Background: an optimization exercise with open tools, aiming at small area, a short achievable clock period and few clock cycles. Do not read the settings as production practice.
At most, simulation tests tie the RTL to the original design; equivalence was not proved.
The series may have gaps, and a smaller design here may also do less where the tests do not look.
The RTL of runs 6 to 8 was laid out without a check of its function.

[flow/design.v]
module JAM (CLK, RST, W,J, Cost,MatchCount,MinCost, Valid );
input CLK;
input RST;
output reg [2:0] W;
output reg [2:0] J;
input [6:0] Cost;
output reg [3:0] MatchCount;
output reg [9:0] MinCost;
output reg Valid ;
reg [3:0] current_state;
reg [3:0] next_state;
parameter INIT = 0;
parameter GET_DATA = 1;
parameter CHECK_MIN = 2;
parameter FIND_PIVOT = 3;
parameter FIND_BIGGER_THAN_MIN = 4;
parameter EXCHANGE = 5;
parameter FLIP_NUMBER = 6;
parameter OUTPUT = 7;
parameter FINISH = 8;
reg [2:0] pivot;
reg [2:0] head;
reg [2:0] tail;
reg [2:0] exchange_point;
reg [2:0] tmp_exchange_point;
reg [9:0] tmp_min;
reg [2:0] buffer [0:7];
reg [3:0] counter;
wire sort_over;
assign sort_over = (buffer[0] == 7 && buffer[1] == 6 && buffer[2] == 5 && buffer[3] == 4 && buffer[4] == 3 && buffer[5] == 2&& buffer[6] == 1&& buffer[7] == 0) ? 1 : 0;
always @(posedge CLK) begin
if(RST)
    current_state <= INIT;
else
    current_state <= next_state;
end
always @(*) begin
    case(current_state)
    INIT:
        next_state = GET_DATA;
    GET_DATA:
        next_state = (counter == 4'd7) ? CHECK_MIN : GET_DATA;
    CHECK_MIN:
        next_state = FIND_PIVOT;
    FIND_PIVOT:
        if(sort_over)
            next_state = OUTPUT;
        else if(buffer[counter] > buffer[counter+1])
            next_state = FIND_PIVOT;
        else
            next_state = FIND_BIGGER_THAN_MIN;
    FIND_BIGGER_THAN_MIN:
        next_state = (tmp_exchange_point == 3'd7 || buffer[tmp_exchange_point] == buffer[pivot] + 1) ? EXCHANGE : FIND_BIGGER_THAN_MIN;
    EXCHANGE:
        next_state = FLIP_NUMBER;
    FLIP_NUMBER:
        next_state = (head < tail) ? FLIP_NUMBER : GET_DATA ;
    OUTPUT:
        next_state = FINISH;
    FINISH:
        next_state = FINISH;
    default:
        next_state = INIT;
    endcase
end
always @(posedge CLK) begin
if(RST)
    counter <= 0;
else if((current_state == INIT || current_state == FLIP_NUMBER) && next_state == GET_DATA)
    counter <= 0;
else if(current_state == CHECK_MIN)
    counter <= 4'd6;
else if(current_state == FIND_PIVOT)
    counter <= counter - 1;
else 
    counter <= counter + 1;
end
always @(posedge CLK) begin
if(RST)
begin
    buffer[0] <= 0;
    buffer[1] <= 1;
    buffer[2] <= 2;
    buffer[3] <= 3;
    buffer[4] <= 4;
    buffer[5] <= 5;
    buffer[6] <= 6;
    buffer[7] <= 7;
    pivot <= 0;
    head <= 0;
    tail <= 0;
    tmp_exchange_point <=0;
    exchange_point <=0;
end
else if(current_state == FIND_PIVOT)
begin
    if(buffer[counter] < buffer[counter +1] )
    begin
        pivot <= counter;
        head <= counter + 1;
        tail <= 3'd7;
        tmp_exchange_point <= counter + 1;
        exchange_point <= counter + 1;
    end
end
else if(current_state == FIND_BIGGER_THAN_MIN)
begin
    if(buffer[tmp_exchange_point] > buffer[pivot] && buffer[tmp_exchange_point] <= buffer[exchange_point])
    begin
        exchange_point <= tmp_exchange_point;
        tmp_exchange_point <= tmp_exchange_point + 1;
    end
    else
        tmp_exchange_point <= tmp_exchange_point + 1;
end
else if(current_state == EXCHANGE) 
begin
    buffer[exchange_point] <= buffer[pivot];
    buffer[pivot] <= buffer[exchange_point];
end
else if(current_state == FLIP_NUMBER)
begin
    if(head < tail)
    begin
        buffer[head] <= buffer[tail];
        buffer[tail] <= buffer[head];
        head <= head + 1;
        tail <= tail - 1;
    end
end
end
always @(posedge CLK) begin
if(RST)
begin
    MinCost <= 10'd1023;
    MatchCount <= 0;
    Valid <= 0;
end
else if(current_state == CHECK_MIN)
begin
    if(tmp_min < MinCost)
    begin
        MinCost <= tmp_min;
        MatchCount <= 1;
    end
    else if(tmp_min == MinCost)
        MatchCount <= MatchCount + 1;
end
else if(next_state == OUTPUT)
    Valid <= 1;
end
always @(posedge CLK) begin
if(RST)
    tmp_min <= 0;
else if(current_state == GET_DATA)
    tmp_min <= tmp_min + Cost;
else if(current_state == CHECK_MIN)
    tmp_min <= 0;
end
always @(posedge CLK) begin
if(RST)
begin
    W <= 0;
    J <= 0;
end
else if(current_state == GET_DATA)
begin
    W <= W + 1;
    J <= buffer[W + 3'd1];
end
else if(current_state == CHECK_MIN)
begin
    W <= 0;
    J <= buffer[0];
end
else if(current_state == FLIP_NUMBER)
    J <= buffer[0];
end
endmodule
[flow/run.sh]
#!/bin/bash
# synth_recipe.tcl (not shown) runs the flow's synth.tcl, then flattens the netlist and writes it again
# the make line also repeats each setting of config.mk as NAME=value (left out here)
make -C /OpenROAD-flow-scripts/flow DESIGN_CONFIG=/design/flow/config.mk WORK_HOME=/design/flow/orfs CLKGATE_MAP_FILE= SYNTH_SCRIPT=/design/flow/synth_recipe.tcl finish
[flow/config.mk]
export PLATFORM = sky130hd
export DESIGN_NAME = JAM
export DESIGN_NICKNAME = JAM
export VERILOG_FILES = /design/flow/design.v
export SDC_FILE = /design/flow/constraint.sdc
export NUM_CORES = 4
export LEC_CHECK = 0
export CAP_MARGIN = 20
export CORE_MARGIN = 2
export CORE_UTILIZATION = 40
export SLEW_MARGIN = 20
[flow/constraint.sdc]
create_clock -name core_clock -period 5.0 [get_ports {CLK}]
set_input_delay 1.0000 -clock core_clock [delete_from_list [all_inputs] [get_ports {CLK}]]
set_output_delay 1.0000 -clock core_clock [all_outputs]
set_load 0.01 [all_outputs]
==> summary.md, run 1 <==
| Metric | Value |
|---|---|
| Max_slew headroom | 37.4% |
| Initial antenna violation count | 0 |
| Antenna cells | 0 |
| Ys async rst share | 0% |
| Req. time, crit path | 5.21 ns |
| Outcome | timing/DRC/antenna clean |
| CTS buffer count | 9 |
| Clock skew | 0.0106 ns |
| CP Max Fanout | 10 |
| Initial core utilization | 40.9% |
| Clk buf depth | 2 |
| Final #Nets | 699 |
| Syn avg cell area | 10.1 um2 |
| Remaining Overflow, GRT | 0 |
| Finished Cell Area | 0.00724 mm2 |
| Root Driver | clkbuf_16 |
| Mapped Nets | 687 |
| HPWL after DPL | 13200 um |
| Area leader, netlist | dfxtp_1 |
| DRC | 0 |
| Min cycle time layout | 3.94 ns |
| Clock sink count | 93 |
| Post-Syn Area | 0.00649 mm2 |
| Final number of hold-violating endpoints | 0 |
| Die width | 131 um |
| H-tree depth | 3 |
| Clock transition at the registers of the reported paths | 0.07 ns |
| Seq/Total Area, Yosys | 32.4% |
| Antenna Nets Post-Route | 0 |
| Worst slack, placed | 1.15 ns |
| Worst hold slack | 0.505 ns |
| DP Area | 0.00696 mm2 |
| Avg WL per Cell | 21.1 um |
| Min-delay worst type | flip-flop to flip-flop |
| Crit-path cells | inv_1 -> ha_1 -> mux4_2 -> mux2i_1 -> ha_1 -> a21oi_1 -> o211ai_1 -> o21ai_1 -> o21ai_0 -> a22oi_1 -> nor2_1 |
| Worst setup margin | 1.06 ns |
| FMAX | 0.254 GHz |
| Slowest stage cell, crit path | dfxtp_1 |
| Worst path arrival time | 4.14 ns |
| Cell count after synthesis | 640 |
| Vias per Instance | 6.09 |
| Worst setup EP type | flip-flop |
| Synthesis Warnings | 1 |
| Buffers on Ports | 29 |
| Critical path's most frequent cell | ha_1 |
| Top cells by count, synth | nor2_1 (93), dfxtp_1 (69), mux2i_1 (49), mux4_2 (44) |
| IO Pins | 30 |
Testbench counts for the RTL of run 1, summed over its fixed seeds: cycles 10,748,052.
[run 1: per-layer routing]
metal	vias up	part of all wire [%]	global-route usage, %	wire length [um]
met3	47	8.4	5.44	1540
li1	2442	-	-	-
met1	2572	43	29.1	7930
met4	0	3.2	8.39	581
met5	-	0	0	0
met2	257	45	33.1	8320
[run 1: cell usage in the layout (no fill, tap or decap), types with 8 or more instances in the layout]
cell             instances
a21o_1                   8
a21oi_1                 34
a22oi_1                  9
clkbuf_16                9
clkdlybuf4s50_1         28
dfxtp_1                 69
edfxtp_1                24
ha_1                    37
inv_1                   27
mux2_2                  14
mux2i_1                 49
mux4_2                  44
nand2_1                 37
nand3_1                  9
nor2_1                  93
nor2b_1                 11
nor3_1                  18
o21ai_0                  9
or3_1                    8
xor2_1                   8
[run 1: worst paths after layout]
check / slack [ns] / end / from / cells after the start
worst max register to register: 1.06 / head[2] / counter[1] / 11
worst min-delay path: 0.51 / J[1] / J[1] / 2
worst max-delay path: 1.06 / head[2] / counter[1] / 11
worst min register to register: 0.51 / J[1] / J[1] / 2
[run 1: logic make-up (layout without fill, tap and decap cells)]
group | after synthesis | after routing | synth area share [%]
compound gates | 110 | 110 | 11.3
xor+xnor | 14 | 14 | 2.00
fa+ha+maj | 38 | 38 | 7.44
buf+inv | 60 | 77 | 3.72
flops | 93 | 93 | 32.4
mux | 114 | 114 | 27.6
simple gates | 211 | 211 | 15.5
[run 1: worst max-delay path, delay by kind of cell, from the launching register on]
kind,cells,cell delay [ns]
flip-flops,1,0.58
multiplexers,2,0.71
buffers and inverters,1,0.16
adder cells (fa/ha/maj),2,0.86
AND/OR/NAND/NOR,1,0.08
AO/OA/AOI/OAI,5,1.38
[run 1: area by class of cell]
type	count	area, um2
fill	1522	8650
multi-input combinational	487	4160
sequential	93	2100
timing repair buffer	34	323
tap	216	270
clock buffer	9	225
inverter	27	101
clock inverter	7	56.3
[run 1: metrics by stage]
step                      std cells  util [%]
after floorplan                 640         -
after global placement          857      43.8
after detailed placement        857      43.8
after CTS                       873      45.6
after global routing            873      45.6
final                           873      45.6
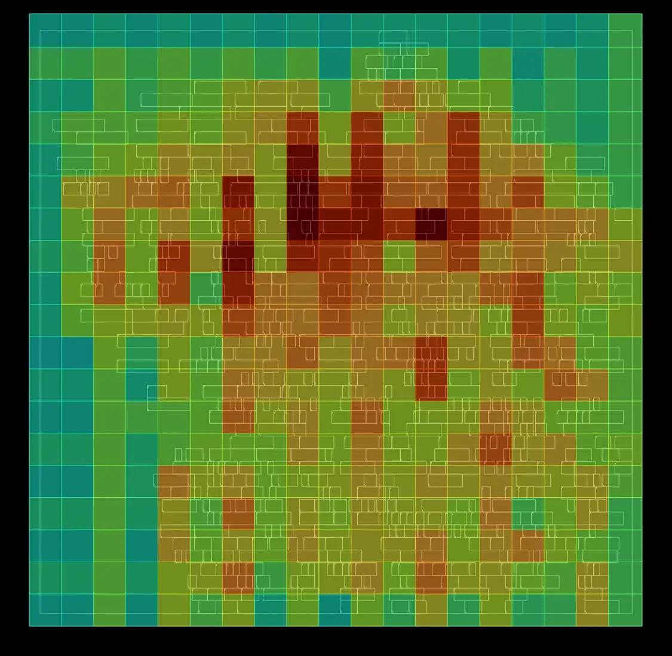
run_1/congestion.png
global routing usage on met3: 5.44%
total track usage: 21.5%
Util after Layout: 45.6%
routing usage on met2: 33.1%
gr busiest metal: met2

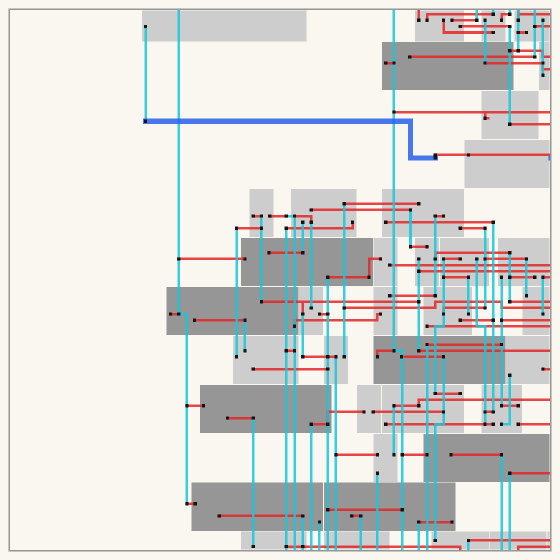
run_1/detail.png
Region (18, 18) to (48, 48) um. Cells in grey, sequential cells in the stronger grey; small squares are vias.
- metal 3: blue
- metal 2: cyan
- metal 1: red
- most frequent: dfxtp_1 (8), nor2_1 (6), ha_1 (4)
- sequential cells in the window: 8
- netlist names of flops here include: `MatchCount` (4), `MinCost` (3)
- cells with their middle in the window: 32

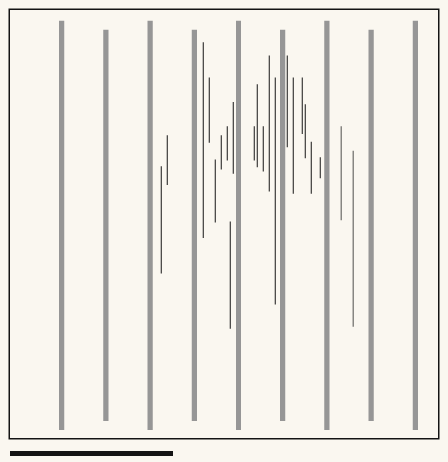
run_1/layer_met4.png
Scale bar: 50 um. Supply wires on this layer in grey.
- longest straight run: 69.4 um
- nets with wire on the layer: 19
vias: 5318
routed wire length: 18400 um

run_1/layer_met3.png
Cells faint in the background.
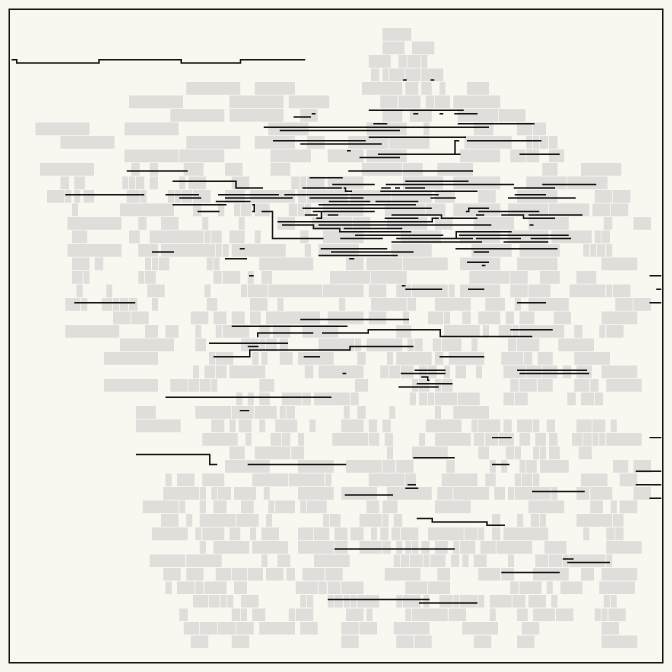

==> inputs of run 2 (changes only) <==
==> flow/design.v (replaced) <==
module JAM (CLK, RST, W, J, Cost, MatchCount, MinCost, Valid);
input CLK;
input RST;
output reg [2:0] W;
output reg [2:0] J;
input [6:0] Cost;
output reg [3:0] MatchCount;
output reg [9:0] MinCost;
output reg Valid;
localparam S_SCAN = 3'd0, S_UPD = 3'd1, S_AUG = 3'd2, S_DFS = 3'd3,
           S_POP = 3'd4, S_DONE = 3'd5;
reg [2:0] st;
reg [2:0] row;           
reg [6:0] u  [0:7];      
reg [6:0] nv [0:7];      
reg [7:0] minv [0:7];    
reg [3:0] way [0:7];     
reg [2:0] p [0:7];       
reg [7:0] matched;
reg [7:0] used;          
reg [7:0] rowin;         
reg [3:0] j0;            
reg [7:0] delta;
reg [2:0] j1;
reg first;
integer k;
function [3:0] next_after;
    input [7:0] m;
    input [2:0] c;
    integer i;
    begin
        next_after = 4'b1000;
        for (i = 7; i >= 0; i = i - 1)
            if (m[i] && i > c) next_after = i;
    end
endfunction
function [3:0] lowest;
    input [7:0] m;
    integer i;
    begin
        lowest = 4'b1000;
        for (i = 7; i >= 0; i = i - 1)
            if (m[i]) lowest = i;
    end
endfunction
wire [8:0] cur9 = {2'b0, Cost} + {2'b0, nv[J]} - {2'b0, u[W]};
wire [7:0] cur = cur9[7:0];
wire better = first || (cur < minv[J]);
wire [7:0] mnew = better ? cur : minv[J];
wire [3:0] nscan = next_after(~used, J);
wire tight = ({1'b0, Cost} + {1'b0, nv[J]}) == {1'b0, u[W]};
wire [7:0] used_push = used | (8'd1 << J);
wire [3:0] first_push = lowest(~used_push);
wire [2:0] cprev = way[W][2:0];
wire [7:0] used_pop = used & ~(8'd1 << cprev);
wire [3:0] npop = next_after(~used_pop, cprev);
wire [7:0] used_j1 = used | (8'd1 << j1);
wire [3:0] first_j1 = lowest(~used_j1);
wire [3:0] wa = way[j0[2:0]];
always @(posedge CLK) begin
    if (RST) begin
        st <= S_SCAN;
        row <= 3'd0;
        W <= 3'd0;
        J <= 3'd0;
        j0 <= 4'b1000;
        first <= 1'b1;
        delta <= 8'hff;
        used <= 8'd0;
        rowin <= 8'd1;
        matched <= 8'd0;
        MinCost <= 10'd0;
        MatchCount <= 4'd0;
        Valid <= 1'b0;
        for (k = 0; k < 8; k = k + 1) begin
            u[k] <= 7'd0;
            nv[k] <= 7'd0;
        end
    end else begin
        case (st)
        S_SCAN: begin
            if (better) begin
                minv[J] <= cur;
                way[J] <= j0;
            end
            if (mnew < delta) begin
                delta <= mnew;
                j1 <= J;
            end
            if (nscan[3])
                st <= S_UPD;
            else
                J <= nscan[2:0];
        end
        S_UPD: begin
            for (k = 0; k < 8; k = k + 1) begin
                if (used[k])
                    nv[k] <= nv[k] + delta[6:0];
                else
                    minv[k] <= minv[k] - delta;
                if (rowin[k])
                    u[k] <= u[k] + delta[6:0];
            end
            MinCost <= MinCost + {2'b0, delta};
            delta <= 8'hff;
            first <= 1'b0;
            if (matched[j1]) begin
                used <= used_j1;
                rowin[p[j1]] <= 1'b1;
                W <= p[j1];
                J <= first_j1[2:0];
                j0 <= {1'b0, j1};
                st <= S_SCAN;
            end else begin
                j0 <= {1'b0, j1};
                st <= S_AUG;
            end
        end
        S_AUG: begin
            matched[j0[2:0]] <= 1'b1;
            p[j0[2:0]] <= wa[3] ? row : p[wa[2:0]];
            j0 <= wa;
            if (wa[3]) begin
                used <= 8'd0;
                W <= row + 3'd1;
                J <= 3'd0;
                first <= 1'b1;
                if (row == 3'd7) begin
                    W <= 3'd0;
                    st <= S_DFS;
                end else begin
                    row <= row + 3'd1;
                    rowin <= 8'd1 << (row + 3'd1);
                    st <= S_SCAN;
                end
            end
        end
        S_DFS: begin
            if (tight && W != 3'd7) begin
                way[W] <= {1'b0, J};
                used <= used_push;
                W <= W + 3'd1;
                J <= first_push[2:0];
            end else if (!tight && !nscan[3]) begin
                J <= nscan[2:0];
            end else begin
                if (tight)
                    MatchCount <= MatchCount + 4'd1;
                if (W == 3'd0)
                    st <= S_DONE;
                else begin
                    W <= W - 3'd1;
                    st <= S_POP;
                end
            end
        end
        S_POP: begin
            used <= used_pop;
            if (!npop[3]) begin
                J <= npop[2:0];
                st <= S_DFS;
            end else if (W == 3'd0)
                st <= S_DONE;
            else
                W <= W - 3'd1;
        end
        default: begin
            Valid <= 1'b1;
        end
        endcase
    end
end
endmodule
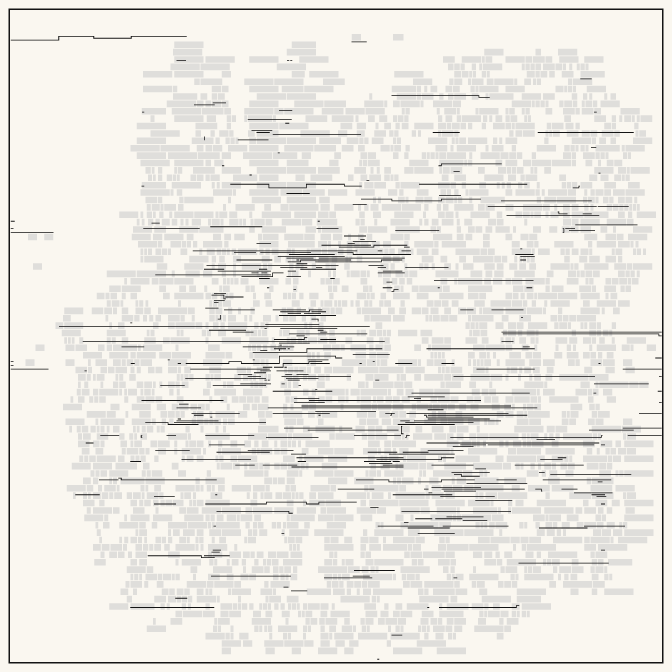
run_2/layer_met3.png
Cells faint in the background.
- share of all routed wire: 7.1%
- longest straight run: 114 um
- wire length on this layer: 4780 um
- main direction: horizontal
- nets with wire on the layer: 229
global routing usage on met3: 4.57%
routed wire length: 67100 um
vias: 19100

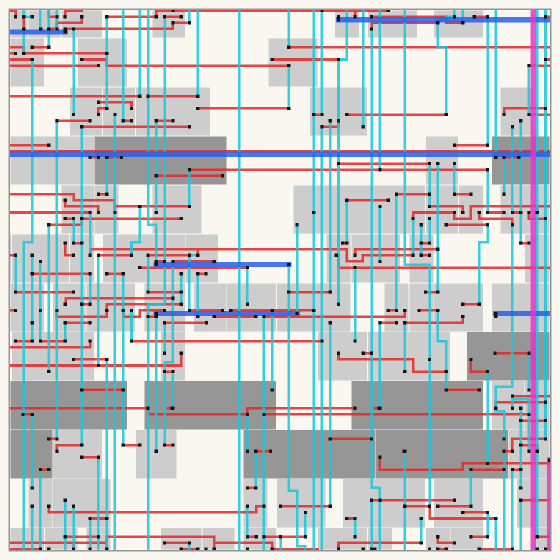
run_2/detail.png
Region (45, 45) to (75, 75) um. Cells in grey, sequential cells in the stronger grey; small squares are vias.
- metal 3: blue
- metal 1: red
- metal 4: magenta
- metal 2: cyan
- netlist names of flops here include: `nv` (7)
- most frequent: buf_4 (10), nor2_1 (8)
- cells with their middle in the window: 64
- sequential cells in the window: 7

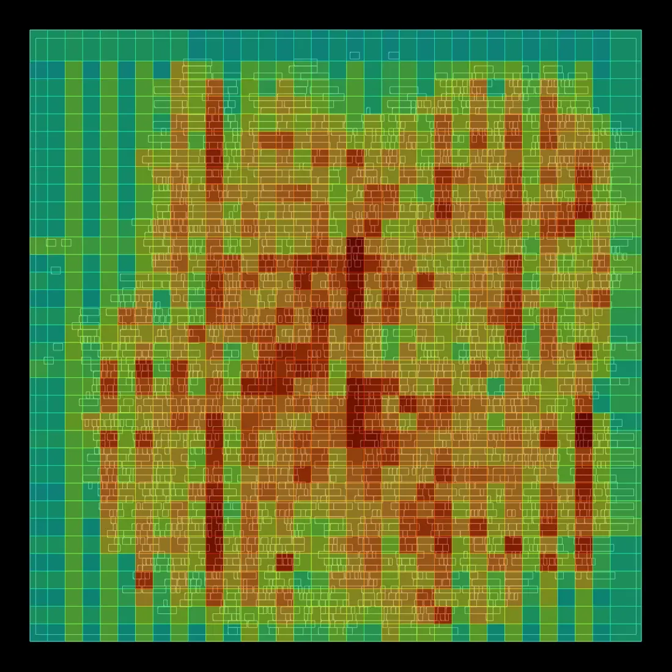
run_2/congestion.png
Util after Layout: 48.8%
GR Layer Usage met1: 30.5%
total track usage: 23.4%
routing usage on met2: 39.3%

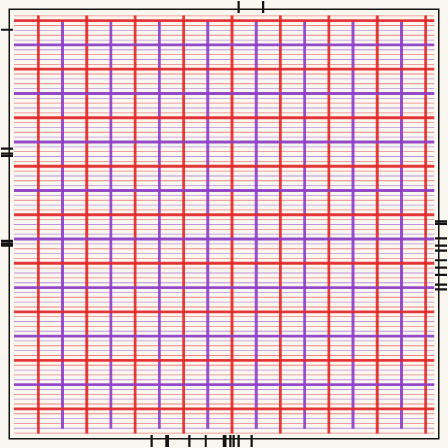
run_2/power_grid.png
Pins as bars on the die edge.
- VDD: purple
- VSS: red
- met4 straps: 17
- rows: 86
Die H: 240 um

==> summary.md, run 2 <==
| Metric | Value |
|---|---|
| Outcome | failed layout checks |
| SO Viols | setup timing |
| Antenna Nets Post-Route | 0 (unchanged) |
| Avg WL per Cell | 19.6 um (-6.7%) |
| CTS buffer count | 40 (+31) |
| Synthesis Warnings | 3 (+2) |
| Clock transition at the registers of the reported paths | 0.06 ns (about the same) |
| Worst setup margin | -1.43 ns (-2.50 ns) |
| Root Driver | clkbuf_16 |
| Area leader, netlist | dfxtp_1 |
| Seq/Total Area, Yosys | 33.5% (+1.1 points) |
| Initial core utilization | 40.4% (-0.47 points) |
| Fillers | 5120 (+240%) |
| Critical path's most frequent cell | a21o_1 |
| Clock skew | 0.0155 ns (+0.00487 ns) |
| Number of synthesized register bits | 311 |
| Commonest non-fill, non-tap cell in the layout | a21oi_1 |
| Mapped Nets | 2701 (+290%) |
| Detail Route met3 WL | 4780 um (+210%) |
| Cell count after synthesis | 2450 (+280%) |
| Antenna cells | 0 (unchanged) |
| Req. time, crit path | 5.41 ns (+0.20 ns) |
| Dpl cells | 3334 (+290%) |
| RR Startpoint | W[0] |
| Worst setup endpoint | delta[4] |
| Final #Nets | 2891 (+310%) |
| Min cycle time layout | 6.43 ns (+2.50 ns) |
| Final setup vio count | 110 |
| Cts hold-fix bufs | 0 |
| H-tree depth | 2 (-1) |
| Final number of hold-violating endpoints | 0 (unchanged) |
| Top cells by count, synth | a21oi_1 (250), nor2_1 (247), ha_1 (209), dfxtp_1 (188), nand2_1 (155) |
| Max layer used | met4 |
| Syn avg cell area | 9.09 um2 (-10%) |
| Buffers on Ports | 29 (unchanged) |
| Ys async rst share | 0% (unchanged) |
| Remaining Overflow, GRT | 0 (unchanged) |
| FMAX | 0.155 GHz (-39%) |
| Die width | 240 um (+83%) |
| Worst slack, placed | -1.68 ns (-2.83 ns) |
| Clock sink count | 311 (+230%) |
| Worst setup EP type | flip-flop |
| Non-filler cells, final | 3416 (+290%) |
| CP startpoint | W[0] |
| First-pass GRT wire length | 105000 um |
| Skew-Pair Late Insertion Delay | 0.56 ns |
| CP Max Fanout | 5 (-5) |
| Commonest non-fill, non-tap cells in the layout | a21oi_1 (245), nor2_1 (240), buf_4 (236) |
| Placer Congestion | 0.903 |
| Clk buf depth | 3 (+1) |
| Met2 routed WL | 31800 um (+280%) |
| Worst reg2reg path endpoint | delta[4] |
| WL met1 | 28700 um (+260%) |
| Min-delay worst type | flip-flop to flip-flop |
| Post-Syn Area | 0.0223 mm2 (+240%) |
| DRC | 0 (unchanged) |
| Vias per Instance | 5.59 (-8.2%) |
| Hold_sp | j0[3] |
| Slowest stage cell, crit path | or4_4 |
| Reg2Reg Depth | 32 (+21) |
| Worst reg-to-reg setup slack | -1.43 ns (-2.50 ns) |
| HPWL after DPL | 48600 um (+270%) |
| Worst path arrival time | 6.84 ns (+2.70 ns) |
| Initial antenna violation count | 0 (unchanged) |
| Max_slew headroom | 32.8% (-4.6 points) |
| IO Pins | 30 (unchanged) |
| Largest net degree at the start of global routing | 73 |
Testbench counts for the RTL of run 2, summed over its fixed seeds: cycles 4,555.
-- run 2: cell count changes in the layout (fill, tap and decap cells not counted), moves of 99 or more --
cell,previous run,this run
buf_4,5,236
dfxtp_1,69,183
a21oi_1,34,245
ha_1,37,201
edfxtp_1,24,123
nor2_1,93,240
nand2_1,37,154
o21ai_0,9,141
-- run 2: layer usage --
metal / vias to the layer above / GRT usage, %
li1: 9204 / -
met1: 9153 / 30.5
met2: 644 / 39.3
met3: 109 / 4.57
met4: 0 / 6.93
met5: - / 0
-- run 2: worst min-delay path by stage --
stage / endpoint / cells after the start
after floorplan: j0[3] / 2
after global placement: j0[3] / 2
after detailed placement: j0[3] / 2
after CTS: j0[3] / 2
after global routing: j0[3] / 2
final: j0[3] / 2
-- run 2: metrics by stage --
step	util (%)	TNS, ns	cell area (um2)	hold WS, ns
after global routing	48.8	-139.22	26900	0.470
after detailed placement	45.8	-126.12	25200	0.441
after global placement	45.8	-123.23	25200	0.427
after CTS	48.4	-109.82	26700	0.448
final	48.8	-115.80	26900	0.448
after floorplan	-	-150.11	22600	0.415
-- run 2: final cells by class --
cell class / instances / area, um2 / share of cell area [%]
well taps: 748 / 936 / 3.48
multi-input cells: 1875 / 14300 / 53.2
repair buffers: 288 / 2430 / 9.04
clock buffers: 54 / 1100 / 4.11
inverters: 124 / 473 / 1.76
clock inverters: 16 / 156 / 0.582
flip-flops and latches: 311 / 7470 / 27.8
-- run 2: critical path, delay by kind of cell (launching register included) --
| family | cells | cell delay, ns |
|---|---|---|
| buf+inv | 4 | 0.50 |
| xor+xnor | 1 | 0.16 |
| simple gates | 5 | 1.04 |
| fa+ha+maj | 6 | 1.57 |
| mux | 2 | 0.38 |
| flops | 1 | 0.36 |
| compound gates | 14 | 2.31 |
-- run 2: cell families after synthesis --
kind of cell | count (synthesis) | share of synthesized area (%)
mux | 119 | 7.57
xor+xnor | 147 | 5.85
simple gates | 671 | 14.2
buf+inv | 264 | 4.57
flops | 311 | 33.5
compound gates | 696 | 19.6
fa+ha+maj | 242 | 14.7
-- run 2: timing repair --
action,4_1_cts,5_1_grt
setup buffers,9,4
pin swaps,19,9
cloned,0,1
gates resized for setup,35,32
setup endpoints to repair,110,122
run_2/clocks.png
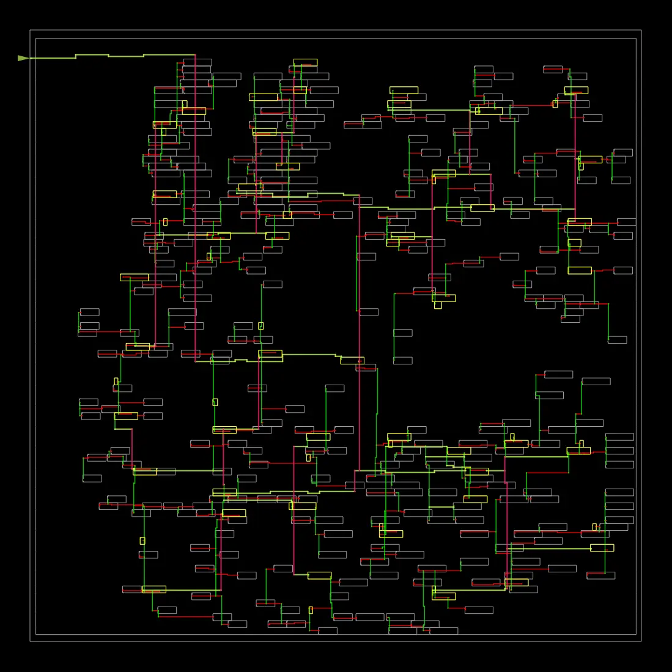

## Run 3: files that changed since run 2, shown whole
==> flow/design.v <==
module JAM (CLK, RST, W, J, Cost, MatchCount, MinCost, Valid);
input CLK;
input RST;
output reg [2:0] W;
output reg [2:0] J;
input [6:0] Cost;
output reg [3:0] MatchCount;
output reg [9:0] MinCost;
output reg Valid;
localparam ST_SCAN = 3'd0, ST_WAIT = 3'd1, ST_PEND = 3'd2, ST_READ = 3'd3,
           ST_DFS = 3'd4, ST_DONE = 3'd5;
reg [2:0] st;
reg [2:0] row;           
reg [6:0] u  [0:7];      
reg [6:0] nv [0:7];      
reg [7:0] minv [0:7];    
reg [2:0] way [0:7];     
reg [7:0] vw;            
reg [7:0] vwo;           
reg [2:0] p [0:7];       
reg [7:0] matched;
reg [7:0] used;          
reg [7:0] rowin;         
reg [2:0] j0;            
reg j0v;                 
reg [7:0] delta;
reg [2:0] j1;
reg first;
reg upd;                 
reg aug;                 
reg [2:0] ja;
reg [2:0] arow;
reg [7:0] T [0:7];       
reg fresh;               
reg s1v, s1l;
reg [6:0] s1c;
reg [7:0] s1p, s1m;
reg [2:0] s1j;
reg s2v, s2l;
reg [7:0] s2m;
reg [2:0] s2j;
reg rdv;
reg [6:0] rdc;
reg [7:0] rdt;
reg [5:0] rda;
integer k;
function [3:0] next_after;
    input [7:0] m;
    input [2:0] c;
    integer i;
    begin
        next_after = 4'b1000;
        for (i = 7; i >= 0; i = i - 1)
            if (m[i] && i > c) next_after = i;
    end
endfunction
function [3:0] lowest;
    input [7:0] m;
    integer i;
    begin
        lowest = 4'b1000;
        for (i = 7; i >= 0; i = i - 1)
            if (m[i]) lowest = i;
    end
endfunction
wire [3:0] nscan = next_after(~used, J);
wire [7:0] p0 = {1'b0, nv[J]} - {1'b0, u[W]};
wire [7:0] m0 = first ? 8'hff : (upd ? minv[J] - delta : minv[J]);
wire [7:0] cur = {1'b0, s1c} + s1p;
wire lt = cur < s1m;
wire [7:0] mnew = lt ? cur : s1m;
wire lt2 = s2m < delta;
wire [7:0] dfin = lt2 ? s2m : delta;
wire [2:0] j1f = lt2 ? s2j : j1;
wire [7:0] used_j = used | (8'd1 << j1f);
wire [3:0] first_j = lowest(~used_j);
wire [7:0] tgt = {1'b0, u[W]} - {1'b0, nv[J]};
reg [7:0] avail [0:7];
reg [7:0] blk;
reg dead;
reg [7:0] cand;
always @(*) begin
    blk = 8'd0;
    dead = 1'b0;
    for (k = 0; k < 8; k = k + 1) begin
        avail[k] = T[k] & ~used;
        if (k > W) begin
            if (avail[k] == 8'd0) dead = 1'b1;
            if ((avail[k] & (avail[k] - 8'd1)) == 8'd0) blk = blk | avail[k];
        end
    end
    cand = avail[W] & ~blk & (fresh ? 8'hff : ~((8'd2 << way[W]) - 8'd1));
    if (dead) cand = 8'd0;
end
wire [3:0] cfirst = lowest(cand);
wire [2:0] sprev = way[W - 3'd1];
always @(posedge CLK) begin
    if (RST) begin
        st <= ST_SCAN;
        row <= 3'd0;
        W <= 3'd0;
        J <= 3'd0;
        j0v <= 1'b1;
        first <= 1'b1;
        upd <= 1'b0;
        aug <= 1'b0;
        delta <= 8'hff;
        used <= 8'd0;
        rowin <= 8'd1;
        matched <= 8'd0;
        s1v <= 1'b0;
        s2v <= 1'b0;
        rdv <= 1'b0;
        MinCost <= 10'd0;
        MatchCount <= 4'd0;
        Valid <= 1'b0;
        for (k = 0; k < 8; k = k + 1) begin
            u[k] <= 7'd0;
            nv[k] <= 7'd0;
        end
    end else begin
        upd <= 1'b0;
        if (upd) begin
            for (k = 0; k < 8; k = k + 1) begin
                if (used[k] && (k != j1 || st == ST_PEND))
                    nv[k] <= nv[k] + delta[6:0];
                if (!used[k])
                    minv[k] <= minv[k] - delta;
                if (rowin[k] && (k != W || st == ST_PEND))
                    u[k] <= u[k] + delta[6:0];
            end
            MinCost <= MinCost + {3'd0, delta[6:0]};
            delta <= 8'hff;
        end
        if (aug) begin
            matched[ja] <= 1'b1;
            p[ja] <= vwo[ja] ? arow : p[way[ja]];
            ja <= way[ja];
            if (vwo[ja]) aug <= 1'b0;
        end
        s1v <= (st == ST_SCAN);
        s1l <= nscan[3];
        s1c <= Cost;
        s1p <= p0;
        s1m <= m0;
        s1j <= J;
        s2v <= s1v;
        s2l <= s1l;
        s2m <= mnew;
        s2j <= s1j;
        if (s1v) begin
            minv[s1j] <= mnew;
            if (first)
                vw[s1j] <= 1'b1;
            else if (lt) begin
                vw[s1j] <= j0v;
                way[s1j] <= j0;
            end
        end
        if (s2v) begin
            delta <= dfin;
            j1 <= j1f;
        end
        case (st)
        ST_SCAN: begin
            if (nscan[3])
                st <= ST_WAIT;
            else
                J <= nscan[2:0];
        end
        ST_WAIT: begin
            if (s2v && s2l) begin
                first <= 1'b0;
                upd <= 1'b1;
                if (matched[j1f]) begin
                    used <= used_j;
                    rowin[p[j1f]] <= 1'b1;
                    W <= p[j1f];
                    J <= first_j[2:0];
                    j0 <= j1f;
                    j0v <= 1'b0;
                    st <= ST_SCAN;
                end else begin
                    ja <= j1f;
                    arow <= row;
                    vwo <= vw;
                    st <= ST_PEND;
                end
            end
        end
        ST_PEND: begin
            used <= 8'd0;
            first <= 1'b1;
            j0v <= 1'b1;
            J <= 3'd0;
            if (row == 3'd7) begin
                W <= 3'd0;
                st <= ST_READ;
            end else begin
                aug <= 1'b1;
                row <= row + 3'd1;
                W <= row + 3'd1;
                rowin <= 8'd1 << (row + 3'd1);
                st <= ST_SCAN;
            end
        end
        ST_READ: begin
            {W, J} <= {W, J} + 6'd1;
            if ({W, J} == 6'd63) begin
                W <= 3'd0;
                fresh <= 1'b1;
                st <= ST_DFS;
            end
        end
        ST_DFS: begin
            if (!rdv) begin
                if (cand != 8'd0) begin
                    way[W] <= cfirst[2:0];
                    if (W == 3'd6) begin
                        MatchCount <= MatchCount + 4'd1;
                        fresh <= 1'b0;
                    end else begin
                        used <= used | (8'd1 << cfirst[2:0]);
                        W <= W + 3'd1;
                        fresh <= 1'b1;
                    end
                end else if (W == 3'd0) begin
                    st <= ST_DONE;
                end else begin
                    used <= used & ~(8'd1 << sprev);
                    W <= W - 3'd1;
                    fresh <= 1'b0;
                end
            end
        end
        default: begin
            Valid <= 1'b1;
        end
        endcase
        rdv <= (st == ST_READ);
        rdc <= Cost;
        rdt <= tgt;
        rda <= {W, J};
        if (rdv)
            T[rda[5:3]][rda[2:0]] <= ({1'b0, rdc} == rdt);
    end
end
endmodule
==> flow/config.mk <==
export PLATFORM = sky130hd
export DESIGN_NAME = JAM
export DESIGN_NICKNAME = JAM
export VERILOG_FILES = /design/flow/design.v
export SDC_FILE = /design/flow/constraint.sdc
export NUM_CORES = 4
export LEC_CHECK = 0
export CAP_MARGIN = 20
export CORE_MARGIN = 2
export CORE_UTILIZATION = 50
export SETUP_SLACK_MARGIN = 2.0
export SLEW_MARGIN = 20
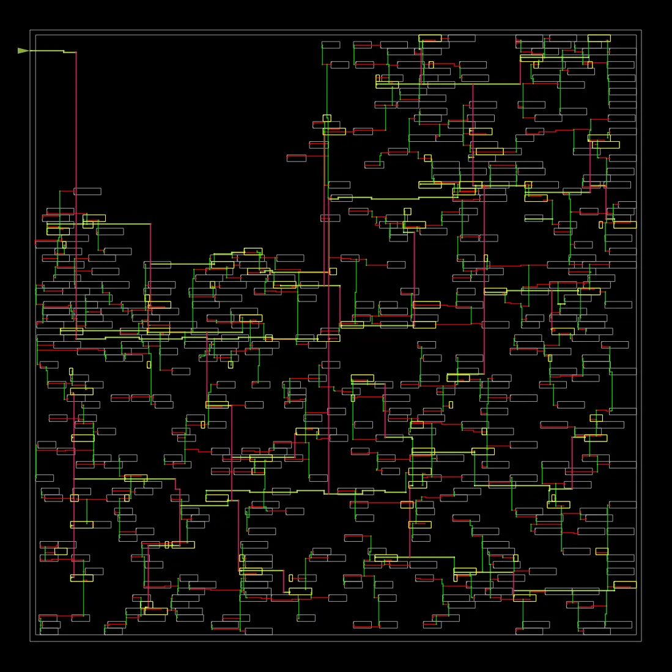
run_3/clocks.png
clock sink count: 441
CTS buffer count: 52

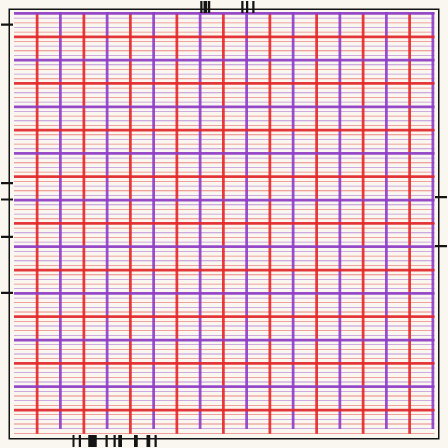
run_3/power_grid.png
Pins as bars on the die edge.
- VSS: red
- VDD: purple
- rows: 90
- signal pins: 30
die width: 250 um
core box area: 0.0600 mm2
Die H: 250 um

==> summary.md, run 3 <==
| Metric | Value |
|---|---|
| Vias per Instance | 6.30 (+13%) |
| CP Launch Type | flip-flop |
| Register area | 0.0114 mm2 (+53%) |
| Hold depth | 0 (-2) |
| Buffers on Ports | 29 (unchanged) |
| Drt first pass iters | 8 |
| Cts hold-fix bufs | 0 (unchanged) |
| Post-synth cell types | 98 |
| Yosys top cell area share | 25.3% |
| DRC | 0 (unchanged) |
| Final setup vio count | 0 (-100%) |
| Unrepaired setup endpoints after global routing | true |
| Dpl cells | 3925 (+18%) |
| Total track usage | 33.5% (+10 points) |
| Placer Congestion | 0.948 (+5.0%) |
| Post-Syn Area | 0.0301 mm2 (+35%) |
| Outcome | timing/DRC/antenna clean |
| Initial antenna violation count | 0 (unchanged) |
| Final #Nets | 3630 (+26%) |
| Max_slew headroom | 12.6% (-20 points) |
| Antenna cells | 0 (unchanged) |
| Top cells by area, synth | edfxtp_1 (25%), dfxtp_1 (12%), ha_1 (9.6%), nor2_1 (4.3%), mux2i_1 (4.1%) |
| Root Driver | clkbuf_16 |
| Avg WL per Cell | 25.5 um (+30%) |
| Syn avg cell area | 9.60 um2 (+5.6%) |
| Post-synth EDFFs | 254 |
| IO Pins | 30 (unchanged) |
| H-tree depth | 2 (unchanged) |
| Req. time, crit path | 5.39 ns (-0.02 ns) |
| Initial core utilization | 50.2% (+9.8 points) |
| Remaining Overflow, GRT | 0 (unchanged) |
| Footprint of the multi-input gates | 0.0197 mm2 (+37%) |
| Non-filler cells, final | 4186 (+23%) |
| Worst setup EP type | flip-flop |
| Crit-path cells | ha_4 -> ha_4 -> a211o_1 -> buf_4 -> a211oi_4 -> buf_6 -> buf_4 -> nand2_1 -> nand4_1 -> nand4b_1 -> a2111o_1 -> nor2_1 -> or2_4 -> nor2_4 -> or4_4 -> or3_4 -> mux2_4 |
| Min cycle time layout | 4.42 ns (-2.01 ns) |
| Number of synthesized register bits | 441 (+42%) |
| Layout Area Growth over Synthesis | 23.1% |
| Max-Cap Viols | 0 |
| Clock skew | 0.0301 ns (+0.0146 ns) |
| Number of global-route vias before repair | 25900 |
| Clk buf depth | 3 (unchanged) |
| Commonest non-fill, non-tap cells in the layout | nor2_1 (333), edfxtp_1 (254), ha_1 (206) |
| Crit share post-route | 88.5% |
| Fillers | 4983 (-2.7%) |
| Largest net degree at the start of global routing | 100 (+37%) |
| Clock transition at the registers of the reported paths | 0.07 ns (about the same) |
| Area leader, netlist | edfxtp_1 |
| Min-delay worst type | flip-flop to flip-flop |
| HPWL after DPL | 77400 um (+59%) |
| Initial DRC Count | 2778 |
| FMAX | 0.226 GHz (+45%) |
| Die footprint | 0.0623 mm2 |
| Cell count after synthesis | 3141 (+28%) |
| # rows | 90 |
| Util after Layout | 61.8% (+13 points) |
| Final number of hold-violating endpoints | 0 (unchanged) |
| Setup_tns | 0 ns (+115.80 ns) |
| Mapped Nets | 3410 (+26%) |
| Ys async rst share | 0% (unchanged) |
| Largest stage delay, worst path | 0.54 ns |
| Slowest stage cell, crit path | or4_4 |
| CTS tree | done |
| Fin. max-slew vios | 0 |
| Commonest non-fill, non-tap cell in the layout | nor2_1 |
| Worst slew pin tran | 1.31 ns |
| Seq/Total Area, Yosys | 37.7% (+4.2 points) |
| Antenna Nets Post-Route | 0 (unchanged) |
| Top cells by count, synth | nor2_1 (346), edfxtp_1 (254), ha_1 (231), nand2_1 (204), dfxtp_1 (187) |
| Skew-Pair Late Insertion Delay | 0.64 ns (+0.08 ns) |
| Synthesis Warnings | 4 (+1) |
| CP Max Fanout | 6 (+1) |
| Ratio of cells with drive above 1 in the final layout | 22.3% |
| Most frequent cell after synthesis | nor2_1 |
| Setup Crit Path Kind | flip-flop to flip-flop |
| First-pass GRT wire length | 160000 um (+53%) |
| Reg2Reg Depth | 17 (-47%) |
| Most used DFF post-synth | edfxtp_1 |
| Worst path arrival time | 4.81 ns (-2.03 ns) |
Testbench counts for the RTL of run 3, summed over its fixed seeds: cycles 4,045.
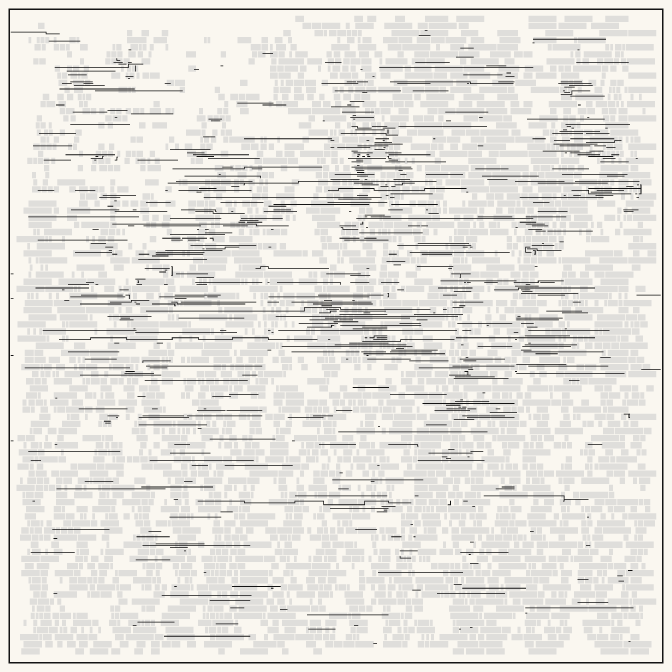
run_3/layer_met3.png
Cells faint in the background.
- main direction: horizontal
- nets with wire on the layer: 374
- share of all routed wire: 6.8%
- wire length on this layer: 7240 um
- longest straight run: 69.5 um
vias: 26400
global routing usage on met3: 4.36%
routed wire length: 107000 um

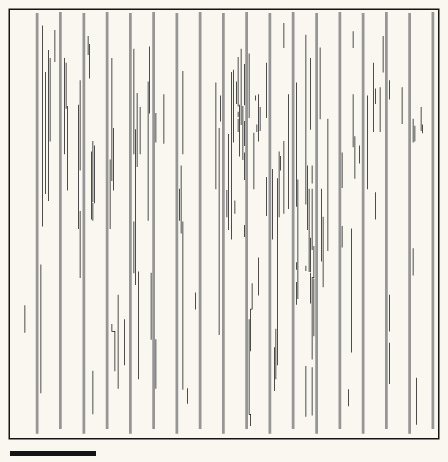
run_3/layer_met4.png
Scale bar: 50 um. Supply wires on this layer in grey.
- nets with wire on the layer: 100
- share of all routed wire: 4.3%
- wire length on this layer: 4570 um

## run 3: cell types whose count changed in the layout (fill, tap and decap cells not counted), sizes merged, moves of 21 or more
| cell | before | now |
|---|---|---|
| nand2b | 43 | 96 |
| a211oi | 19 | 40 |
| mux2i | 67 | 125 |
| edfxtp | 123 | 254 |
| nor2 | 247 | 348 |
| nand2 | 155 | 204 |
| a21oi | 250 | 180 |
| ha | 209 | 231 |
| nor2b | 67 | 106 |
| xor2 | 49 | 74 |
| mux2 | 14 | 49 |
| a22oi | 15 | 38 |
## run 3: cells by family after synthesis
group	after synthesis	synth area share, %
compound gates	774	17.1
xor+xnor	182	5.29
fa+ha+maj	263	11.6
buf+inv	271	3.47
flops	441	37.7
mux	203	8.39
simple gates	1007	16.4
## run 3: critical path, delay by kind of cell, from the launching register on
kind | cells | cell delay, ns
AO/OA/AOI/OAI | 3 | 1.00
adder cells (fa/ha/maj) | 2 | 0.33
buffers and inverters | 3 | 0.43
multiplexers | 1 | 0.31
flip-flops | 1 | 0.38
AND/OR/NAND/NOR | 8 | 1.72
## run 3: layer usage
metal  global-route usage (%)  up-vias  wire length [um]
li1                         -    12000                 -
met1                     45.8    13000             45800
met5                        0        -                 0
met3                     4.36      279              7240
met4                     12.3        0              4570
met2                     54.6     1124             49300
## run 3: path summary, 6_finish.rpt
path         start        end  slack (ns)
max reg2reg   W[0]  way[1][1]        0.58
min            s1l        s2l        0.42
max           W[0]  way[1][1]        0.58
min reg2reg    s1l        s2l        0.42
## run 3: repair_timing
item,CTS,global route
pin swaps,71,94
setup buffers,110,42
cloned,8,2
endpoints found under the setup margin,236,222
gates resized for setup,258,166
## run 3: final cells by class
| type | instances | share of cell area, % |
|---|---|---|
| clock buffer | 70 | 3.93 |
| clock inverter | 27 | 0.705 |
| inverter | 137 | 1.50 |
| multi-input combinational | 2436 | 53.0 |
| sequential | 441 | 30.8 |
| tap | 782 | 2.64 |
| timing repair buffer | 293 | 7.52 |
## run 3: per-stage QoR
stage	hold slack (ns)	setup WS (ns)	instance area, um2
3_3_place_gp	0.407	0.238	32200
4_1_cts	0.424	0.627	36000
2_1_floorplan	0.400	0.464	30700
3_5_place_dp	0.410	0.121	32200
5_1_grt	0.428	0.500	37100
6_report	0.424	0.577	37100
run_3/congestion.png
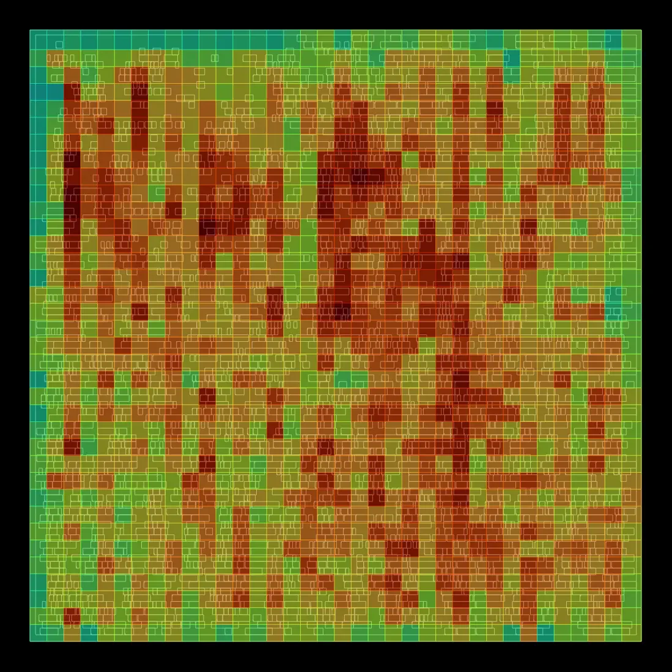

==> inputs of run 4 (changes only) <==
--- a/flow/config.mk
+++ b/flow/config.mk
@@ -7,2 +7,3 @@
 export LEC_CHECK = 0
+export ABC_CLOCK_PERIOD_IN_PS = 2500
 export CAP_MARGIN = 20
@@ -10,3 +11,3 @@
 export CORE_UTILIZATION = 50
-export SETUP_SLACK_MARGIN = 2.0
+export SETUP_SLACK_MARGIN = 2.5
 export SLEW_MARGIN = 20
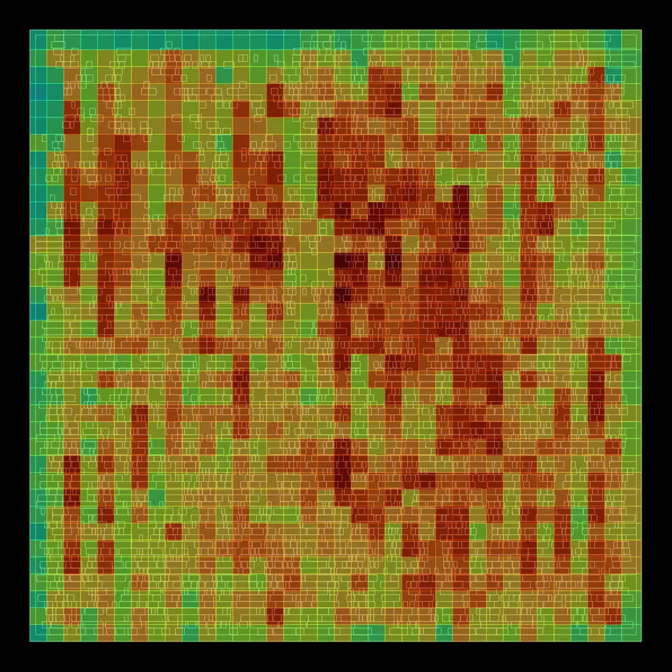
run_4/congestion.png
total track usage: 34.4%
routing usage on met2: 56.4%

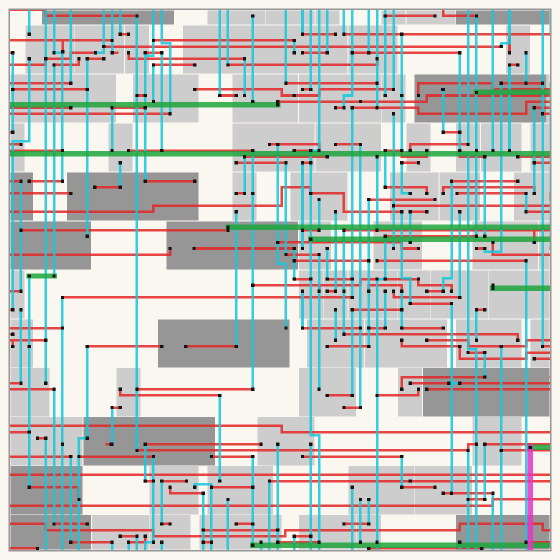
run_4/detail.png
Region (47, 47) to (77, 77) um. Cells in grey, sequential cells in the stronger grey; small squares are vias.
- metal 3: green
- metal 4: magenta
- metal 1: red
- metal 2: cyan
- sequential cells in the window: 10
- cells with their middle in the window: 60
- netlist names of flops here include: `u` (8), `nv` (2)
- most frequent: nor2_1 (10), dfxtp_1 (10), mux2i_1 (8)

==> summary.md, run 4 <==
| Metric | Value |
|---|---|
| Outcome | timing/DRC/antenna clean |
| CTS buffer count | 51 (-1.9%) |
| Syn avg cell area | 9.60 um2 (unchanged) |
| DRC | 0 (unchanged) |
| Worst setup margin | 0.539 ns (-0.0386 ns) |
| Initial core utilization | 50.2% (unchanged) |
| Reg2Reg Depth | 18 (+1) |
| First-pass GRT wire length | 163000 um (+1.8%) |
| Setup Crit Path Kind | flip-flop to flip-flop |
| Clock skew | 0.0468 ns (+0.0167 ns) |
| Final setup vio count | 0 (unchanged) |
| IO Pins | 30 (unchanged) |
| FMAX | 0.224 GHz (-0.87%) |
| Ratio of cells with drive above 1 in the final layout | 25.7% (+3.4 points) |
| Core box area | 0.0600 mm2 (unchanged) |
| Commonest non-fill, non-tap cells in the layout | nor2_1 (327), edfxtp_1 (254), buf_4 (213) |
| Initial DRC Count | 2541 (-8.5%) |
| CP Buf/Inv Count | 2 (-1) |
| CTS tree | done |
| Synthesis Warnings | 4 (unchanged) |
| H-tree depth | 2 (unchanged) |
| Finished Cell Area | 0.0379 mm2 (+2.2%) |
| Post-synth EDFFs | 254 (unchanged) |
| Largest net degree at the start of global routing | 81 (-19%) |
| # rows | 90 (unchanged) |
| Cell count after synthesis | 3141 (unchanged) |
| CP Max Fanout | 4 (-2) |
| Clk buf depth | 3 (unchanged) |
| Skew-Pair Late Insertion Delay | 0.64 ns (about the same) |
| Top cell family by delay on the critical path | simple AND/OR/NAND/NOR gates |
| Final number of hold-violating endpoints | 0 (unchanged) |
| Number of global-route vias before repair | 26500 (+2.4%) |
| Root Driver | clkbuf_16 |
| Most frequent cell after synthesis | nor2_1 |
| Clock sink count | 441 (unchanged) |
| DP Area | 0.0323 mm2 (+0.38%) |
| Drt first pass iters | 7 (-1) |
| Fin. max-slew vios | 0 (unchanged) |
| Worst slack, placed | 0.0525 ns (-0.0684 ns) |
| Placer Congestion | 0.950 (+0.25%) |
| Post-Syn Area | 0.0301 mm2 (unchanged) |
| CP Launch Type | flip-flop |
| Remaining Overflow, GRT | 0 (unchanged) |
| Worst path arrival time | 4.82 ns (about the same) |
| Buffers on Ports | 29 (unchanged) |
| Final #Nets | 3676 (+1.3%) |
| Req. time, crit path | 5.36 ns (-0.03 ns) |
| Commonest non-fill, non-tap cell in the layout | nor2_1 |
| Avg WL per Cell | 26.2 um (+2.4%) |
| Crit share post-route | 89.2% (+0.77 points) |
| Antenna cells | 0 (unchanged) |
| Crit-path cells | mux4_2 -> mux2i_4 -> and2_4 -> nand2_4 -> ha_4 -> nor2b_4 -> inv_2 -> o21bai_4 -> a311o_1 -> and4bb_1 -> o2111ai_4 -> a21oi_4 -> or4b_4 -> nor2_4 -> or4_4 -> buf_6 -> nor3_4 -> mux2_4 |
| Levels on crit path | 18 (+1) |
| Unrepaired setup endpoints after global routing | true |
| Min-delay worst type | flip-flop to flip-flop |
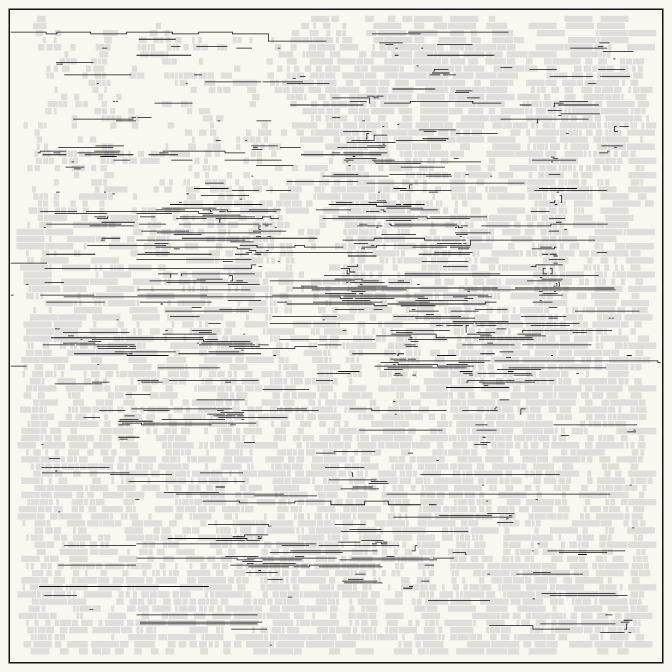
run_4/layer_met3.png
Cells faint in the background.
- longest straight run: 106 um
- share of all routed wire: 7.9%
vias: 26700
routed wire length: 111000 um
global routing usage on met3: 5.02%

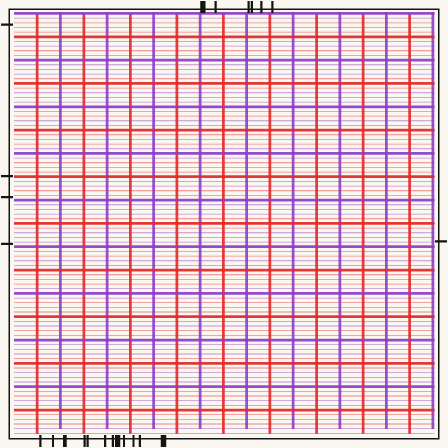
run_4/power_grid.png
Pins as bars on the die edge.
- VSS: red
- VDD: purple
- met1 rails: 91
- met4 straps: 18
- rows: 90

run 4: layer usage:
metal,track usage (%),share of wire [%]
met5,0,0.012
met4,13.1,4.3
met3,5.02,7.9
met2,56.4,46
met1,46.0,42
run 4: cells by family after synthesis:
kind of cell,after synthesis,synth area share (%)
compound gates,774,17.1
xor+xnor,182,5.29
fa+ha+maj,263,11.6
buf+inv,271,3.47
flops,441,37.7
mux,203,8.39
simple gates,1007,16.4
run 4: path summary, 6_finish.rpt:
path	from	to
hold / removal	s1l	s2l
hold reg to reg	s1l	s2l
setup reg to reg	way[7][1]	way[3][1]
setup / recovery	way[7][1]	way[3][1]
run 4: final cells by class:
cell class | count | area [um2]
Clock buffer | 65 | 1390
Clock inverter | 29 | 360
Fill cell | 4828 | 22100
Inverter | 137 | 552
Multi-Input combinational cell | 2434 | 20000
Sequential cell | 441 | 11400
Tap cell | 782 | 978
Timing Repair Buffer | 342 | 3250
run 4: what timing repair did:
item | CTS | global route
hold buffers | 0 | 0
pin swaps | 105 | 119
endpoints found under the setup margin | 354 | 295
buffers inserted | 114 | 64
cloned | 13 | 4
resized for setup | 396 | 216
run 4: worst register-to-register path, stage by stage, from the launching register on:
cell and delay (ns):
edfxtp_1 0.42, mux4_2 0.51, mux2i_4 0.21, and2_4 0.22, nand2_4 0.06, ha_4 0.16, nor2b_4 0.13, inv_2 0.08
o21bai_4 0.07, a311o_1 0.28, and4bb_1 0.30, o2111ai_4 0.14, a21oi_4 0.20, or4b_4 0.17, nor2_4 0.04, or4_4 0.46
buf_6 0.15, nor3_4 0.29, mux2_4 0.33
run 4: per-stage QoR:
step / util, %
3_3_place_gp: 53.8
6_report: 63.2
3_5_place_dp: 53.8
5_1_grt: 63.2
4_1_cts: 60.8
2_1_floorplan: -
run_4/clocks.png
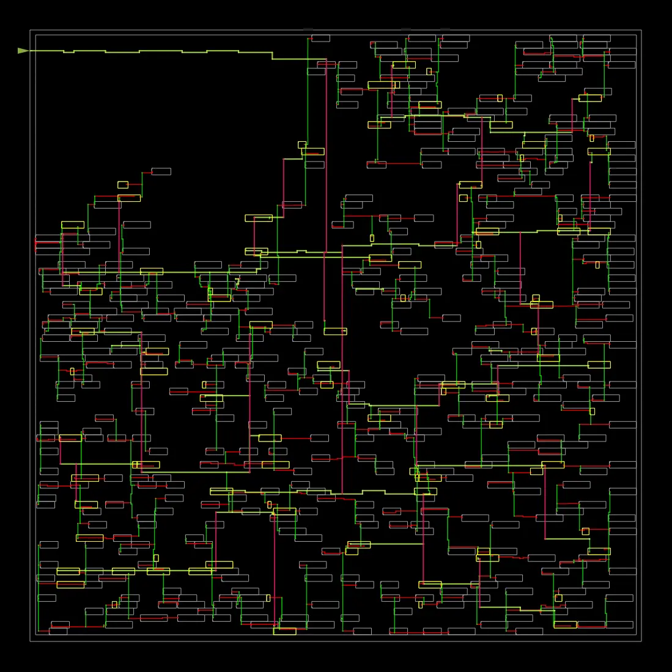

==> inputs of run 5 (changes only) <==
--- a/flow/config.mk
+++ b/flow/config.mk
@@ -7,7 +7,5 @@
 export LEC_CHECK = 0
-export ABC_CLOCK_PERIOD_IN_PS = 2500
 export CAP_MARGIN = 20
 export CORE_MARGIN = 2
-export CORE_UTILIZATION = 50
-export SETUP_SLACK_MARGIN = 2.5
+export CORE_UTILIZATION = 40
 export SLEW_MARGIN = 20
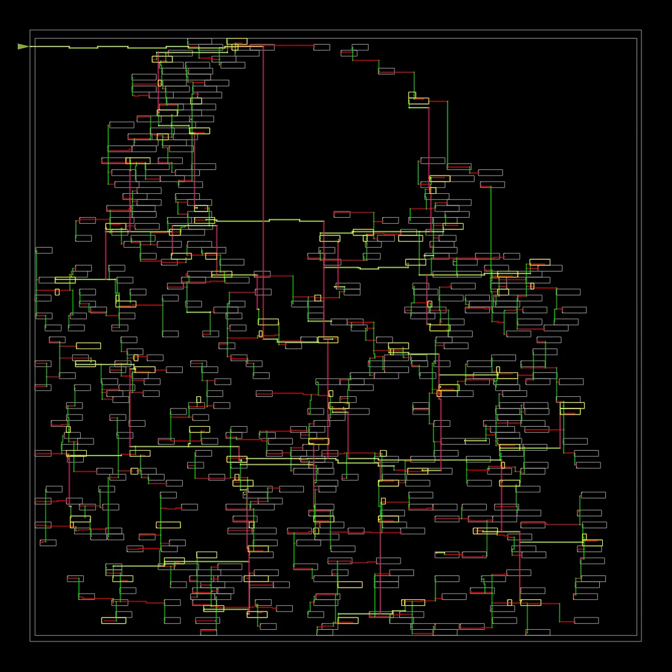
run_5/clocks.png
Skew-Pair Late Insertion Delay: 0.63 ns

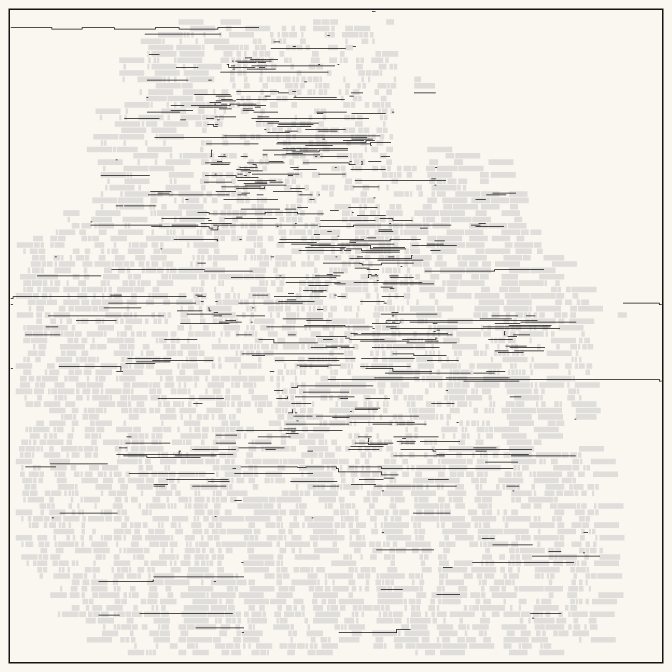
run_5/layer_met3.png
Cells faint in the background.
- longest straight run: 141 um
- share of all routed wire: 6.7%
- main direction: horizontal
- nets with wire on the layer: 311
vias: 24700
routed wire length: 95500 um

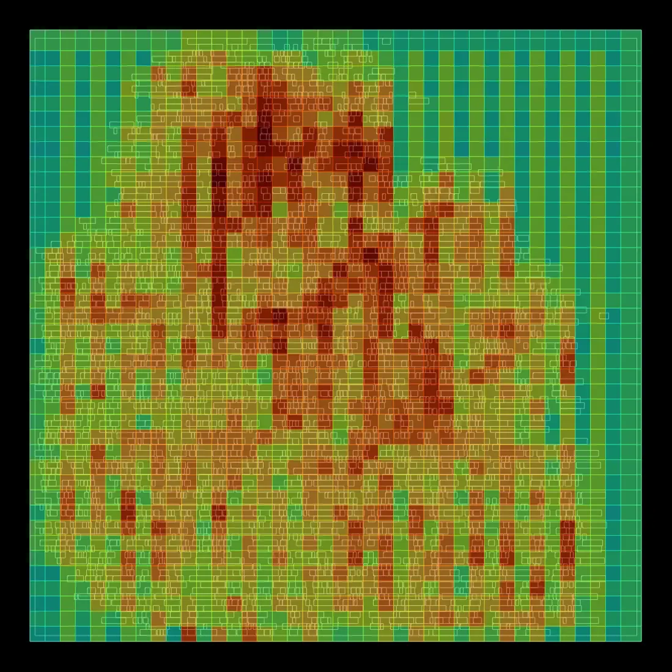
run_5/congestion.png
total track usage: 24.3%
Avg WL per Cell: 22.6 um

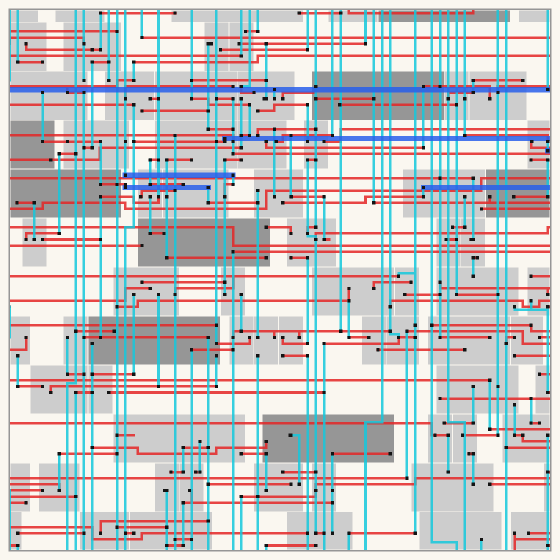
run_5/detail.png
Region (55, 55) to (85, 85) um. Cells in grey, sequential cells in the stronger grey; small squares are vias.
- metal 3: blue
- metal 1: red
- metal 2: cyan
- sequential cells in the window: 5
- most frequent: nor2_1 (11), ha_1 (11), inv_1 (10)
- netlist names of flops here include: `nv` (5)
- cells with their middle in the window: 61

==> summary.md, run 5 <==
| Metric | Value |
|---|---|
| Dpl cells | 4122 |
| Min cycle time layout | 4.80 ns |
| Worst setup endpoint | used[7] |
| Placer Congestion | 1.02 (+7.3%) |
| Slowest stage cell, crit path | a2111oi_0 |
| Top cell family by delay on the critical path | compound AO/OA/AOI/OAI gates |
| CP startpoint | delta[4] |
| HPWL after DPL | 71400 um |
| Worst reg2reg path endpoint | used[7] |
| Commonest non-fill, non-tap cell in the layout | nor2_1 |
| Final setup vio count | 0 (unchanged) |
| Number of synthesized register bits | 441 |
| CP Launch Type | flip-flop |
| Mapped Nets | 3410 |
| Min-delay worst type | flip-flop to flip-flop |
| Non-filler cells, final | 4219 |
| Setup_tns | 0 ns |
| Clk buf depth | 3 (unchanged) |
| Synthesis Warnings | 4 (unchanged) |
| Setup Crit Path Kind | flip-flop to flip-flop |
| Outcome | timing/DRC/antenna clean |
| Max-Cap Viols | 0 |
| Fin. max-slew vios | 0 (unchanged) |
| Largest stage delay, worst path | 0.55 ns |
| Post-Syn Area | 0.0301 mm2 (unchanged) |
| Die footprint | 0.0776 mm2 |
| DRC | 0 (unchanged) |
| Req. time, crit path | 5.46 ns (+0.10 ns) |
| Post-synth cell types | 98 |
| RR Startpoint | delta[4] |
| Clock skew | 0.0613 ns (+0.0145 ns) |
| Worst setup EP type | flip-flop |
| Layout Area Growth over Synthesis | 12.5% |
| Initial core utilization | 40.4% (-9.8 points) |
| Antenna cells | 0 (unchanged) |
| Unrepaired setup endpoints after global routing | false |
| Die H | 279 um |
| FMAX | 0.208 GHz (-7.1%) |
| H-tree depth | 2 (unchanged) |
| Max_slew headroom | 22.4% |
| Worst reg-to-reg setup slack | 0.20 ns |
| Final number of hold-violating endpoints | 0 (unchanged) |
| Remaining Overflow, GRT | 0 (unchanged) |
| Clock transition at the registers of the reported paths | 0.06 ns |
| Reg2Reg Depth | 13 (-5) |
| Drt first pass iters | 8 (+1) |
| CP Max Fanout | 15 (+11) |
| Die width | 279 um |
| Seq/Total Area, Yosys | 37.7% |
| Commonest non-fill, non-tap cells in the layout | nor2_1 (345), edfxtp_1 (254), ha_1 (231) |
| Ratio of cells with drive above 1 in the final layout | 10.5% (-15 points) |
| Vias per Instance | 5.86 |
| Top cells by count, synth | nor2_1 (346), edfxtp_1 (254), ha_1 (231), nand2_1 (204), dfxtp_1 (187) |
| Initial antenna violation count | 2 |
| Final #Nets | 3476 (-5.4%) |
| Post-synth EDFFs | 254 (unchanged) |
| CTS buffer count | 52 (+2.0%) |
| First-pass GRT wire length | 145000 um (-11%) |
| Levels on crit path | 13 (-5) |
| Top cells by area, synth | edfxtp_1 (25%), dfxtp_1 (12%), ha_1 (9.6%), nor2_1 (4.3%), mux2i_1 (4.1%) |
| Number of global-route vias before repair | 23700 (-10%) |
| Worst path arrival time | 5.26 ns (+0.44 ns) |
| Crit share post-route | 96.0% (+6.8 points) |
| Root Driver | clkbuf_16 |
| Core box area | 0.0746 mm2 (+24%) |
| Cell count after synthesis | 3141 (unchanged) |
| Clock sink count | 441 (unchanged) |
| Most frequent cell after synthesis | nor2_1 |
| # rows | 100 (+11%) |
| Initial DRC Count | 2467 (-2.9%) |
| Syn avg cell area | 9.60 um2 (unchanged) |
| IO Pins | 30 (unchanged) |
| Ys async rst share | 0% |
| Crit-path cells | inv_1 -> ha_1 -> a211o_1 -> or2_2 -> a31o_2 -> a21oi_1 -> nor2_1 -> a2111oi_0 -> a22oi_1 -> a21oi_1 -> nor3_1 -> a31o_2 -> a221oi_1 |
| Area leader, netlist | edfxtp_1 |
| CTS tree | done |
| CP Buf/Inv Count | 1 (-1) |
| Worst slew pin tran | 1.16 ns |
| Most used DFF post-synth | edfxtp_1 |
| Antenna Nets Post-Route | 0 |
| Largest net degree at the start of global routing | 76 (-6.2%) |
| Buffers on Ports | 29 (unchanged) |
| Yosys top cell area share | 25.3% |
-- run 5: worst register-to-register path, stage by stage (launching register included) --
cell and delay (ns):
dfxtp_1 0.33, inv_1 0.21, ha_1 0.28, a211o_1 0.29, or2_2 0.34, a31o_2 0.24, a21oi_1 0.45, nor2_1 0.35
a2111oi_0 0.55, a22oi_1 0.24, a21oi_1 0.48, nor3_1 0.11, a31o_2 0.37, a221oi_1 0.38
-- run 5: cell families after synthesis --
| kind of cell | after synthesis | synth area share, % |
|---|---|---|
| fa+ha+maj | 263 | 11.6 |
| compound gates | 774 | 17.1 |
| simple gates | 1007 | 16.4 |
| xor+xnor | 182 | 5.29 |
| flops | 441 | 37.7 |
| buf+inv | 271 | 3.47 |
| mux | 203 | 8.39 |
-- run 5: per-stage QoR --
step | cell area, um2 | setup slack [ns] | utilization, % | hold WS, ns
finish | 33900 | 0.198 | 45.5 | 0.421
CTS | 33900 | 0.0134 | 45.4 | 0.419
global route | 33900 | 0.0494 | 45.5 | 0.433
detailed placement | 32100 | 0.0466 | 43.0 | 0.405
floorplan | 30200 | 0.0149 | - | 0.400
global placement | 32100 | 0.104 | 43.0 | 0.405
-- run 5: worst min path at each step --
stage          startpoint  endpoint  slack, ns  depth (start not counted)
6_report              s1l       s2l       0.42                          0
5_1_grt               s1l       s2l       0.43                          0
4_1_cts               s1l       s2l       0.42                          0
3_5_place_dp          s1l       s2l       0.40                          0
3_3_place_gp          s1l       s2l       0.40                          0
2_1_floorplan         s1l       s2l       0.40                          0
-- run 5: layout make-up --
cell class	count	area (um2)
clock buffer	61	1410
clock inverter	36	379
fill	7203	40700
inverter	137	519
multi-input combinational	2429	17800
sequential	441	11400
tap	969	1210
timing repair buffer	146	1180
-- run 5: what timing repair did --
item | in CTS | in global routing
hold endpoints to repair | 0 | 0
resized for setup | 0 | 6
hold buffers | 0 | 0
setup buffers | 0 | 0
setup endpoints to repair | 0 | 43
-- run 5: layer usage --
layer / vias up / wire length, um / global-route usage (%)
met5: - / 0 / 0
met4: 0 / 3000 / 7.46
met3: 173 / 6390 / 3.37
met2: 890 / 42300 / 37.9
met1: 12000 / 43800 / 34.7
li1: 11600 / - / -
run_5/layer_met4.png
Scale bar: 100 um. Supply wires on this layer in grey.
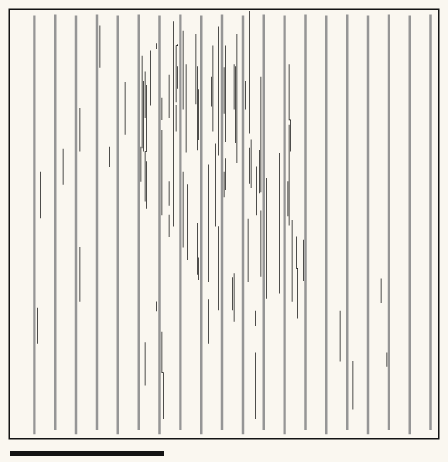

## Run 6: files that changed since run 5, shown whole
==> flow/design.v <==
module JAM (CLK, RST, W, J, Cost, MatchCount, MinCost, Valid);
input CLK;
input RST;
output reg [2:0] W;
output reg [2:0] J;
input [6:0] Cost;
output reg [3:0] MatchCount;
output reg [9:0] MinCost;
output reg Valid;
localparam ST_SCAN = 3'd0, ST_WAIT = 3'd1, ST_LAST = 3'd2, ST_LAST2 = 3'd3,
           ST_READ = 3'd4, ST_DFSA = 3'd5, ST_DFSB = 3'd6, ST_DONE = 3'd7;
reg [2:0] st;
reg [2:0] row;           
reg [6:0] u  [0:7];      
reg [6:0] nv [0:7];      
reg [7:0] minv [0:7];    
reg [2:0] way [0:7];     
reg [7:0] vw;            
reg [2:0] p [0:7];       
reg [7:0] matched;
reg [7:0] used;          
reg [7:0] rowin;         
reg [7:0] todo;          
reg [6:0] uW;            
reg [2:0] j0;            
reg [7:0] delta;         
reg [2:0] j1;
reg first;               
reg ph;                  
reg upd;                 
reg aug;                 
reg [2:0] ja;
reg [2:0] arow;
reg [7:0] abv;           
reg [7:0] candr;         
reg one;                 
reg s1v, s1l, s1r;
reg [6:0] s1c;
reg [7:0] s1p;
reg [2:0] s1j, s1w;
reg s2v, s2l;
reg [7:0] s2c, s2m;
reg [2:0] s2j;
reg s3l;
integer k;
function [3:0] lowest;
    input [7:0] m;
    integer i;
    begin
        lowest = 4'b1000;
        for (i = 7; i >= 0; i = i - 1)
            if (m[i]) lowest = i;
    end
endfunction
function single;
    input [7:0] m;
    reg a, b, ma, mb;
    begin
        a = |m[3:0];
        b = |m[7:4];
        ma = (m[0] & m[1]) | (m[2] & m[3]) | ((m[0] | m[1]) & (m[2] | m[3]));
        mb = (m[4] & m[5]) | (m[6] & m[7]) | ((m[4] | m[5]) & (m[6] | m[7]));
        single = ~(ma | mb | (a & b));
    end
endfunction
wire [3:0] nx = lowest(todo);
wire [7:0] p0 = {1'b0, nv[J]} - {1'b0, uW};
wire [7:0] cur = {1'b0, s1c} + s1p;
wire lt = s2c < s2m;
wire c1 = s2c < delta;
wire c2 = s2m < delta;
wire take = lt ? c1 : c2;
wire [7:0] mnew = lt ? s2c : s2m;
wire [7:0] used_j = used | (8'd1 << j1);
wire [3:0] fj = lowest(~used_j);
wire [2:0] pj = p[j1];
reg [7:0] avail [0:7];
reg [7:0] blk;
reg dead, allone;
reg [7:0] cand;
always @(*) begin
    blk = 8'd0;
    dead = 1'b0;
    allone = 1'b1;
    for (k = 0; k < 8; k = k + 1) begin
        avail[k] = minv[k] & ~used;
        if (!single(avail[k])) allone = 1'b0;
        if (k > W) begin
            if (avail[k] == 8'd0) dead = 1'b1;
            if (single(avail[k])) blk = blk | avail[k];
        end
    end
    cand = dead ? 8'd0 : (avail[W] & ~blk & abv);
end
wire [3:0] cfirst = lowest(candr);
wire [2:0] sprev = way[W - 3'd1];
wire [1:0] pc = single(candr) ? {1'b0, |candr} : 2'd2;
always @(posedge CLK) begin
    if (RST) begin
        st <= ST_SCAN;
        row <= 3'd0;
        W <= 3'd0;
        J <= 3'd0;
        todo <= 8'hfe;
        uW <= 7'd0;
        first <= 1'b1;
        ph <= 1'b1;
        upd <= 1'b0;
        aug <= 1'b0;
        delta <= 8'hff;
        used <= 8'd0;
        rowin <= 8'd0;
        matched <= 8'd0;
        s1v <= 1'b0;
        s1r <= 1'b0;
        s2v <= 1'b0;
        s3l <= 1'b0;
        MinCost <= 10'd0;
        MatchCount <= 4'd0;
        Valid <= 1'b0;
        for (k = 0; k < 8; k = k + 1) begin
            u[k] <= 7'd0;
            nv[k] <= 7'd0;
        end
    end else begin
        upd <= 1'b0;
        if (upd) begin
            for (k = 0; k < 8; k = k + 1) begin
                if (used[k] && k != j1)
                    nv[k] <= nv[k] + delta[6:0];
                if (!used[k])
                    minv[k] <= minv[k] - delta;
                if (rowin[k] && (k != W || st == ST_LAST))
                    u[k] <= u[k] + delta[6:0];
            end
            MinCost <= MinCost + {3'd0, delta[6:0]};
            delta <= 8'hff;
        end
        if (aug) begin
            matched[ja] <= 1'b1;
            p[ja] <= vw[ja] ? arow : p[way[ja]];
            ja <= way[ja];
            if (vw[ja]) aug <= 1'b0;
        end
        s1v <= (st == ST_SCAN);
        s1r <= (st == ST_READ);
        s1l <= (todo == 8'd0);
        s1c <= Cost;
        s1p <= p0;
        s1j <= J;
        s1w <= W;
        s2v <= s1v;
        s2l <= s1l;
        s2c <= cur;
        s2m <= first ? 8'hff : minv[s1j];
        s2j <= s1j;
        if (s1r)
            minv[s1w][s1j] <= (cur == 8'd0);
        s3l <= s2v && s2l;
        if (s2v) begin
            minv[s2j] <= mnew;
            if (!first && lt) begin
                vw[s2j] <= 1'b0;
                way[s2j] <= j0;
            end
            if (take) begin
                delta <= mnew;
                j1 <= s2j;
            end
        end
        case (st)
        ST_SCAN: begin
            if (ph) begin
                ph <= 1'b0;
                used <= 8'd0;
                rowin <= 8'd1 << row;
            end
            if (todo == 8'd0)
                st <= ST_WAIT;
            else begin
                J <= nx[2:0];
                todo <= todo & ~(8'd1 << nx[2:0]);
            end
        end
        ST_WAIT: begin
            if (s3l) begin
                first <= 1'b0;
                upd <= 1'b1;
                if (first)
                    vw <= 8'hff;
                if (matched[j1]) begin
                    used <= used_j;
                    rowin[pj] <= 1'b1;
                    W <= pj;
                    uW <= u[pj];
                    J <= fj[2:0];
                    todo <= ~used_j & ~(8'd1 << fj[2:0]);
                    j0 <= j1;
                    st <= ST_SCAN;
                end else begin
                    ja <= j1;
                    arow <= row;
                    first <= 1'b1;
                    if (row == 3'd7) begin
                        st <= ST_LAST;
                    end else begin
                        aug <= 1'b1;
                        ph <= 1'b1;
                        row <= row + 3'd1;
                        W <= row + 3'd1;
                        uW <= 7'd0;
                        J <= j1;
                        todo <= ~(8'd1 << j1);
                        st <= ST_SCAN;
                    end
                end
            end
        end
        ST_LAST: begin
            used <= 8'd0;
            W <= 3'd0;
            J <= 3'd0;
            st <= ST_LAST2;
        end
        ST_LAST2: begin
            uW <= u[0];
            st <= ST_READ;
        end
        ST_READ: begin
            {W, J} <= {W, J} + 6'd1;
            if (J == 3'd7)
                uW <= u[W + 3'd1];
            abv <= 8'hff;
            one <= 1'b1;
            if ({W, J} == 6'd63) begin
                W <= 3'd0;
                st <= ST_DFSA;
            end
        end
        ST_DFSA: begin
            if (!s1r) begin
                candr <= cand;
                one <= one && allone;
                st <= ST_DFSB;
            end
        end
        ST_DFSB: begin
            st <= ST_DFSA;
            one <= 1'b0;
            if (one) begin
                MatchCount <= 4'd1;
                st <= ST_DONE;
            end else if (W == 3'd6) begin
                MatchCount <= MatchCount + {2'b0, pc};
                W <= 3'd5;
                used <= used & ~(8'd1 << sprev);
                abv <= ~((8'd2 << sprev) - 8'd1);
            end else if (candr != 8'd0) begin
                way[W] <= cfirst[2:0];
                used <= used | (8'd1 << cfirst[2:0]);
                W <= W + 3'd1;
                abv <= 8'hff;
            end else if (W == 3'd0) begin
                st <= ST_DONE;
            end else begin
                used <= used & ~(8'd1 << sprev);
                W <= W - 3'd1;
                abv <= ~((8'd2 << sprev) - 8'd1);
            end
        end
        default: begin
            Valid <= 1'b1;
        end
        endcase
    end
end
endmodule
==> flow/config.mk <==
export PLATFORM = sky130hd
export DESIGN_NAME = JAM
export DESIGN_NICKNAME = JAM
export VERILOG_FILES = /design/flow/design.v
export SDC_FILE = /design/flow/constraint.sdc
export NUM_CORES = 4
export LEC_CHECK = 0
export ABC_CLOCK_PERIOD_IN_PS = 3000
export CAP_MARGIN = 20
export CORE_MARGIN = 2
export CORE_UTILIZATION = 40
export SETUP_SLACK_MARGIN = 1.5
export SLEW_MARGIN = 20
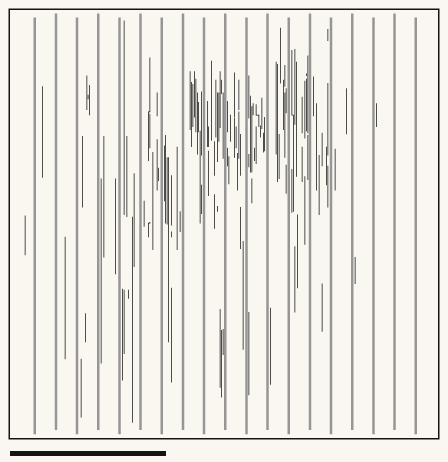
run_6/layer_met4.png
Scale bar: 100 um. Supply wires on this layer in grey.
- nets with wire on the layer: 94
- share of all routed wire: 4.4%
vias: 25800
routed wire length: 102000 um

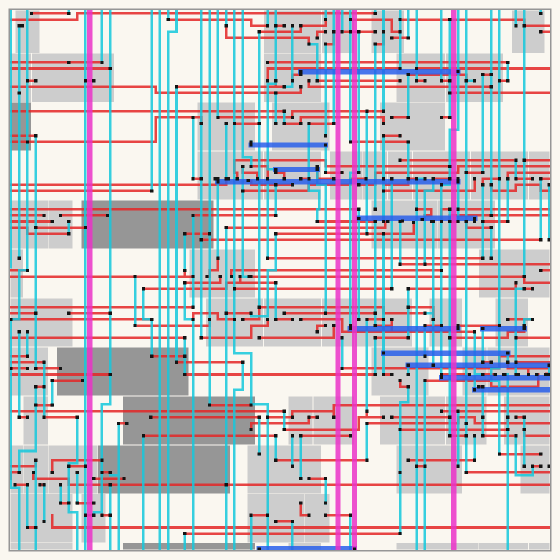
run_6/detail.png
Region (54, 54) to (84, 84) um. Cells in grey, sequential cells in the stronger grey; small squares are vias.
- metal 3: blue
- metal 2: cyan
- metal 1: red
- metal 4: magenta
- sequential cells in the window: 4
- netlist names of flops here include: `u` (4)
- cells with their middle in the window: 54
- most frequent: a22o_1 (9), mux2i_1 (6), o21ai_0 (6)

==> summary.md, run 6 <==
| Metric | Value |
|---|---|
| Outcome | timing/DRC/antenna clean |
| Placer Congestion | 0.999 (-2.0%) |
| RR Startpoint | used[2] |
| Met2 routed WL | 43300 um (+2.4%) |
| Vias per Instance | 6.10 (+4.2%) |
| Max_slew headroom | 19.0% (-3.4 points) |
| Most flop-heavy register | minv |
| Worst reg2reg path endpoint | candr[6] |
| Worst setup endpoint | candr[6] |
| Cell count after synthesis | 3238 (+3.1%) |
| Worst setup margin | 1.54 ns (+1.34 ns) |
| Post-synth EDFFs | 191 (-25%) |
| Worst path arrival time | 3.80 ns (-1.46 ns) |
| IO Pins | 30 (unchanged) |
| Layout Area Growth over Synthesis | 10.6% |
| Yosys top cell area share | 19.6% (-5.7 points) |
| Die width | 274 um (-1.5%) |
| Top cell family by delay on the critical path | compound AO/OA/AOI/OAI gates |
| Detail Route met3 WL | 10800 um (+69%) |
| Post-Syn Area | 0.0292 mm2 (-3.0%) |
| Buffers on Ports | 29 (unchanged) |
| Min cycle time layout | 3.46 ns (-1.34 ns) |
| Dpl cells | 4116 (-0.15%) |
| Reg2Reg Depth | 8 (-5) |
| Fin. max-slew vios | 0 (unchanged) |
| CTS buffer count | 49 (-5.8%) |
| Levels on crit path | 8 (-5) |
| Remaining Overflow, GRT | 0 (unchanged) |
| Max-Cap Viols | 0 (unchanged) |
| Setup_tns | 0 ns (unchanged) |
| Worst slack, placed | 1.37 ns (+1.32 ns) |
| Skew-Pair Late Insertion Delay | 0.62 ns (about the same) |
| Avg WL per Cell | 24.2 um (+6.7%) |
| CP Launch Type | flip-flop |
| CP Buf/Inv Count | 1 (unchanged) |
| Fillers | 7016 (-2.6%) |
| Die H | 274 um (-1.5%) |
| Max layer used | met4 |
| Initial antenna violation count | 0 (-2) |
| Min-delay worst type | flip-flop to flip-flop |
| Setup Crit Path Kind | flip-flop to flip-flop |
| Antenna cells | 0 (unchanged) |
| Root Driver | clkbuf_16 |
| WL met1 | 43400 um (-0.95%) |
| Crit-path cells | clkinv_1 -> a22oi_1 -> o211ai_1 -> a2111oi_4 -> a22oi_1 -> nand2_1 -> a221oi_1 -> o211a_1 |
| Most used DFF post-synth | dfxtp_1 |
| Unrepaired setup endpoints after global routing | true |
| Worst slew pin tran | 1.19 ns (+0.0277 ns) |
| Worst hold slack | 0.430 ns (+0.00930 ns) |
| Worst setup EP type | flip-flop |
| Number of synthesized register bits | 391 (-11%) |
| Final number of hold-violating endpoints | 0 (unchanged) |
| FMAX | 0.289 GHz (+39%) |
| Antenna Nets Post-Route | 0 (unchanged) |
| Clk buf depth | 3 (unchanged) |
| Core box area | 0.0727 mm2 (-2.5%) |
| Largest net degree at the start of global routing | 80 (+5.3%) |
| Ratio of cells with drive above 1 in the final layout | 9.65% (-0.84 points) |
| # rows | 99 (-1.0%) |
| Top cells by count, synth | nand2_1 (322), nor2_1 (288), a21oi_1 (242), ha_1 (230), dfxtp_1 (200) |
| Commonest non-fill, non-tap cell in the layout | nand2_1 |
| Worst reg-to-reg setup slack | 1.54 ns (+1.34 ns) |
| Synthesis Warnings | 4 (unchanged) |
| Most frequent cell after synthesis | nand2_1 |
| H-tree depth | 2 (unchanged) |
| Cts hold-fix bufs | 0 (unchanged) |
| Register area | 0.00976 mm2 (-14%) |
| Die footprint | 0.0753 mm2 (-2.9%) |
| Top cells by area, synth | edfxtp_1 (20%), dfxtp_1 (14%), ha_1 (9.8%), mux2i_1 (4.7%), a21oi_1 (4.1%) |
| Area leader, netlist | edfxtp_1 |
| Non-filler cells, final | 4222 (+0.071%) |
| Seq/Total Area, Yosys | 33.3% (-4.4 points) |
| Mapped Nets | 3505 (+2.8%) |
| Largest register FFs | 64 |
| Post-synth cell types | 96 (-2.0%) |
| Syn avg cell area | 9.03 um2 (-5.9%) |
| Footprint of the multi-input gates | 0.0183 mm2 (+2.6%) |
| Drt first pass iters | 10 (+2) |
| DRC | 0 (unchanged) |
| CP startpoint | used[2] |
| CTS tree | done |
| Ys async rst share | 0% (unchanged) |
| Initial DRC Count | 3398 (+38%) |
| Final #Nets | 3489 (+0.37%) |
| Number of global-route vias before repair | 24000 (+1.1%) |
| CP Max Fanout | 10 (-5) |
| Crit share post-route | 69.3% (-27 points) |
| Largest stage delay, worst path | 0.79 ns (+0.24 ns) |
| Commonest non-fill, non-tap cells in the layout | nand2_1 (321), nor2_1 (287), a21oi_1 (239) |
| Req. time, crit path | 5.34 ns (-0.12 ns) |
| Clock transition at the registers of the reported paths | 0.06 ns (about the same) |
| First-pass GRT wire length | 153000 um (+5.5%) |
| Final setup vio count | 0 (unchanged) |
| Initial core utilization | 40.2% (-0.20 points) |
| Slowest stage cell, crit path | a2111oi_4 |
| Critical path's most frequent cell | a22oi_1 |
| HPWL after DPL | 72100 um (+1.0%) |
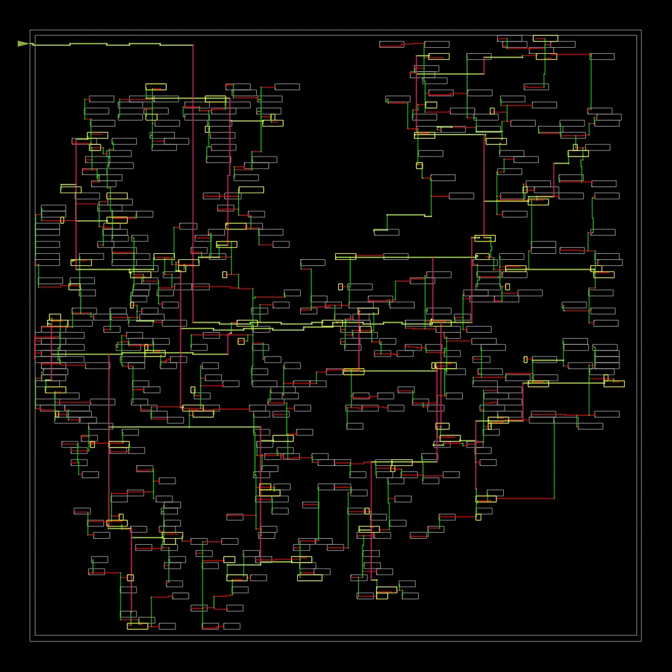
run_6/clocks.png
clock skew: 0.0377 ns
clkbuf count: 68
clock sink count: 391

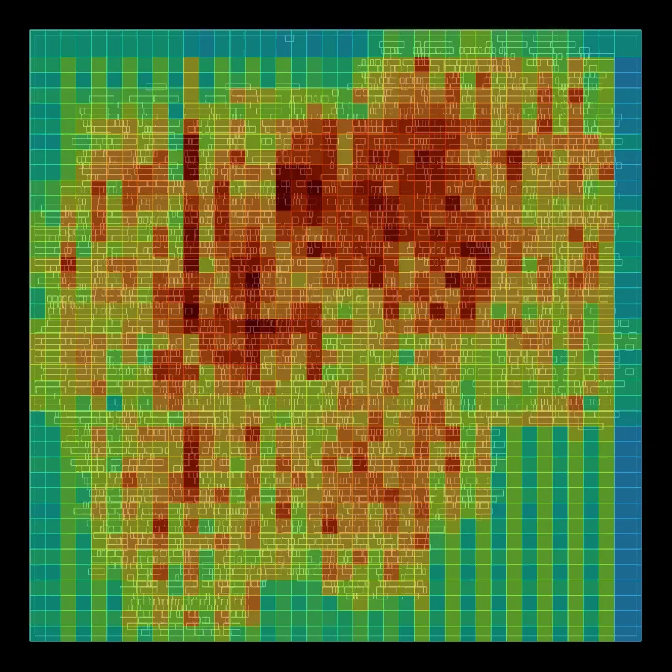
run_6/congestion.png
global routing usage on met3: 6.25%
total track usage: 26.7%
GR Layer Usage met1: 36.9%
Util after Layout: 44.5%

-- run 6: changes by cell type after synthesis, sizes merged, moves of 22 or more --
cell	delta
nor2b	-41
nand2b	-57
a21oi	+62
a21o	-26
nand2	+118
edfxtp	-63
buf	+32
nand3	+63
a221oi	+23
nor2	-59
o21ai	-22
a22oi	+46
a222oi	+25
-- run 6: metal layers --
| metal | track usage [%] | vias to the layer above |
|---|---|---|
| met5 | 0 | - |
| met2 | 39.9 | 1280 |
| li1 | - | 11900 |
| met1 | 36.9 | 12200 |
| met4 | 10.9 | 0 |
| met3 | 6.25 | 287 |
-- run 6: worst min path at each step --
| stage | start | to | cells after the start |
|---|---|---|---|
| 4_1_cts | s1l | s2l | 0 |
| 6_report | s1l | s2l | 0 |
| 5_1_grt | s1l | s2l | 0 |
| 3_5_place_dp | s1l | s2l | 0 |
| 2_1_floorplan | s1l | s2l | 0 |
| 3_3_place_gp | s1l | s2l | 0 |
-- run 6: kinds of logic after synthesis --
kind of cell	synth area share [%]
simple gates	16.7
compound gates	19.4
flops	33.3
buf+inv	4.67
fa+ha+maj	11.9
mux	9.58
xor+xnor	4.52
-- run 6: timing repair --
item                                    CTS  global route
resized for setup                         6            21
pin swaps                                 0             7
endpoints found under the setup margin   13            96
setup buffers                             3            11
-- run 6: layout make-up --
| type | count | area share [%] |
|---|---|---|
| clock buffer | 68 | 4.42 |
| clock inverter | 24 | 0.712 |
| inverter | 152 | 1.81 |
| multi-input combinational | 2522 | 56.5 |
| sequential | 391 | 30.2 |
| tap | 959 | 3.71 |
| timing repair buffer | 106 | 2.70 |
-- run 6: through the flow --
stage | util, % | cell area (um2)
global route | 44.5 | 32300
detailed placement | 41.9 | 30500
global placement | 41.9 | 30500
finish | 44.5 | 32300
CTS | 44.3 | 32200
floorplan | - | 29300
run_6/power_grid.png
Pins as bars on the die edge.
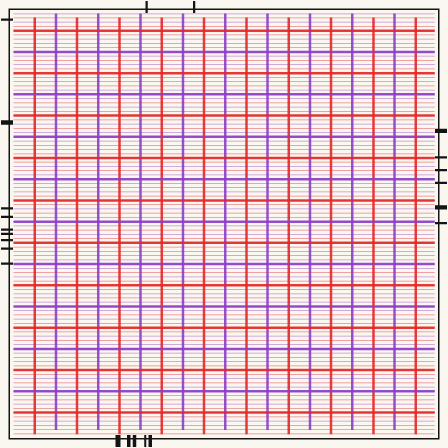

==> inputs of run 7 (changes only) <==
--- a/flow/config.mk
+++ b/flow/config.mk
@@ -7,3 +7,3 @@
 export LEC_CHECK = 0
-export ABC_CLOCK_PERIOD_IN_PS = 3000
+export ABC_CLOCK_PERIOD_IN_PS = 2500
 export CAP_MARGIN = 20
@@ -11,3 +11,3 @@
 export CORE_UTILIZATION = 40
-export SETUP_SLACK_MARGIN = 1.5
+export SETUP_SLACK_MARGIN = 2.2
 export SLEW_MARGIN = 20
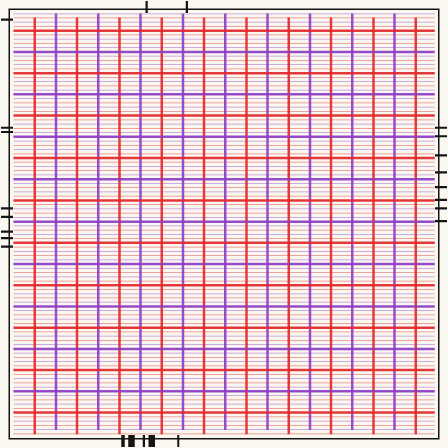
run_7/power_grid.png
Pins as bars on the die edge.
- VDD: purple
- VSS: red
- met4 straps: 19
- met5 straps: 19
- met1 rails: 100
core box area: 0.0727 mm2
Die H: 274 um

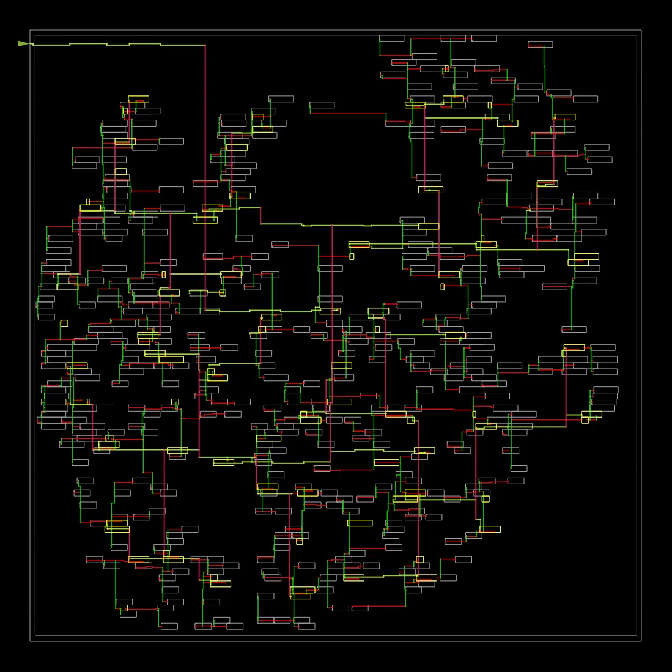
run_7/clocks.png
sequential cell count: 391

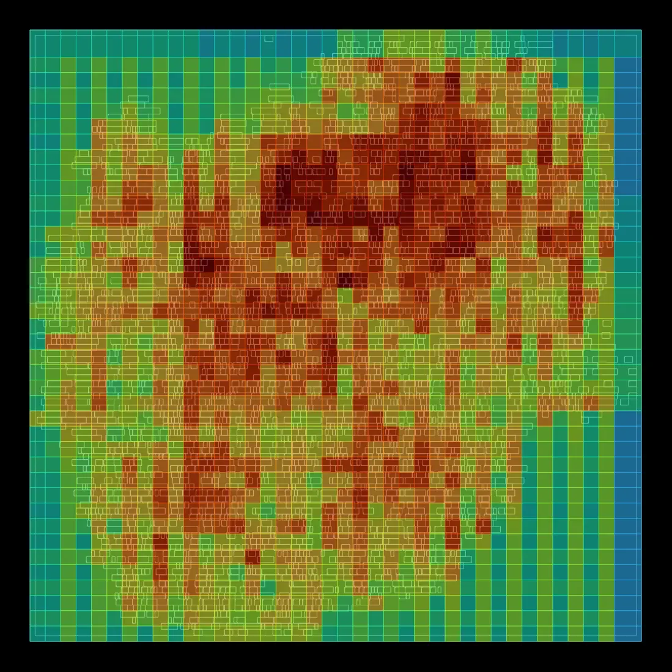
run_7/congestion.png
GR Layer Usage met1: 37.8%
total track usage: 27.8%

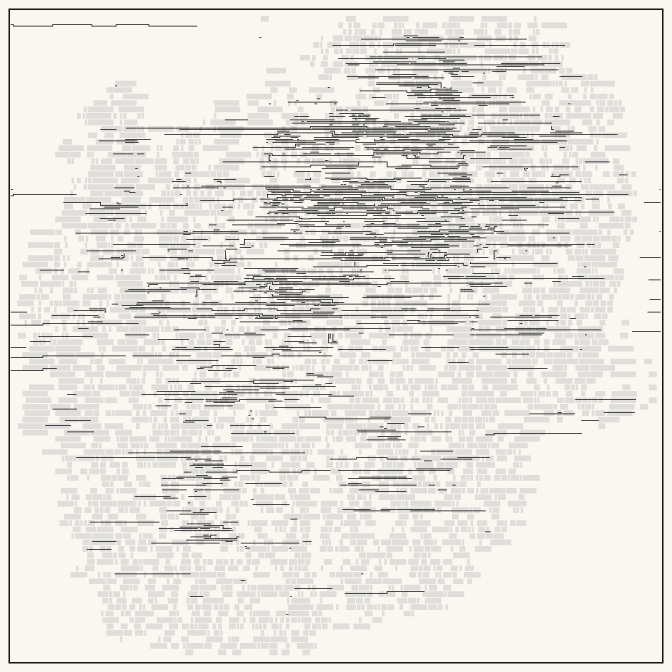
run_7/layer_met3.png
Cells faint in the background.
- nets with wire on the layer: 441
- wire length on this layer: 12000 um
- longest straight run: 149 um
- main direction: horizontal
- share of all routed wire: 11%
vias: 27100
global routing usage on met3: 7.01%

==> summary.md, run 7 <==
| Metric | Value |
|---|---|
| Outcome | timing/DRC/antenna clean |
| Min cycle time layout | 3.12 ns (-0.340 ns) |
| Synthesis Warnings | 4 (unchanged) |
| Syn avg cell area | 9.03 um2 (unchanged) |
| HPWL after DPL | 72400 um (+0.37%) |
| Final #Nets | 3653 (+4.7%) |
| Final setup vio count | 0 (unchanged) |
| Clock transition at the registers of the reported paths | 0.07 ns (about the same) |
| Routed wire length | 108000 um (+6.2%) |
| Mapped Nets | 3505 (unchanged) |
| DRC | 0 (unchanged) |
| Commonest non-fill, non-tap cell in the layout | nand2_1 |
| Unrepaired setup endpoints after global routing | true |
| Max-Cap Viols | 0 (unchanged) |
| Seq/Total Area, Yosys | 33.3% (unchanged) |
| Clk buf depth | 3 (unchanged) |
| Worst setup EP type | flip-flop |
| Yosys top cell area share | 19.6% (unchanged) |
| Clock sink count | 391 (unchanged) |
| Drt first pass iters | 9 (-1) |
| Root Driver | clkbuf_16 |
| Die width | 274 um (unchanged) |
| Max_slew headroom | 33.4% (+14 points) |
| Buffers on Ports | 29 (unchanged) |
| Layout Area Growth over Synthesis | 22.1% |
| Reg2Reg Depth | 14 (+6) |
| Req. time, crit path | 5.54 ns (+0.20 ns) |
| Post-Syn Area | 0.0292 mm2 (unchanged) |
| Slowest stage cell, crit path | or4_4 |
| Routing usage on met2 | 42.1% (+2.2 points) |
| Antenna Nets Post-Route | 0 (unchanged) |
| Levels on crit path | 14 (+6) |
| Critical path's most frequent cell | nor2_1 |
| Cell count after synthesis | 3238 (unchanged) |
| First-pass GRT wire length | 160000 um (+4.3%) |
| Fin. max-slew vios | 0 (unchanged) |
| Largest stage delay, worst path | 0.56 ns (-0.23 ns) |
| Placer Congestion | 0.983 (-1.5%) |
| Number of synthesized register bits | 391 (unchanged) |
## run 7: final timing paths
check | slack (ns) | start | end
max | 1.88 | candr[1] | MatchCount[2]
min | 0.44 | s1v | s2v
max reg2reg | 1.88 | candr[1] | MatchCount[2]
min reg2reg | 0.44 | s1v | s2v
## run 7: stage by stage
stage / cell area [um2] / setup WS [ns] / std cells / hold WS (ns)
finish: 35700 / 1.88 / 4385 / 0.438
global route: 35700 / 1.75 / 4384 / 0.465
CTS: 34200 / 1.92 / 4311 / 0.434
detailed placement: 30700 / 1.38 / 4108 / 0.427
global placement: 30600 / 1.30 / 4107 / 0.422
floorplan: 29600 / 1.87 / 3238 / 0.400
## run 7: cell type report
class,count,area (um2),share of cell area [%]
antenna,1,2.50,0.00701
multi-input combinational,2522,19700,55.3
clock inverter,32,484,1.36
timing repair buffer,270,2520,7.06
inverter,152,647,1.81
sequential,391,9800,27.4
tap,959,1200,3.36
clock buffer,58,1310,3.67
## run 7: repair_timing
item                       CTS  global route
cloned                       8             0
setup endpoints to repair  259           229
buffers inserted           105            73
hold endpoints to repair     0             0
pin swaps                   77            77
resized for setup          176           176
## run 7: cells by family (layout without fill, tap and decap cells)
family,Yosys count,after routing,share of synthesized area [%]
DFF,391,391,33.3
adders and majority gates,262,262,11.9
other,0,1,0
AOI/OAI and AO/OA,845,845,19.4
and+or+nand+nor,1043,1043,16.7
muxes,221,221,9.58
buffers and inverters,325,512,4.67
xor gates and xnor gates,151,151,4.52
## run 7: routing by layer
metal,part of all wire [%],vias up
met5,0.012,-
met4,4.6,2
met3,11,372
met2,43,1501
met1,41,13000
li1,-,12300
run_7/layer_met4.png
Scale bar: 100 um. Supply wires on this layer in grey.
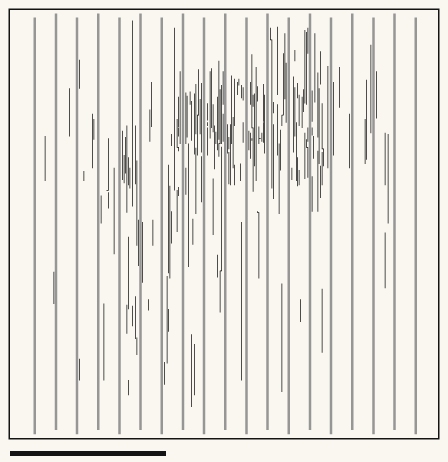

==> inputs of run 8 (changes only) <==
--- a/flow/design.v
+++ b/flow/design.v
@@ -130,4 +130,2 @@
                     nv[k] <= nv[k] + delta[6:0];
-                if (!used[k])
-                    minv[k] <= minv[k] - delta;
                 if (rowin[k] && (k != W || st == ST_LAST))
@@ -140,4 +138,2 @@
             matched[ja] <= 1'b1;
-            p[ja] <= vw[ja] ? arow : p[way[ja]];
-            ja <= way[ja];
             if (vw[ja]) aug <= 1'b0;
@@ -146,26 +142,6 @@
         s1r <= (st == ST_READ);
-        s1l <= (todo == 8'd0);
-        s1c <= Cost;
-        s1p <= p0;
-        s1j <= J;
-        s1w <= W;
         s2v <= s1v;
-        s2l <= s1l;
-        s2c <= cur;
-        s2m <= first ? 8'hff : minv[s1j];
-        s2j <= s1j;
-        if (s1r)
-            minv[s1w][s1j] <= (cur == 8'd0);
         s3l <= s2v && s2l;
-        if (s2v) begin
-            minv[s2j] <= mnew;
-            if (!first && lt) begin
-                vw[s2j] <= 1'b0;
-                way[s2j] <= j0;
-            end
-            if (take) begin
-                delta <= mnew;
-                j1 <= s2j;
-            end
-        end
+        if (s2v && take)
+            delta <= mnew;
         case (st)
@@ -188,4 +164,2 @@
                 upd <= 1'b1;
-                if (first)
-                    vw <= 8'hff;
                 if (matched[j1]) begin
@@ -197,7 +171,4 @@
                     todo <= ~used_j & ~(8'd1 << fj[2:0]);
-                    j0 <= j1;
                     st <= ST_SCAN;
                 end else begin
-                    ja <= j1;
-                    arow <= row;
                     first <= 1'b1;
@@ -232,4 +203,2 @@
                 uW <= u[W + 3'd1];
-            abv <= 8'hff;
-            one <= 1'b1;
             if ({W, J} == 6'd63) begin
@@ -240,7 +209,4 @@
         ST_DFSA: begin
-            if (!s1r) begin
-                candr <= cand;
-                one <= one && allone;
+            if (!s1r)
                 st <= ST_DFSB;
-            end
         end
@@ -248,3 +214,2 @@
             st <= ST_DFSA;
-            one <= 1'b0;
             if (one) begin
@@ -256,8 +221,5 @@
                 used <= used & ~(8'd1 << sprev);
-                abv <= ~((8'd2 << sprev) - 8'd1);
             end else if (candr != 8'd0) begin
-                way[W] <= cfirst[2:0];
                 used <= used | (8'd1 << cfirst[2:0]);
                 W <= W + 3'd1;
-                abv <= 8'hff;
             end else if (W == 3'd0) begin
@@ -267,3 +229,2 @@
                 W <= W - 3'd1;
-                abv <= ~((8'd2 << sprev) - 8'd1);
             end
@@ -276,2 +237,59 @@
 end
+always @(posedge CLK) begin
+    s1l <= (todo == 8'd0);
+    s1c <= Cost;
+    s1p <= p0;
+    s1j <= J;
+    s1w <= W;
+    s2l <= s1l;
+    s2c <= cur;
+    s2m <= first ? 8'hff : minv[s1j];
+    s2j <= s1j;
+    if (s1r)
+        minv[s1w][s1j] <= (cur == 8'd0);
+    if (s2v) begin
+        minv[s2j] <= mnew;
+        if (!first && lt) begin
+            vw[s2j] <= 1'b0;
+            way[s2j] <= j0;
+        end
+        if (take)
+            j1 <= s2j;
+    end
+    if (upd)
+        for (k = 0; k < 8; k = k + 1)
+            if (!used[k])
+                minv[k] <= minv[k] - delta;
+    if (aug) begin
+        p[ja] <= vw[ja] ? arow : p[way[ja]];
+        ja <= way[ja];
+    end
+    if (st == ST_WAIT && s3l) begin
+        if (first)
+            vw <= 8'hff;
+        if (matched[j1])
+            j0 <= j1;
+        else begin
+            ja <= j1;
+            arow <= row;
+        end
+    end
+    if (st == ST_READ) begin
+        abv <= 8'hff;
+        one <= 1'b1;
+    end
+    if (st == ST_DFSA) begin
+        candr <= cand;
+        one <= one && allone;
+    end
+    if (st == ST_DFSB) begin
+        one <= 1'b0;
+        if (W == 3'd6 || candr == 8'd0)
+            abv <= ~((8'd2 << sprev) - 8'd1);
+        else begin
+            way[W] <= cfirst[2:0];
+            abv <= 8'hff;
+        end
+    end
+end
 endmodule
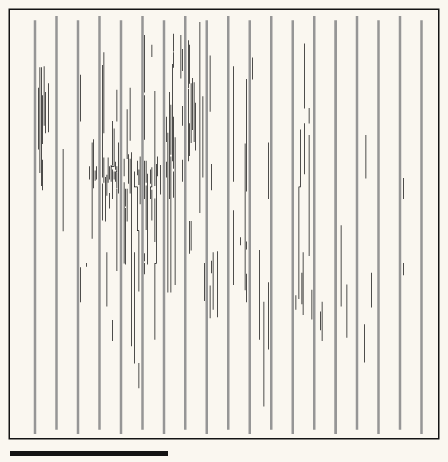
run_8/layer_met4.png
Scale bar: 100 um. Supply wires on this layer in grey.
- longest straight run: 122 um
- share of all routed wire: 4.4%
- wire length on this layer: 4430 um
- nets with wire on the layer: 97
- main direction: vertical
routed wire length: 102000 um
vias: 25800

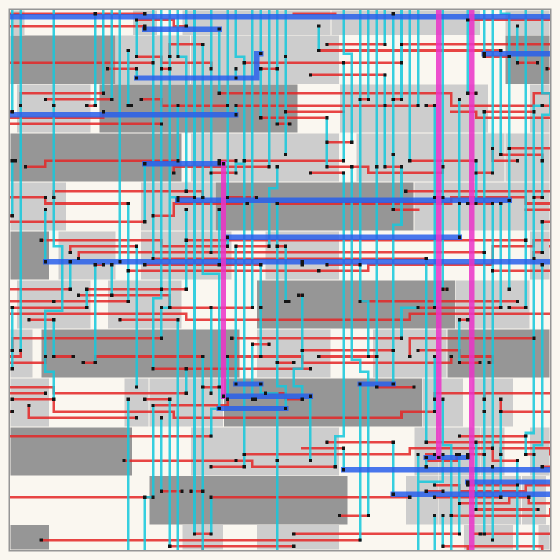
run_8/detail.png
Region (53, 53) to (83, 83) um. Cells in grey, sequential cells in the stronger grey; small squares are vias.
- metal 3: blue
- metal 4: magenta
- metal 2: cyan
- metal 1: red
- netlist names of flops here include: `way` (10)
- sequential cells in the window: 10
- cells with their middle in the window: 47
- most frequent: mux2_2 (10), edfxtp_1 (10), mux4_2 (8)

==> summary.md, run 8 <==
| Metric | Value |
|---|---|
| FMAX | 0.315 GHz |
| CTS tree | done |
| Most frequent cell after synthesis | nor2_1 |
| Initial antenna violation count | 4 |
| Antenna Nets Post-Route | 0 (unchanged) |
| Max_slew headroom | 28.6% (-4.8 points) |
| Crit-path cells | or4_4 -> maj3_2 -> o21ai_2 -> a2bb2oi_2 -> a21oi_2 -> and2_1 -> ha_2 -> inv_2 -> fa_2 -> or4_4 -> a21oi_2 -> a21oi_1 -> nor2_1 |
| Non-filler cells, final | 4211 (-4.0%) |
| CP Buf/Inv Count | 1 |
| CP Launch Type | flip-flop |
| Worst setup EP type | flip-flop |
| Commonest non-fill, non-tap cell in the layout | nor2_1 |
| Fin. max-slew vios | 0 (unchanged) |
| Setup_tns | 0 ns |
| Synthesis Warnings | 4 (unchanged) |
| Detail Route met3 WL | 9820 um (-18%) |
| Post-synth EDFFs | 137 |
| First-pass GRT wire length | 150000 um (-6.0%) |
| Ratio of cells with drive above 1 in the final layout | 18.6% |
| Remaining Overflow, GRT | 0 |
| Drt first pass iters | 14 (+5) |
| Die H | 271 um (-1.4%) |
| Largest stage delay, worst path | 0.55 ns (about the same) |
| Yosys top cell area share | 17.7% (-1.9 points) |
| Commonest non-fill, non-tap cells in the layout | nor2_1 (302), dfxtp_1 (229), ha_1 (208) |
| Max-Cap Viols | 0 (unchanged) |
| Cell count after synthesis | 3116 (-3.8%) |
| Most flop-heavy register | minv |
| Req. time, crit path | 5.54 ns (about the same) |
| Die width | 271 um (-1.4%) |
| Final setup vio count | 0 (unchanged) |
| HPWL after DPL | 68100 um (-5.9%) |
| DP Area | 0.0298 mm2 (-2.8%) |
| Mapped Nets | 3382 (-3.5%) |
| Most used DFF post-synth | dfxtp_1 |
| Root Driver | clkbuf_16 |
| Min cycle time layout | 3.17 ns (+0.0483 ns) |
| Syn avg cell area | 9.12 um2 (+0.99%) |
| Post-Syn Area | 0.0284 mm2 (-2.8%) |
| Post-synth cell types | 94 |
| Min-delay worst type | flip-flop to flip-flop |
| Placer Congestion | 0.986 (+0.32%) |
| DRC | 0 (unchanged) |
| Seq/Total Area, Yosys | 32.1% (-1.1 points) |
| Unrepaired setup endpoints after global routing | true |
| Dpl cells | 3982 (-3.1%) |
| Met2 routed WL | 44500 um (-5.3%) |
| Clock transition at the registers of the reported paths | 0.06 ns (about the same) |
| Total track usage | 26.5% (-1.3 points) |
| Setup Crit Path Kind | flip-flop to flip-flop |
| Ys async rst share | 0% |
| Slowest stage cell, crit path | or4_4 |
| Crit share post-route | 63.4% |
| Outcome | timing/DRC/antenna clean |
| Clk buf depth | 3 (unchanged) |
| Max layer used | met4 |
| Initial DRC Count | 3111 |
| Top cell family by delay on the critical path | simple AND/OR/NAND/NOR gates |
| Core box area | 0.0701 mm2 (-3.5%) |
| WL met1 | 42900 um (-3.3%) |
| Final #Nets | 3499 (-4.2%) |
| Layout Area Growth over Synthesis | 18.3% |
| Number of global-route vias before repair | 24000 |
| Worst slew pin tran | 1.07 ns |
| CTS buffer count | 48 |
| Buffers on Ports | 29 (unchanged) |
| H-tree depth | 2 |
| Number of synthesized register bits | 388 (-0.77%) |
| Finished Cell Area | 0.0336 mm2 (-5.8%) |
| Initial core utilization | 40.5% |
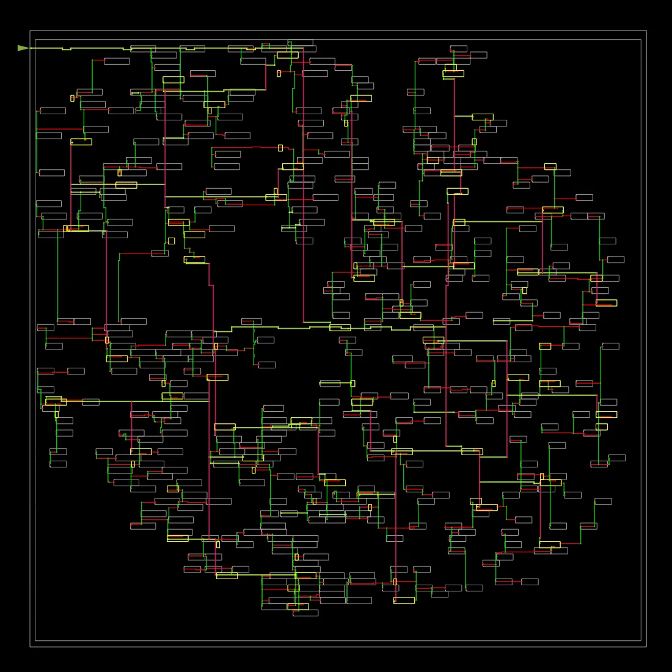
run_8/clocks.png
Skew-Pair Late Insertion Delay: 0.60 ns
clock sink count: 388
clock skew: 0.0191 ns

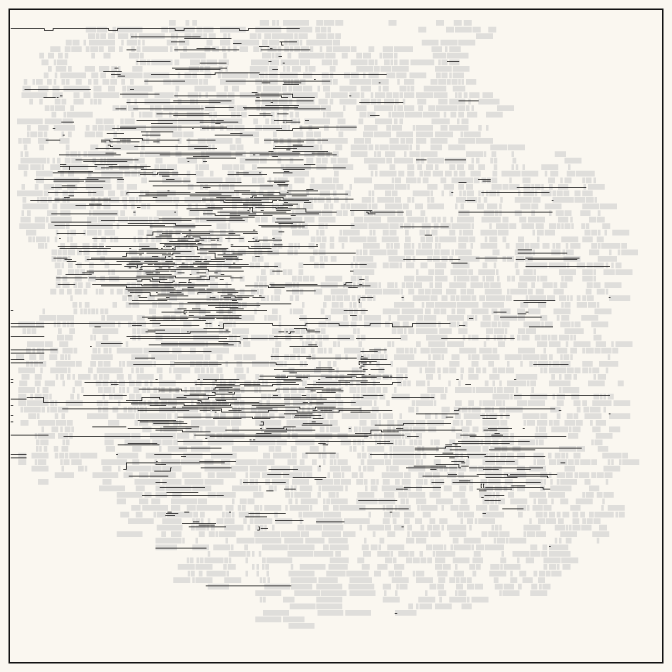
run_8/layer_met3.png
Cells faint in the background.
- longest straight run: 89.9 um
- wire length on this layer: 9820 um
- nets with wire on the layer: 416
global routing usage on met3: 5.69%

[run 8: final timing paths]
path                         to  cells after the start     start  slack (ns)
hold reg to reg             s2l                      0       s1l        0.33
setup / recovery  MatchCount[2]                     13  candr[7]        1.83
setup reg to reg  MatchCount[2]                     13  candr[7]        1.83
hold / removal              s2l                      0       s1l        0.33
[run 8: kinds of logic (layout without fill, tap and decap cells)]
logic type	Yosys count	count (layout)	synth area share, %
xor gates and xnor gates	155	155	4.84
AOI/OAI and AO/OA	919	919	21.4
buffers and inverters	301	453	4.32
and+or+nand+nor	877	877	15.1
other	0	1	0
adders and majority gates	262	262	12.2
muxes	214	216	9.89
DFF	388	388	32.1
[run 8: metrics by stage]
stage,setup slack [ns],hold WS (ns)
after floorplan,1.95,0.310
after CTS,1.81,0.333
final,1.83,0.333
after detailed placement,1.39,0.320
after global routing,1.68,0.353
after global placement,1.43,0.312
[run 8: what timing repair did]
action / in CTS / in global routing
pin swaps: 31 / 57
buffers inserted: 74 / 63
cloned: 2 / 2
endpoints found under the setup margin: 255 / 195
resized for setup: 118 / 155
[run 8: final cells by class]
cell class,count,area [um2]
well taps,940,1180
repair buffers,209,1990
inverters,157,629
fillers,6741,36500
clock inverters,13,57.6
diodes,1,2.50
flip-flops and latches,388,9200
clock buffers,74,1420
multi-input cells,2429,19200
[run 8: worst reg2reg max path: stages (launching register included)]
cell and delay (ns):
edfxtp_1 0.42, or4_4 0.55, maj3_2 0.32, o21ai_2 0.13
a2bb2oi_2 0.08, a21oi_2 0.17, and2_1 0.16, ha_2 0.19
inv_2 0.04, fa_2 0.33, or4_4 0.48, a21oi_2 0.12
a21oi_1 0.05, nor2_1 0.08
[run 8: routing by layer]
metal | up-vias | track usage, %
met5 | - | 0
met4 | 0 | 10.3
met3 | 300 | 5.69
met2 | 1320 | 41.2
met1 | 12400 | 36.0
li1 | 11800 | -

==> gallery <==
Supply network.
Pins as bars on the die edge.
Plate I
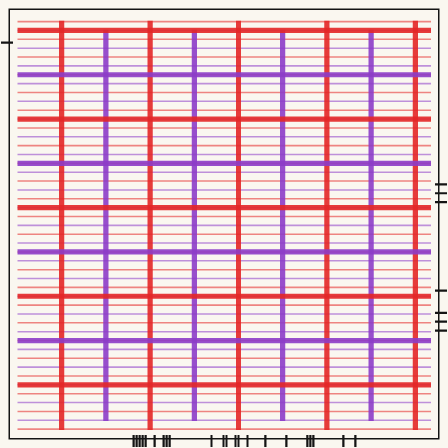
Plate II
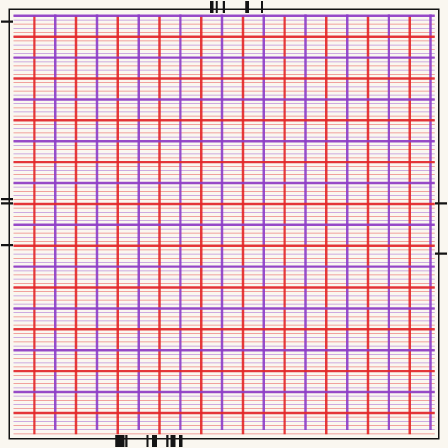
Plate III
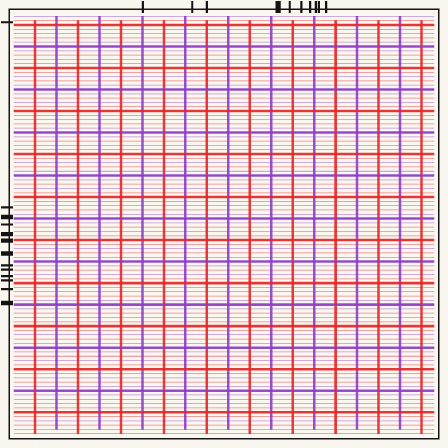
Of these, smallest die: Plate I
run 5 -> Plate II
run 8 -> Plate III
run 1 -> Plate I

Key to Plate I:
- VSS: red
- VDD: purple
- signal pins: 30
- rows: 46
- met4 straps: 9
- met5 straps: 9

port drivers added, routing unchanged:
The results above use ideal ports. As a check the final layouts listed here were re-extracted and re-timed, cells and wires unchanged. Step 1 sets driving cells, clkbuf_16 on the clock port and buf_2 on the other inputs (assumed; they add their load-dependent delay and slew). Step 2 moves the port delays by t, midway between the first and last clock arrival at a register: inputs arrive t later, outputs are due t later. That takes back most of the time a late clock gives input paths. a / b / c = no drivers / after step 1 / after step 2; a / b = the first two.
run | t, ns | slack for setup (ns) | hold slack, ns | worst register clock-pin slew, ns | cell pins on the clock port's net
run 1 | 0.394 | 1.064 / 1.064 / 1.064 | 0.505 / 0.505 / 0.505 | 0.07 / 0.07 | 1
run 2 | 0.617 | -1.435 / -1.435 / -1.435 | 0.448 / 0.448 / 0.448 | 0.06 / 0.06 | 1
run 3 | 0.688 | 0.577 / 0.577 / 0.577 | 0.424 / 0.424 / 0.424 | 0.07 / 0.07 | 1
run 4 | 0.674 | 0.539 / 0.539 / 0.539 | 0.458 / 0.458 / 0.458 | 0.07 / 0.07 | 1
run 5 | 0.669 | 0.198 / 0.198 / 0.198 | 0.421 / 0.421 / 0.421 | 0.07 / 0.07 | 1
run 6 | 0.669 | 1.536 / 1.536 / 1.388 | 0.430 / 0.430 / 0.430 | 0.07 / 0.07 | 1
run 7 | 0.678 | 1.876 / 1.876 / 1.521 | 0.438 / 0.438 / 0.438 | 0.07 / 0.07 | 1
run 8 | 0.658 | 1.828 / 1.828 / 1.828 | 0.333 / 0.333 / 0.333 | 0.06 / 0.06 | 1
For run 7, which loses most, drivers alone change the setup slack by 0.000 ns; drivers and shift together by -0.355 ns.
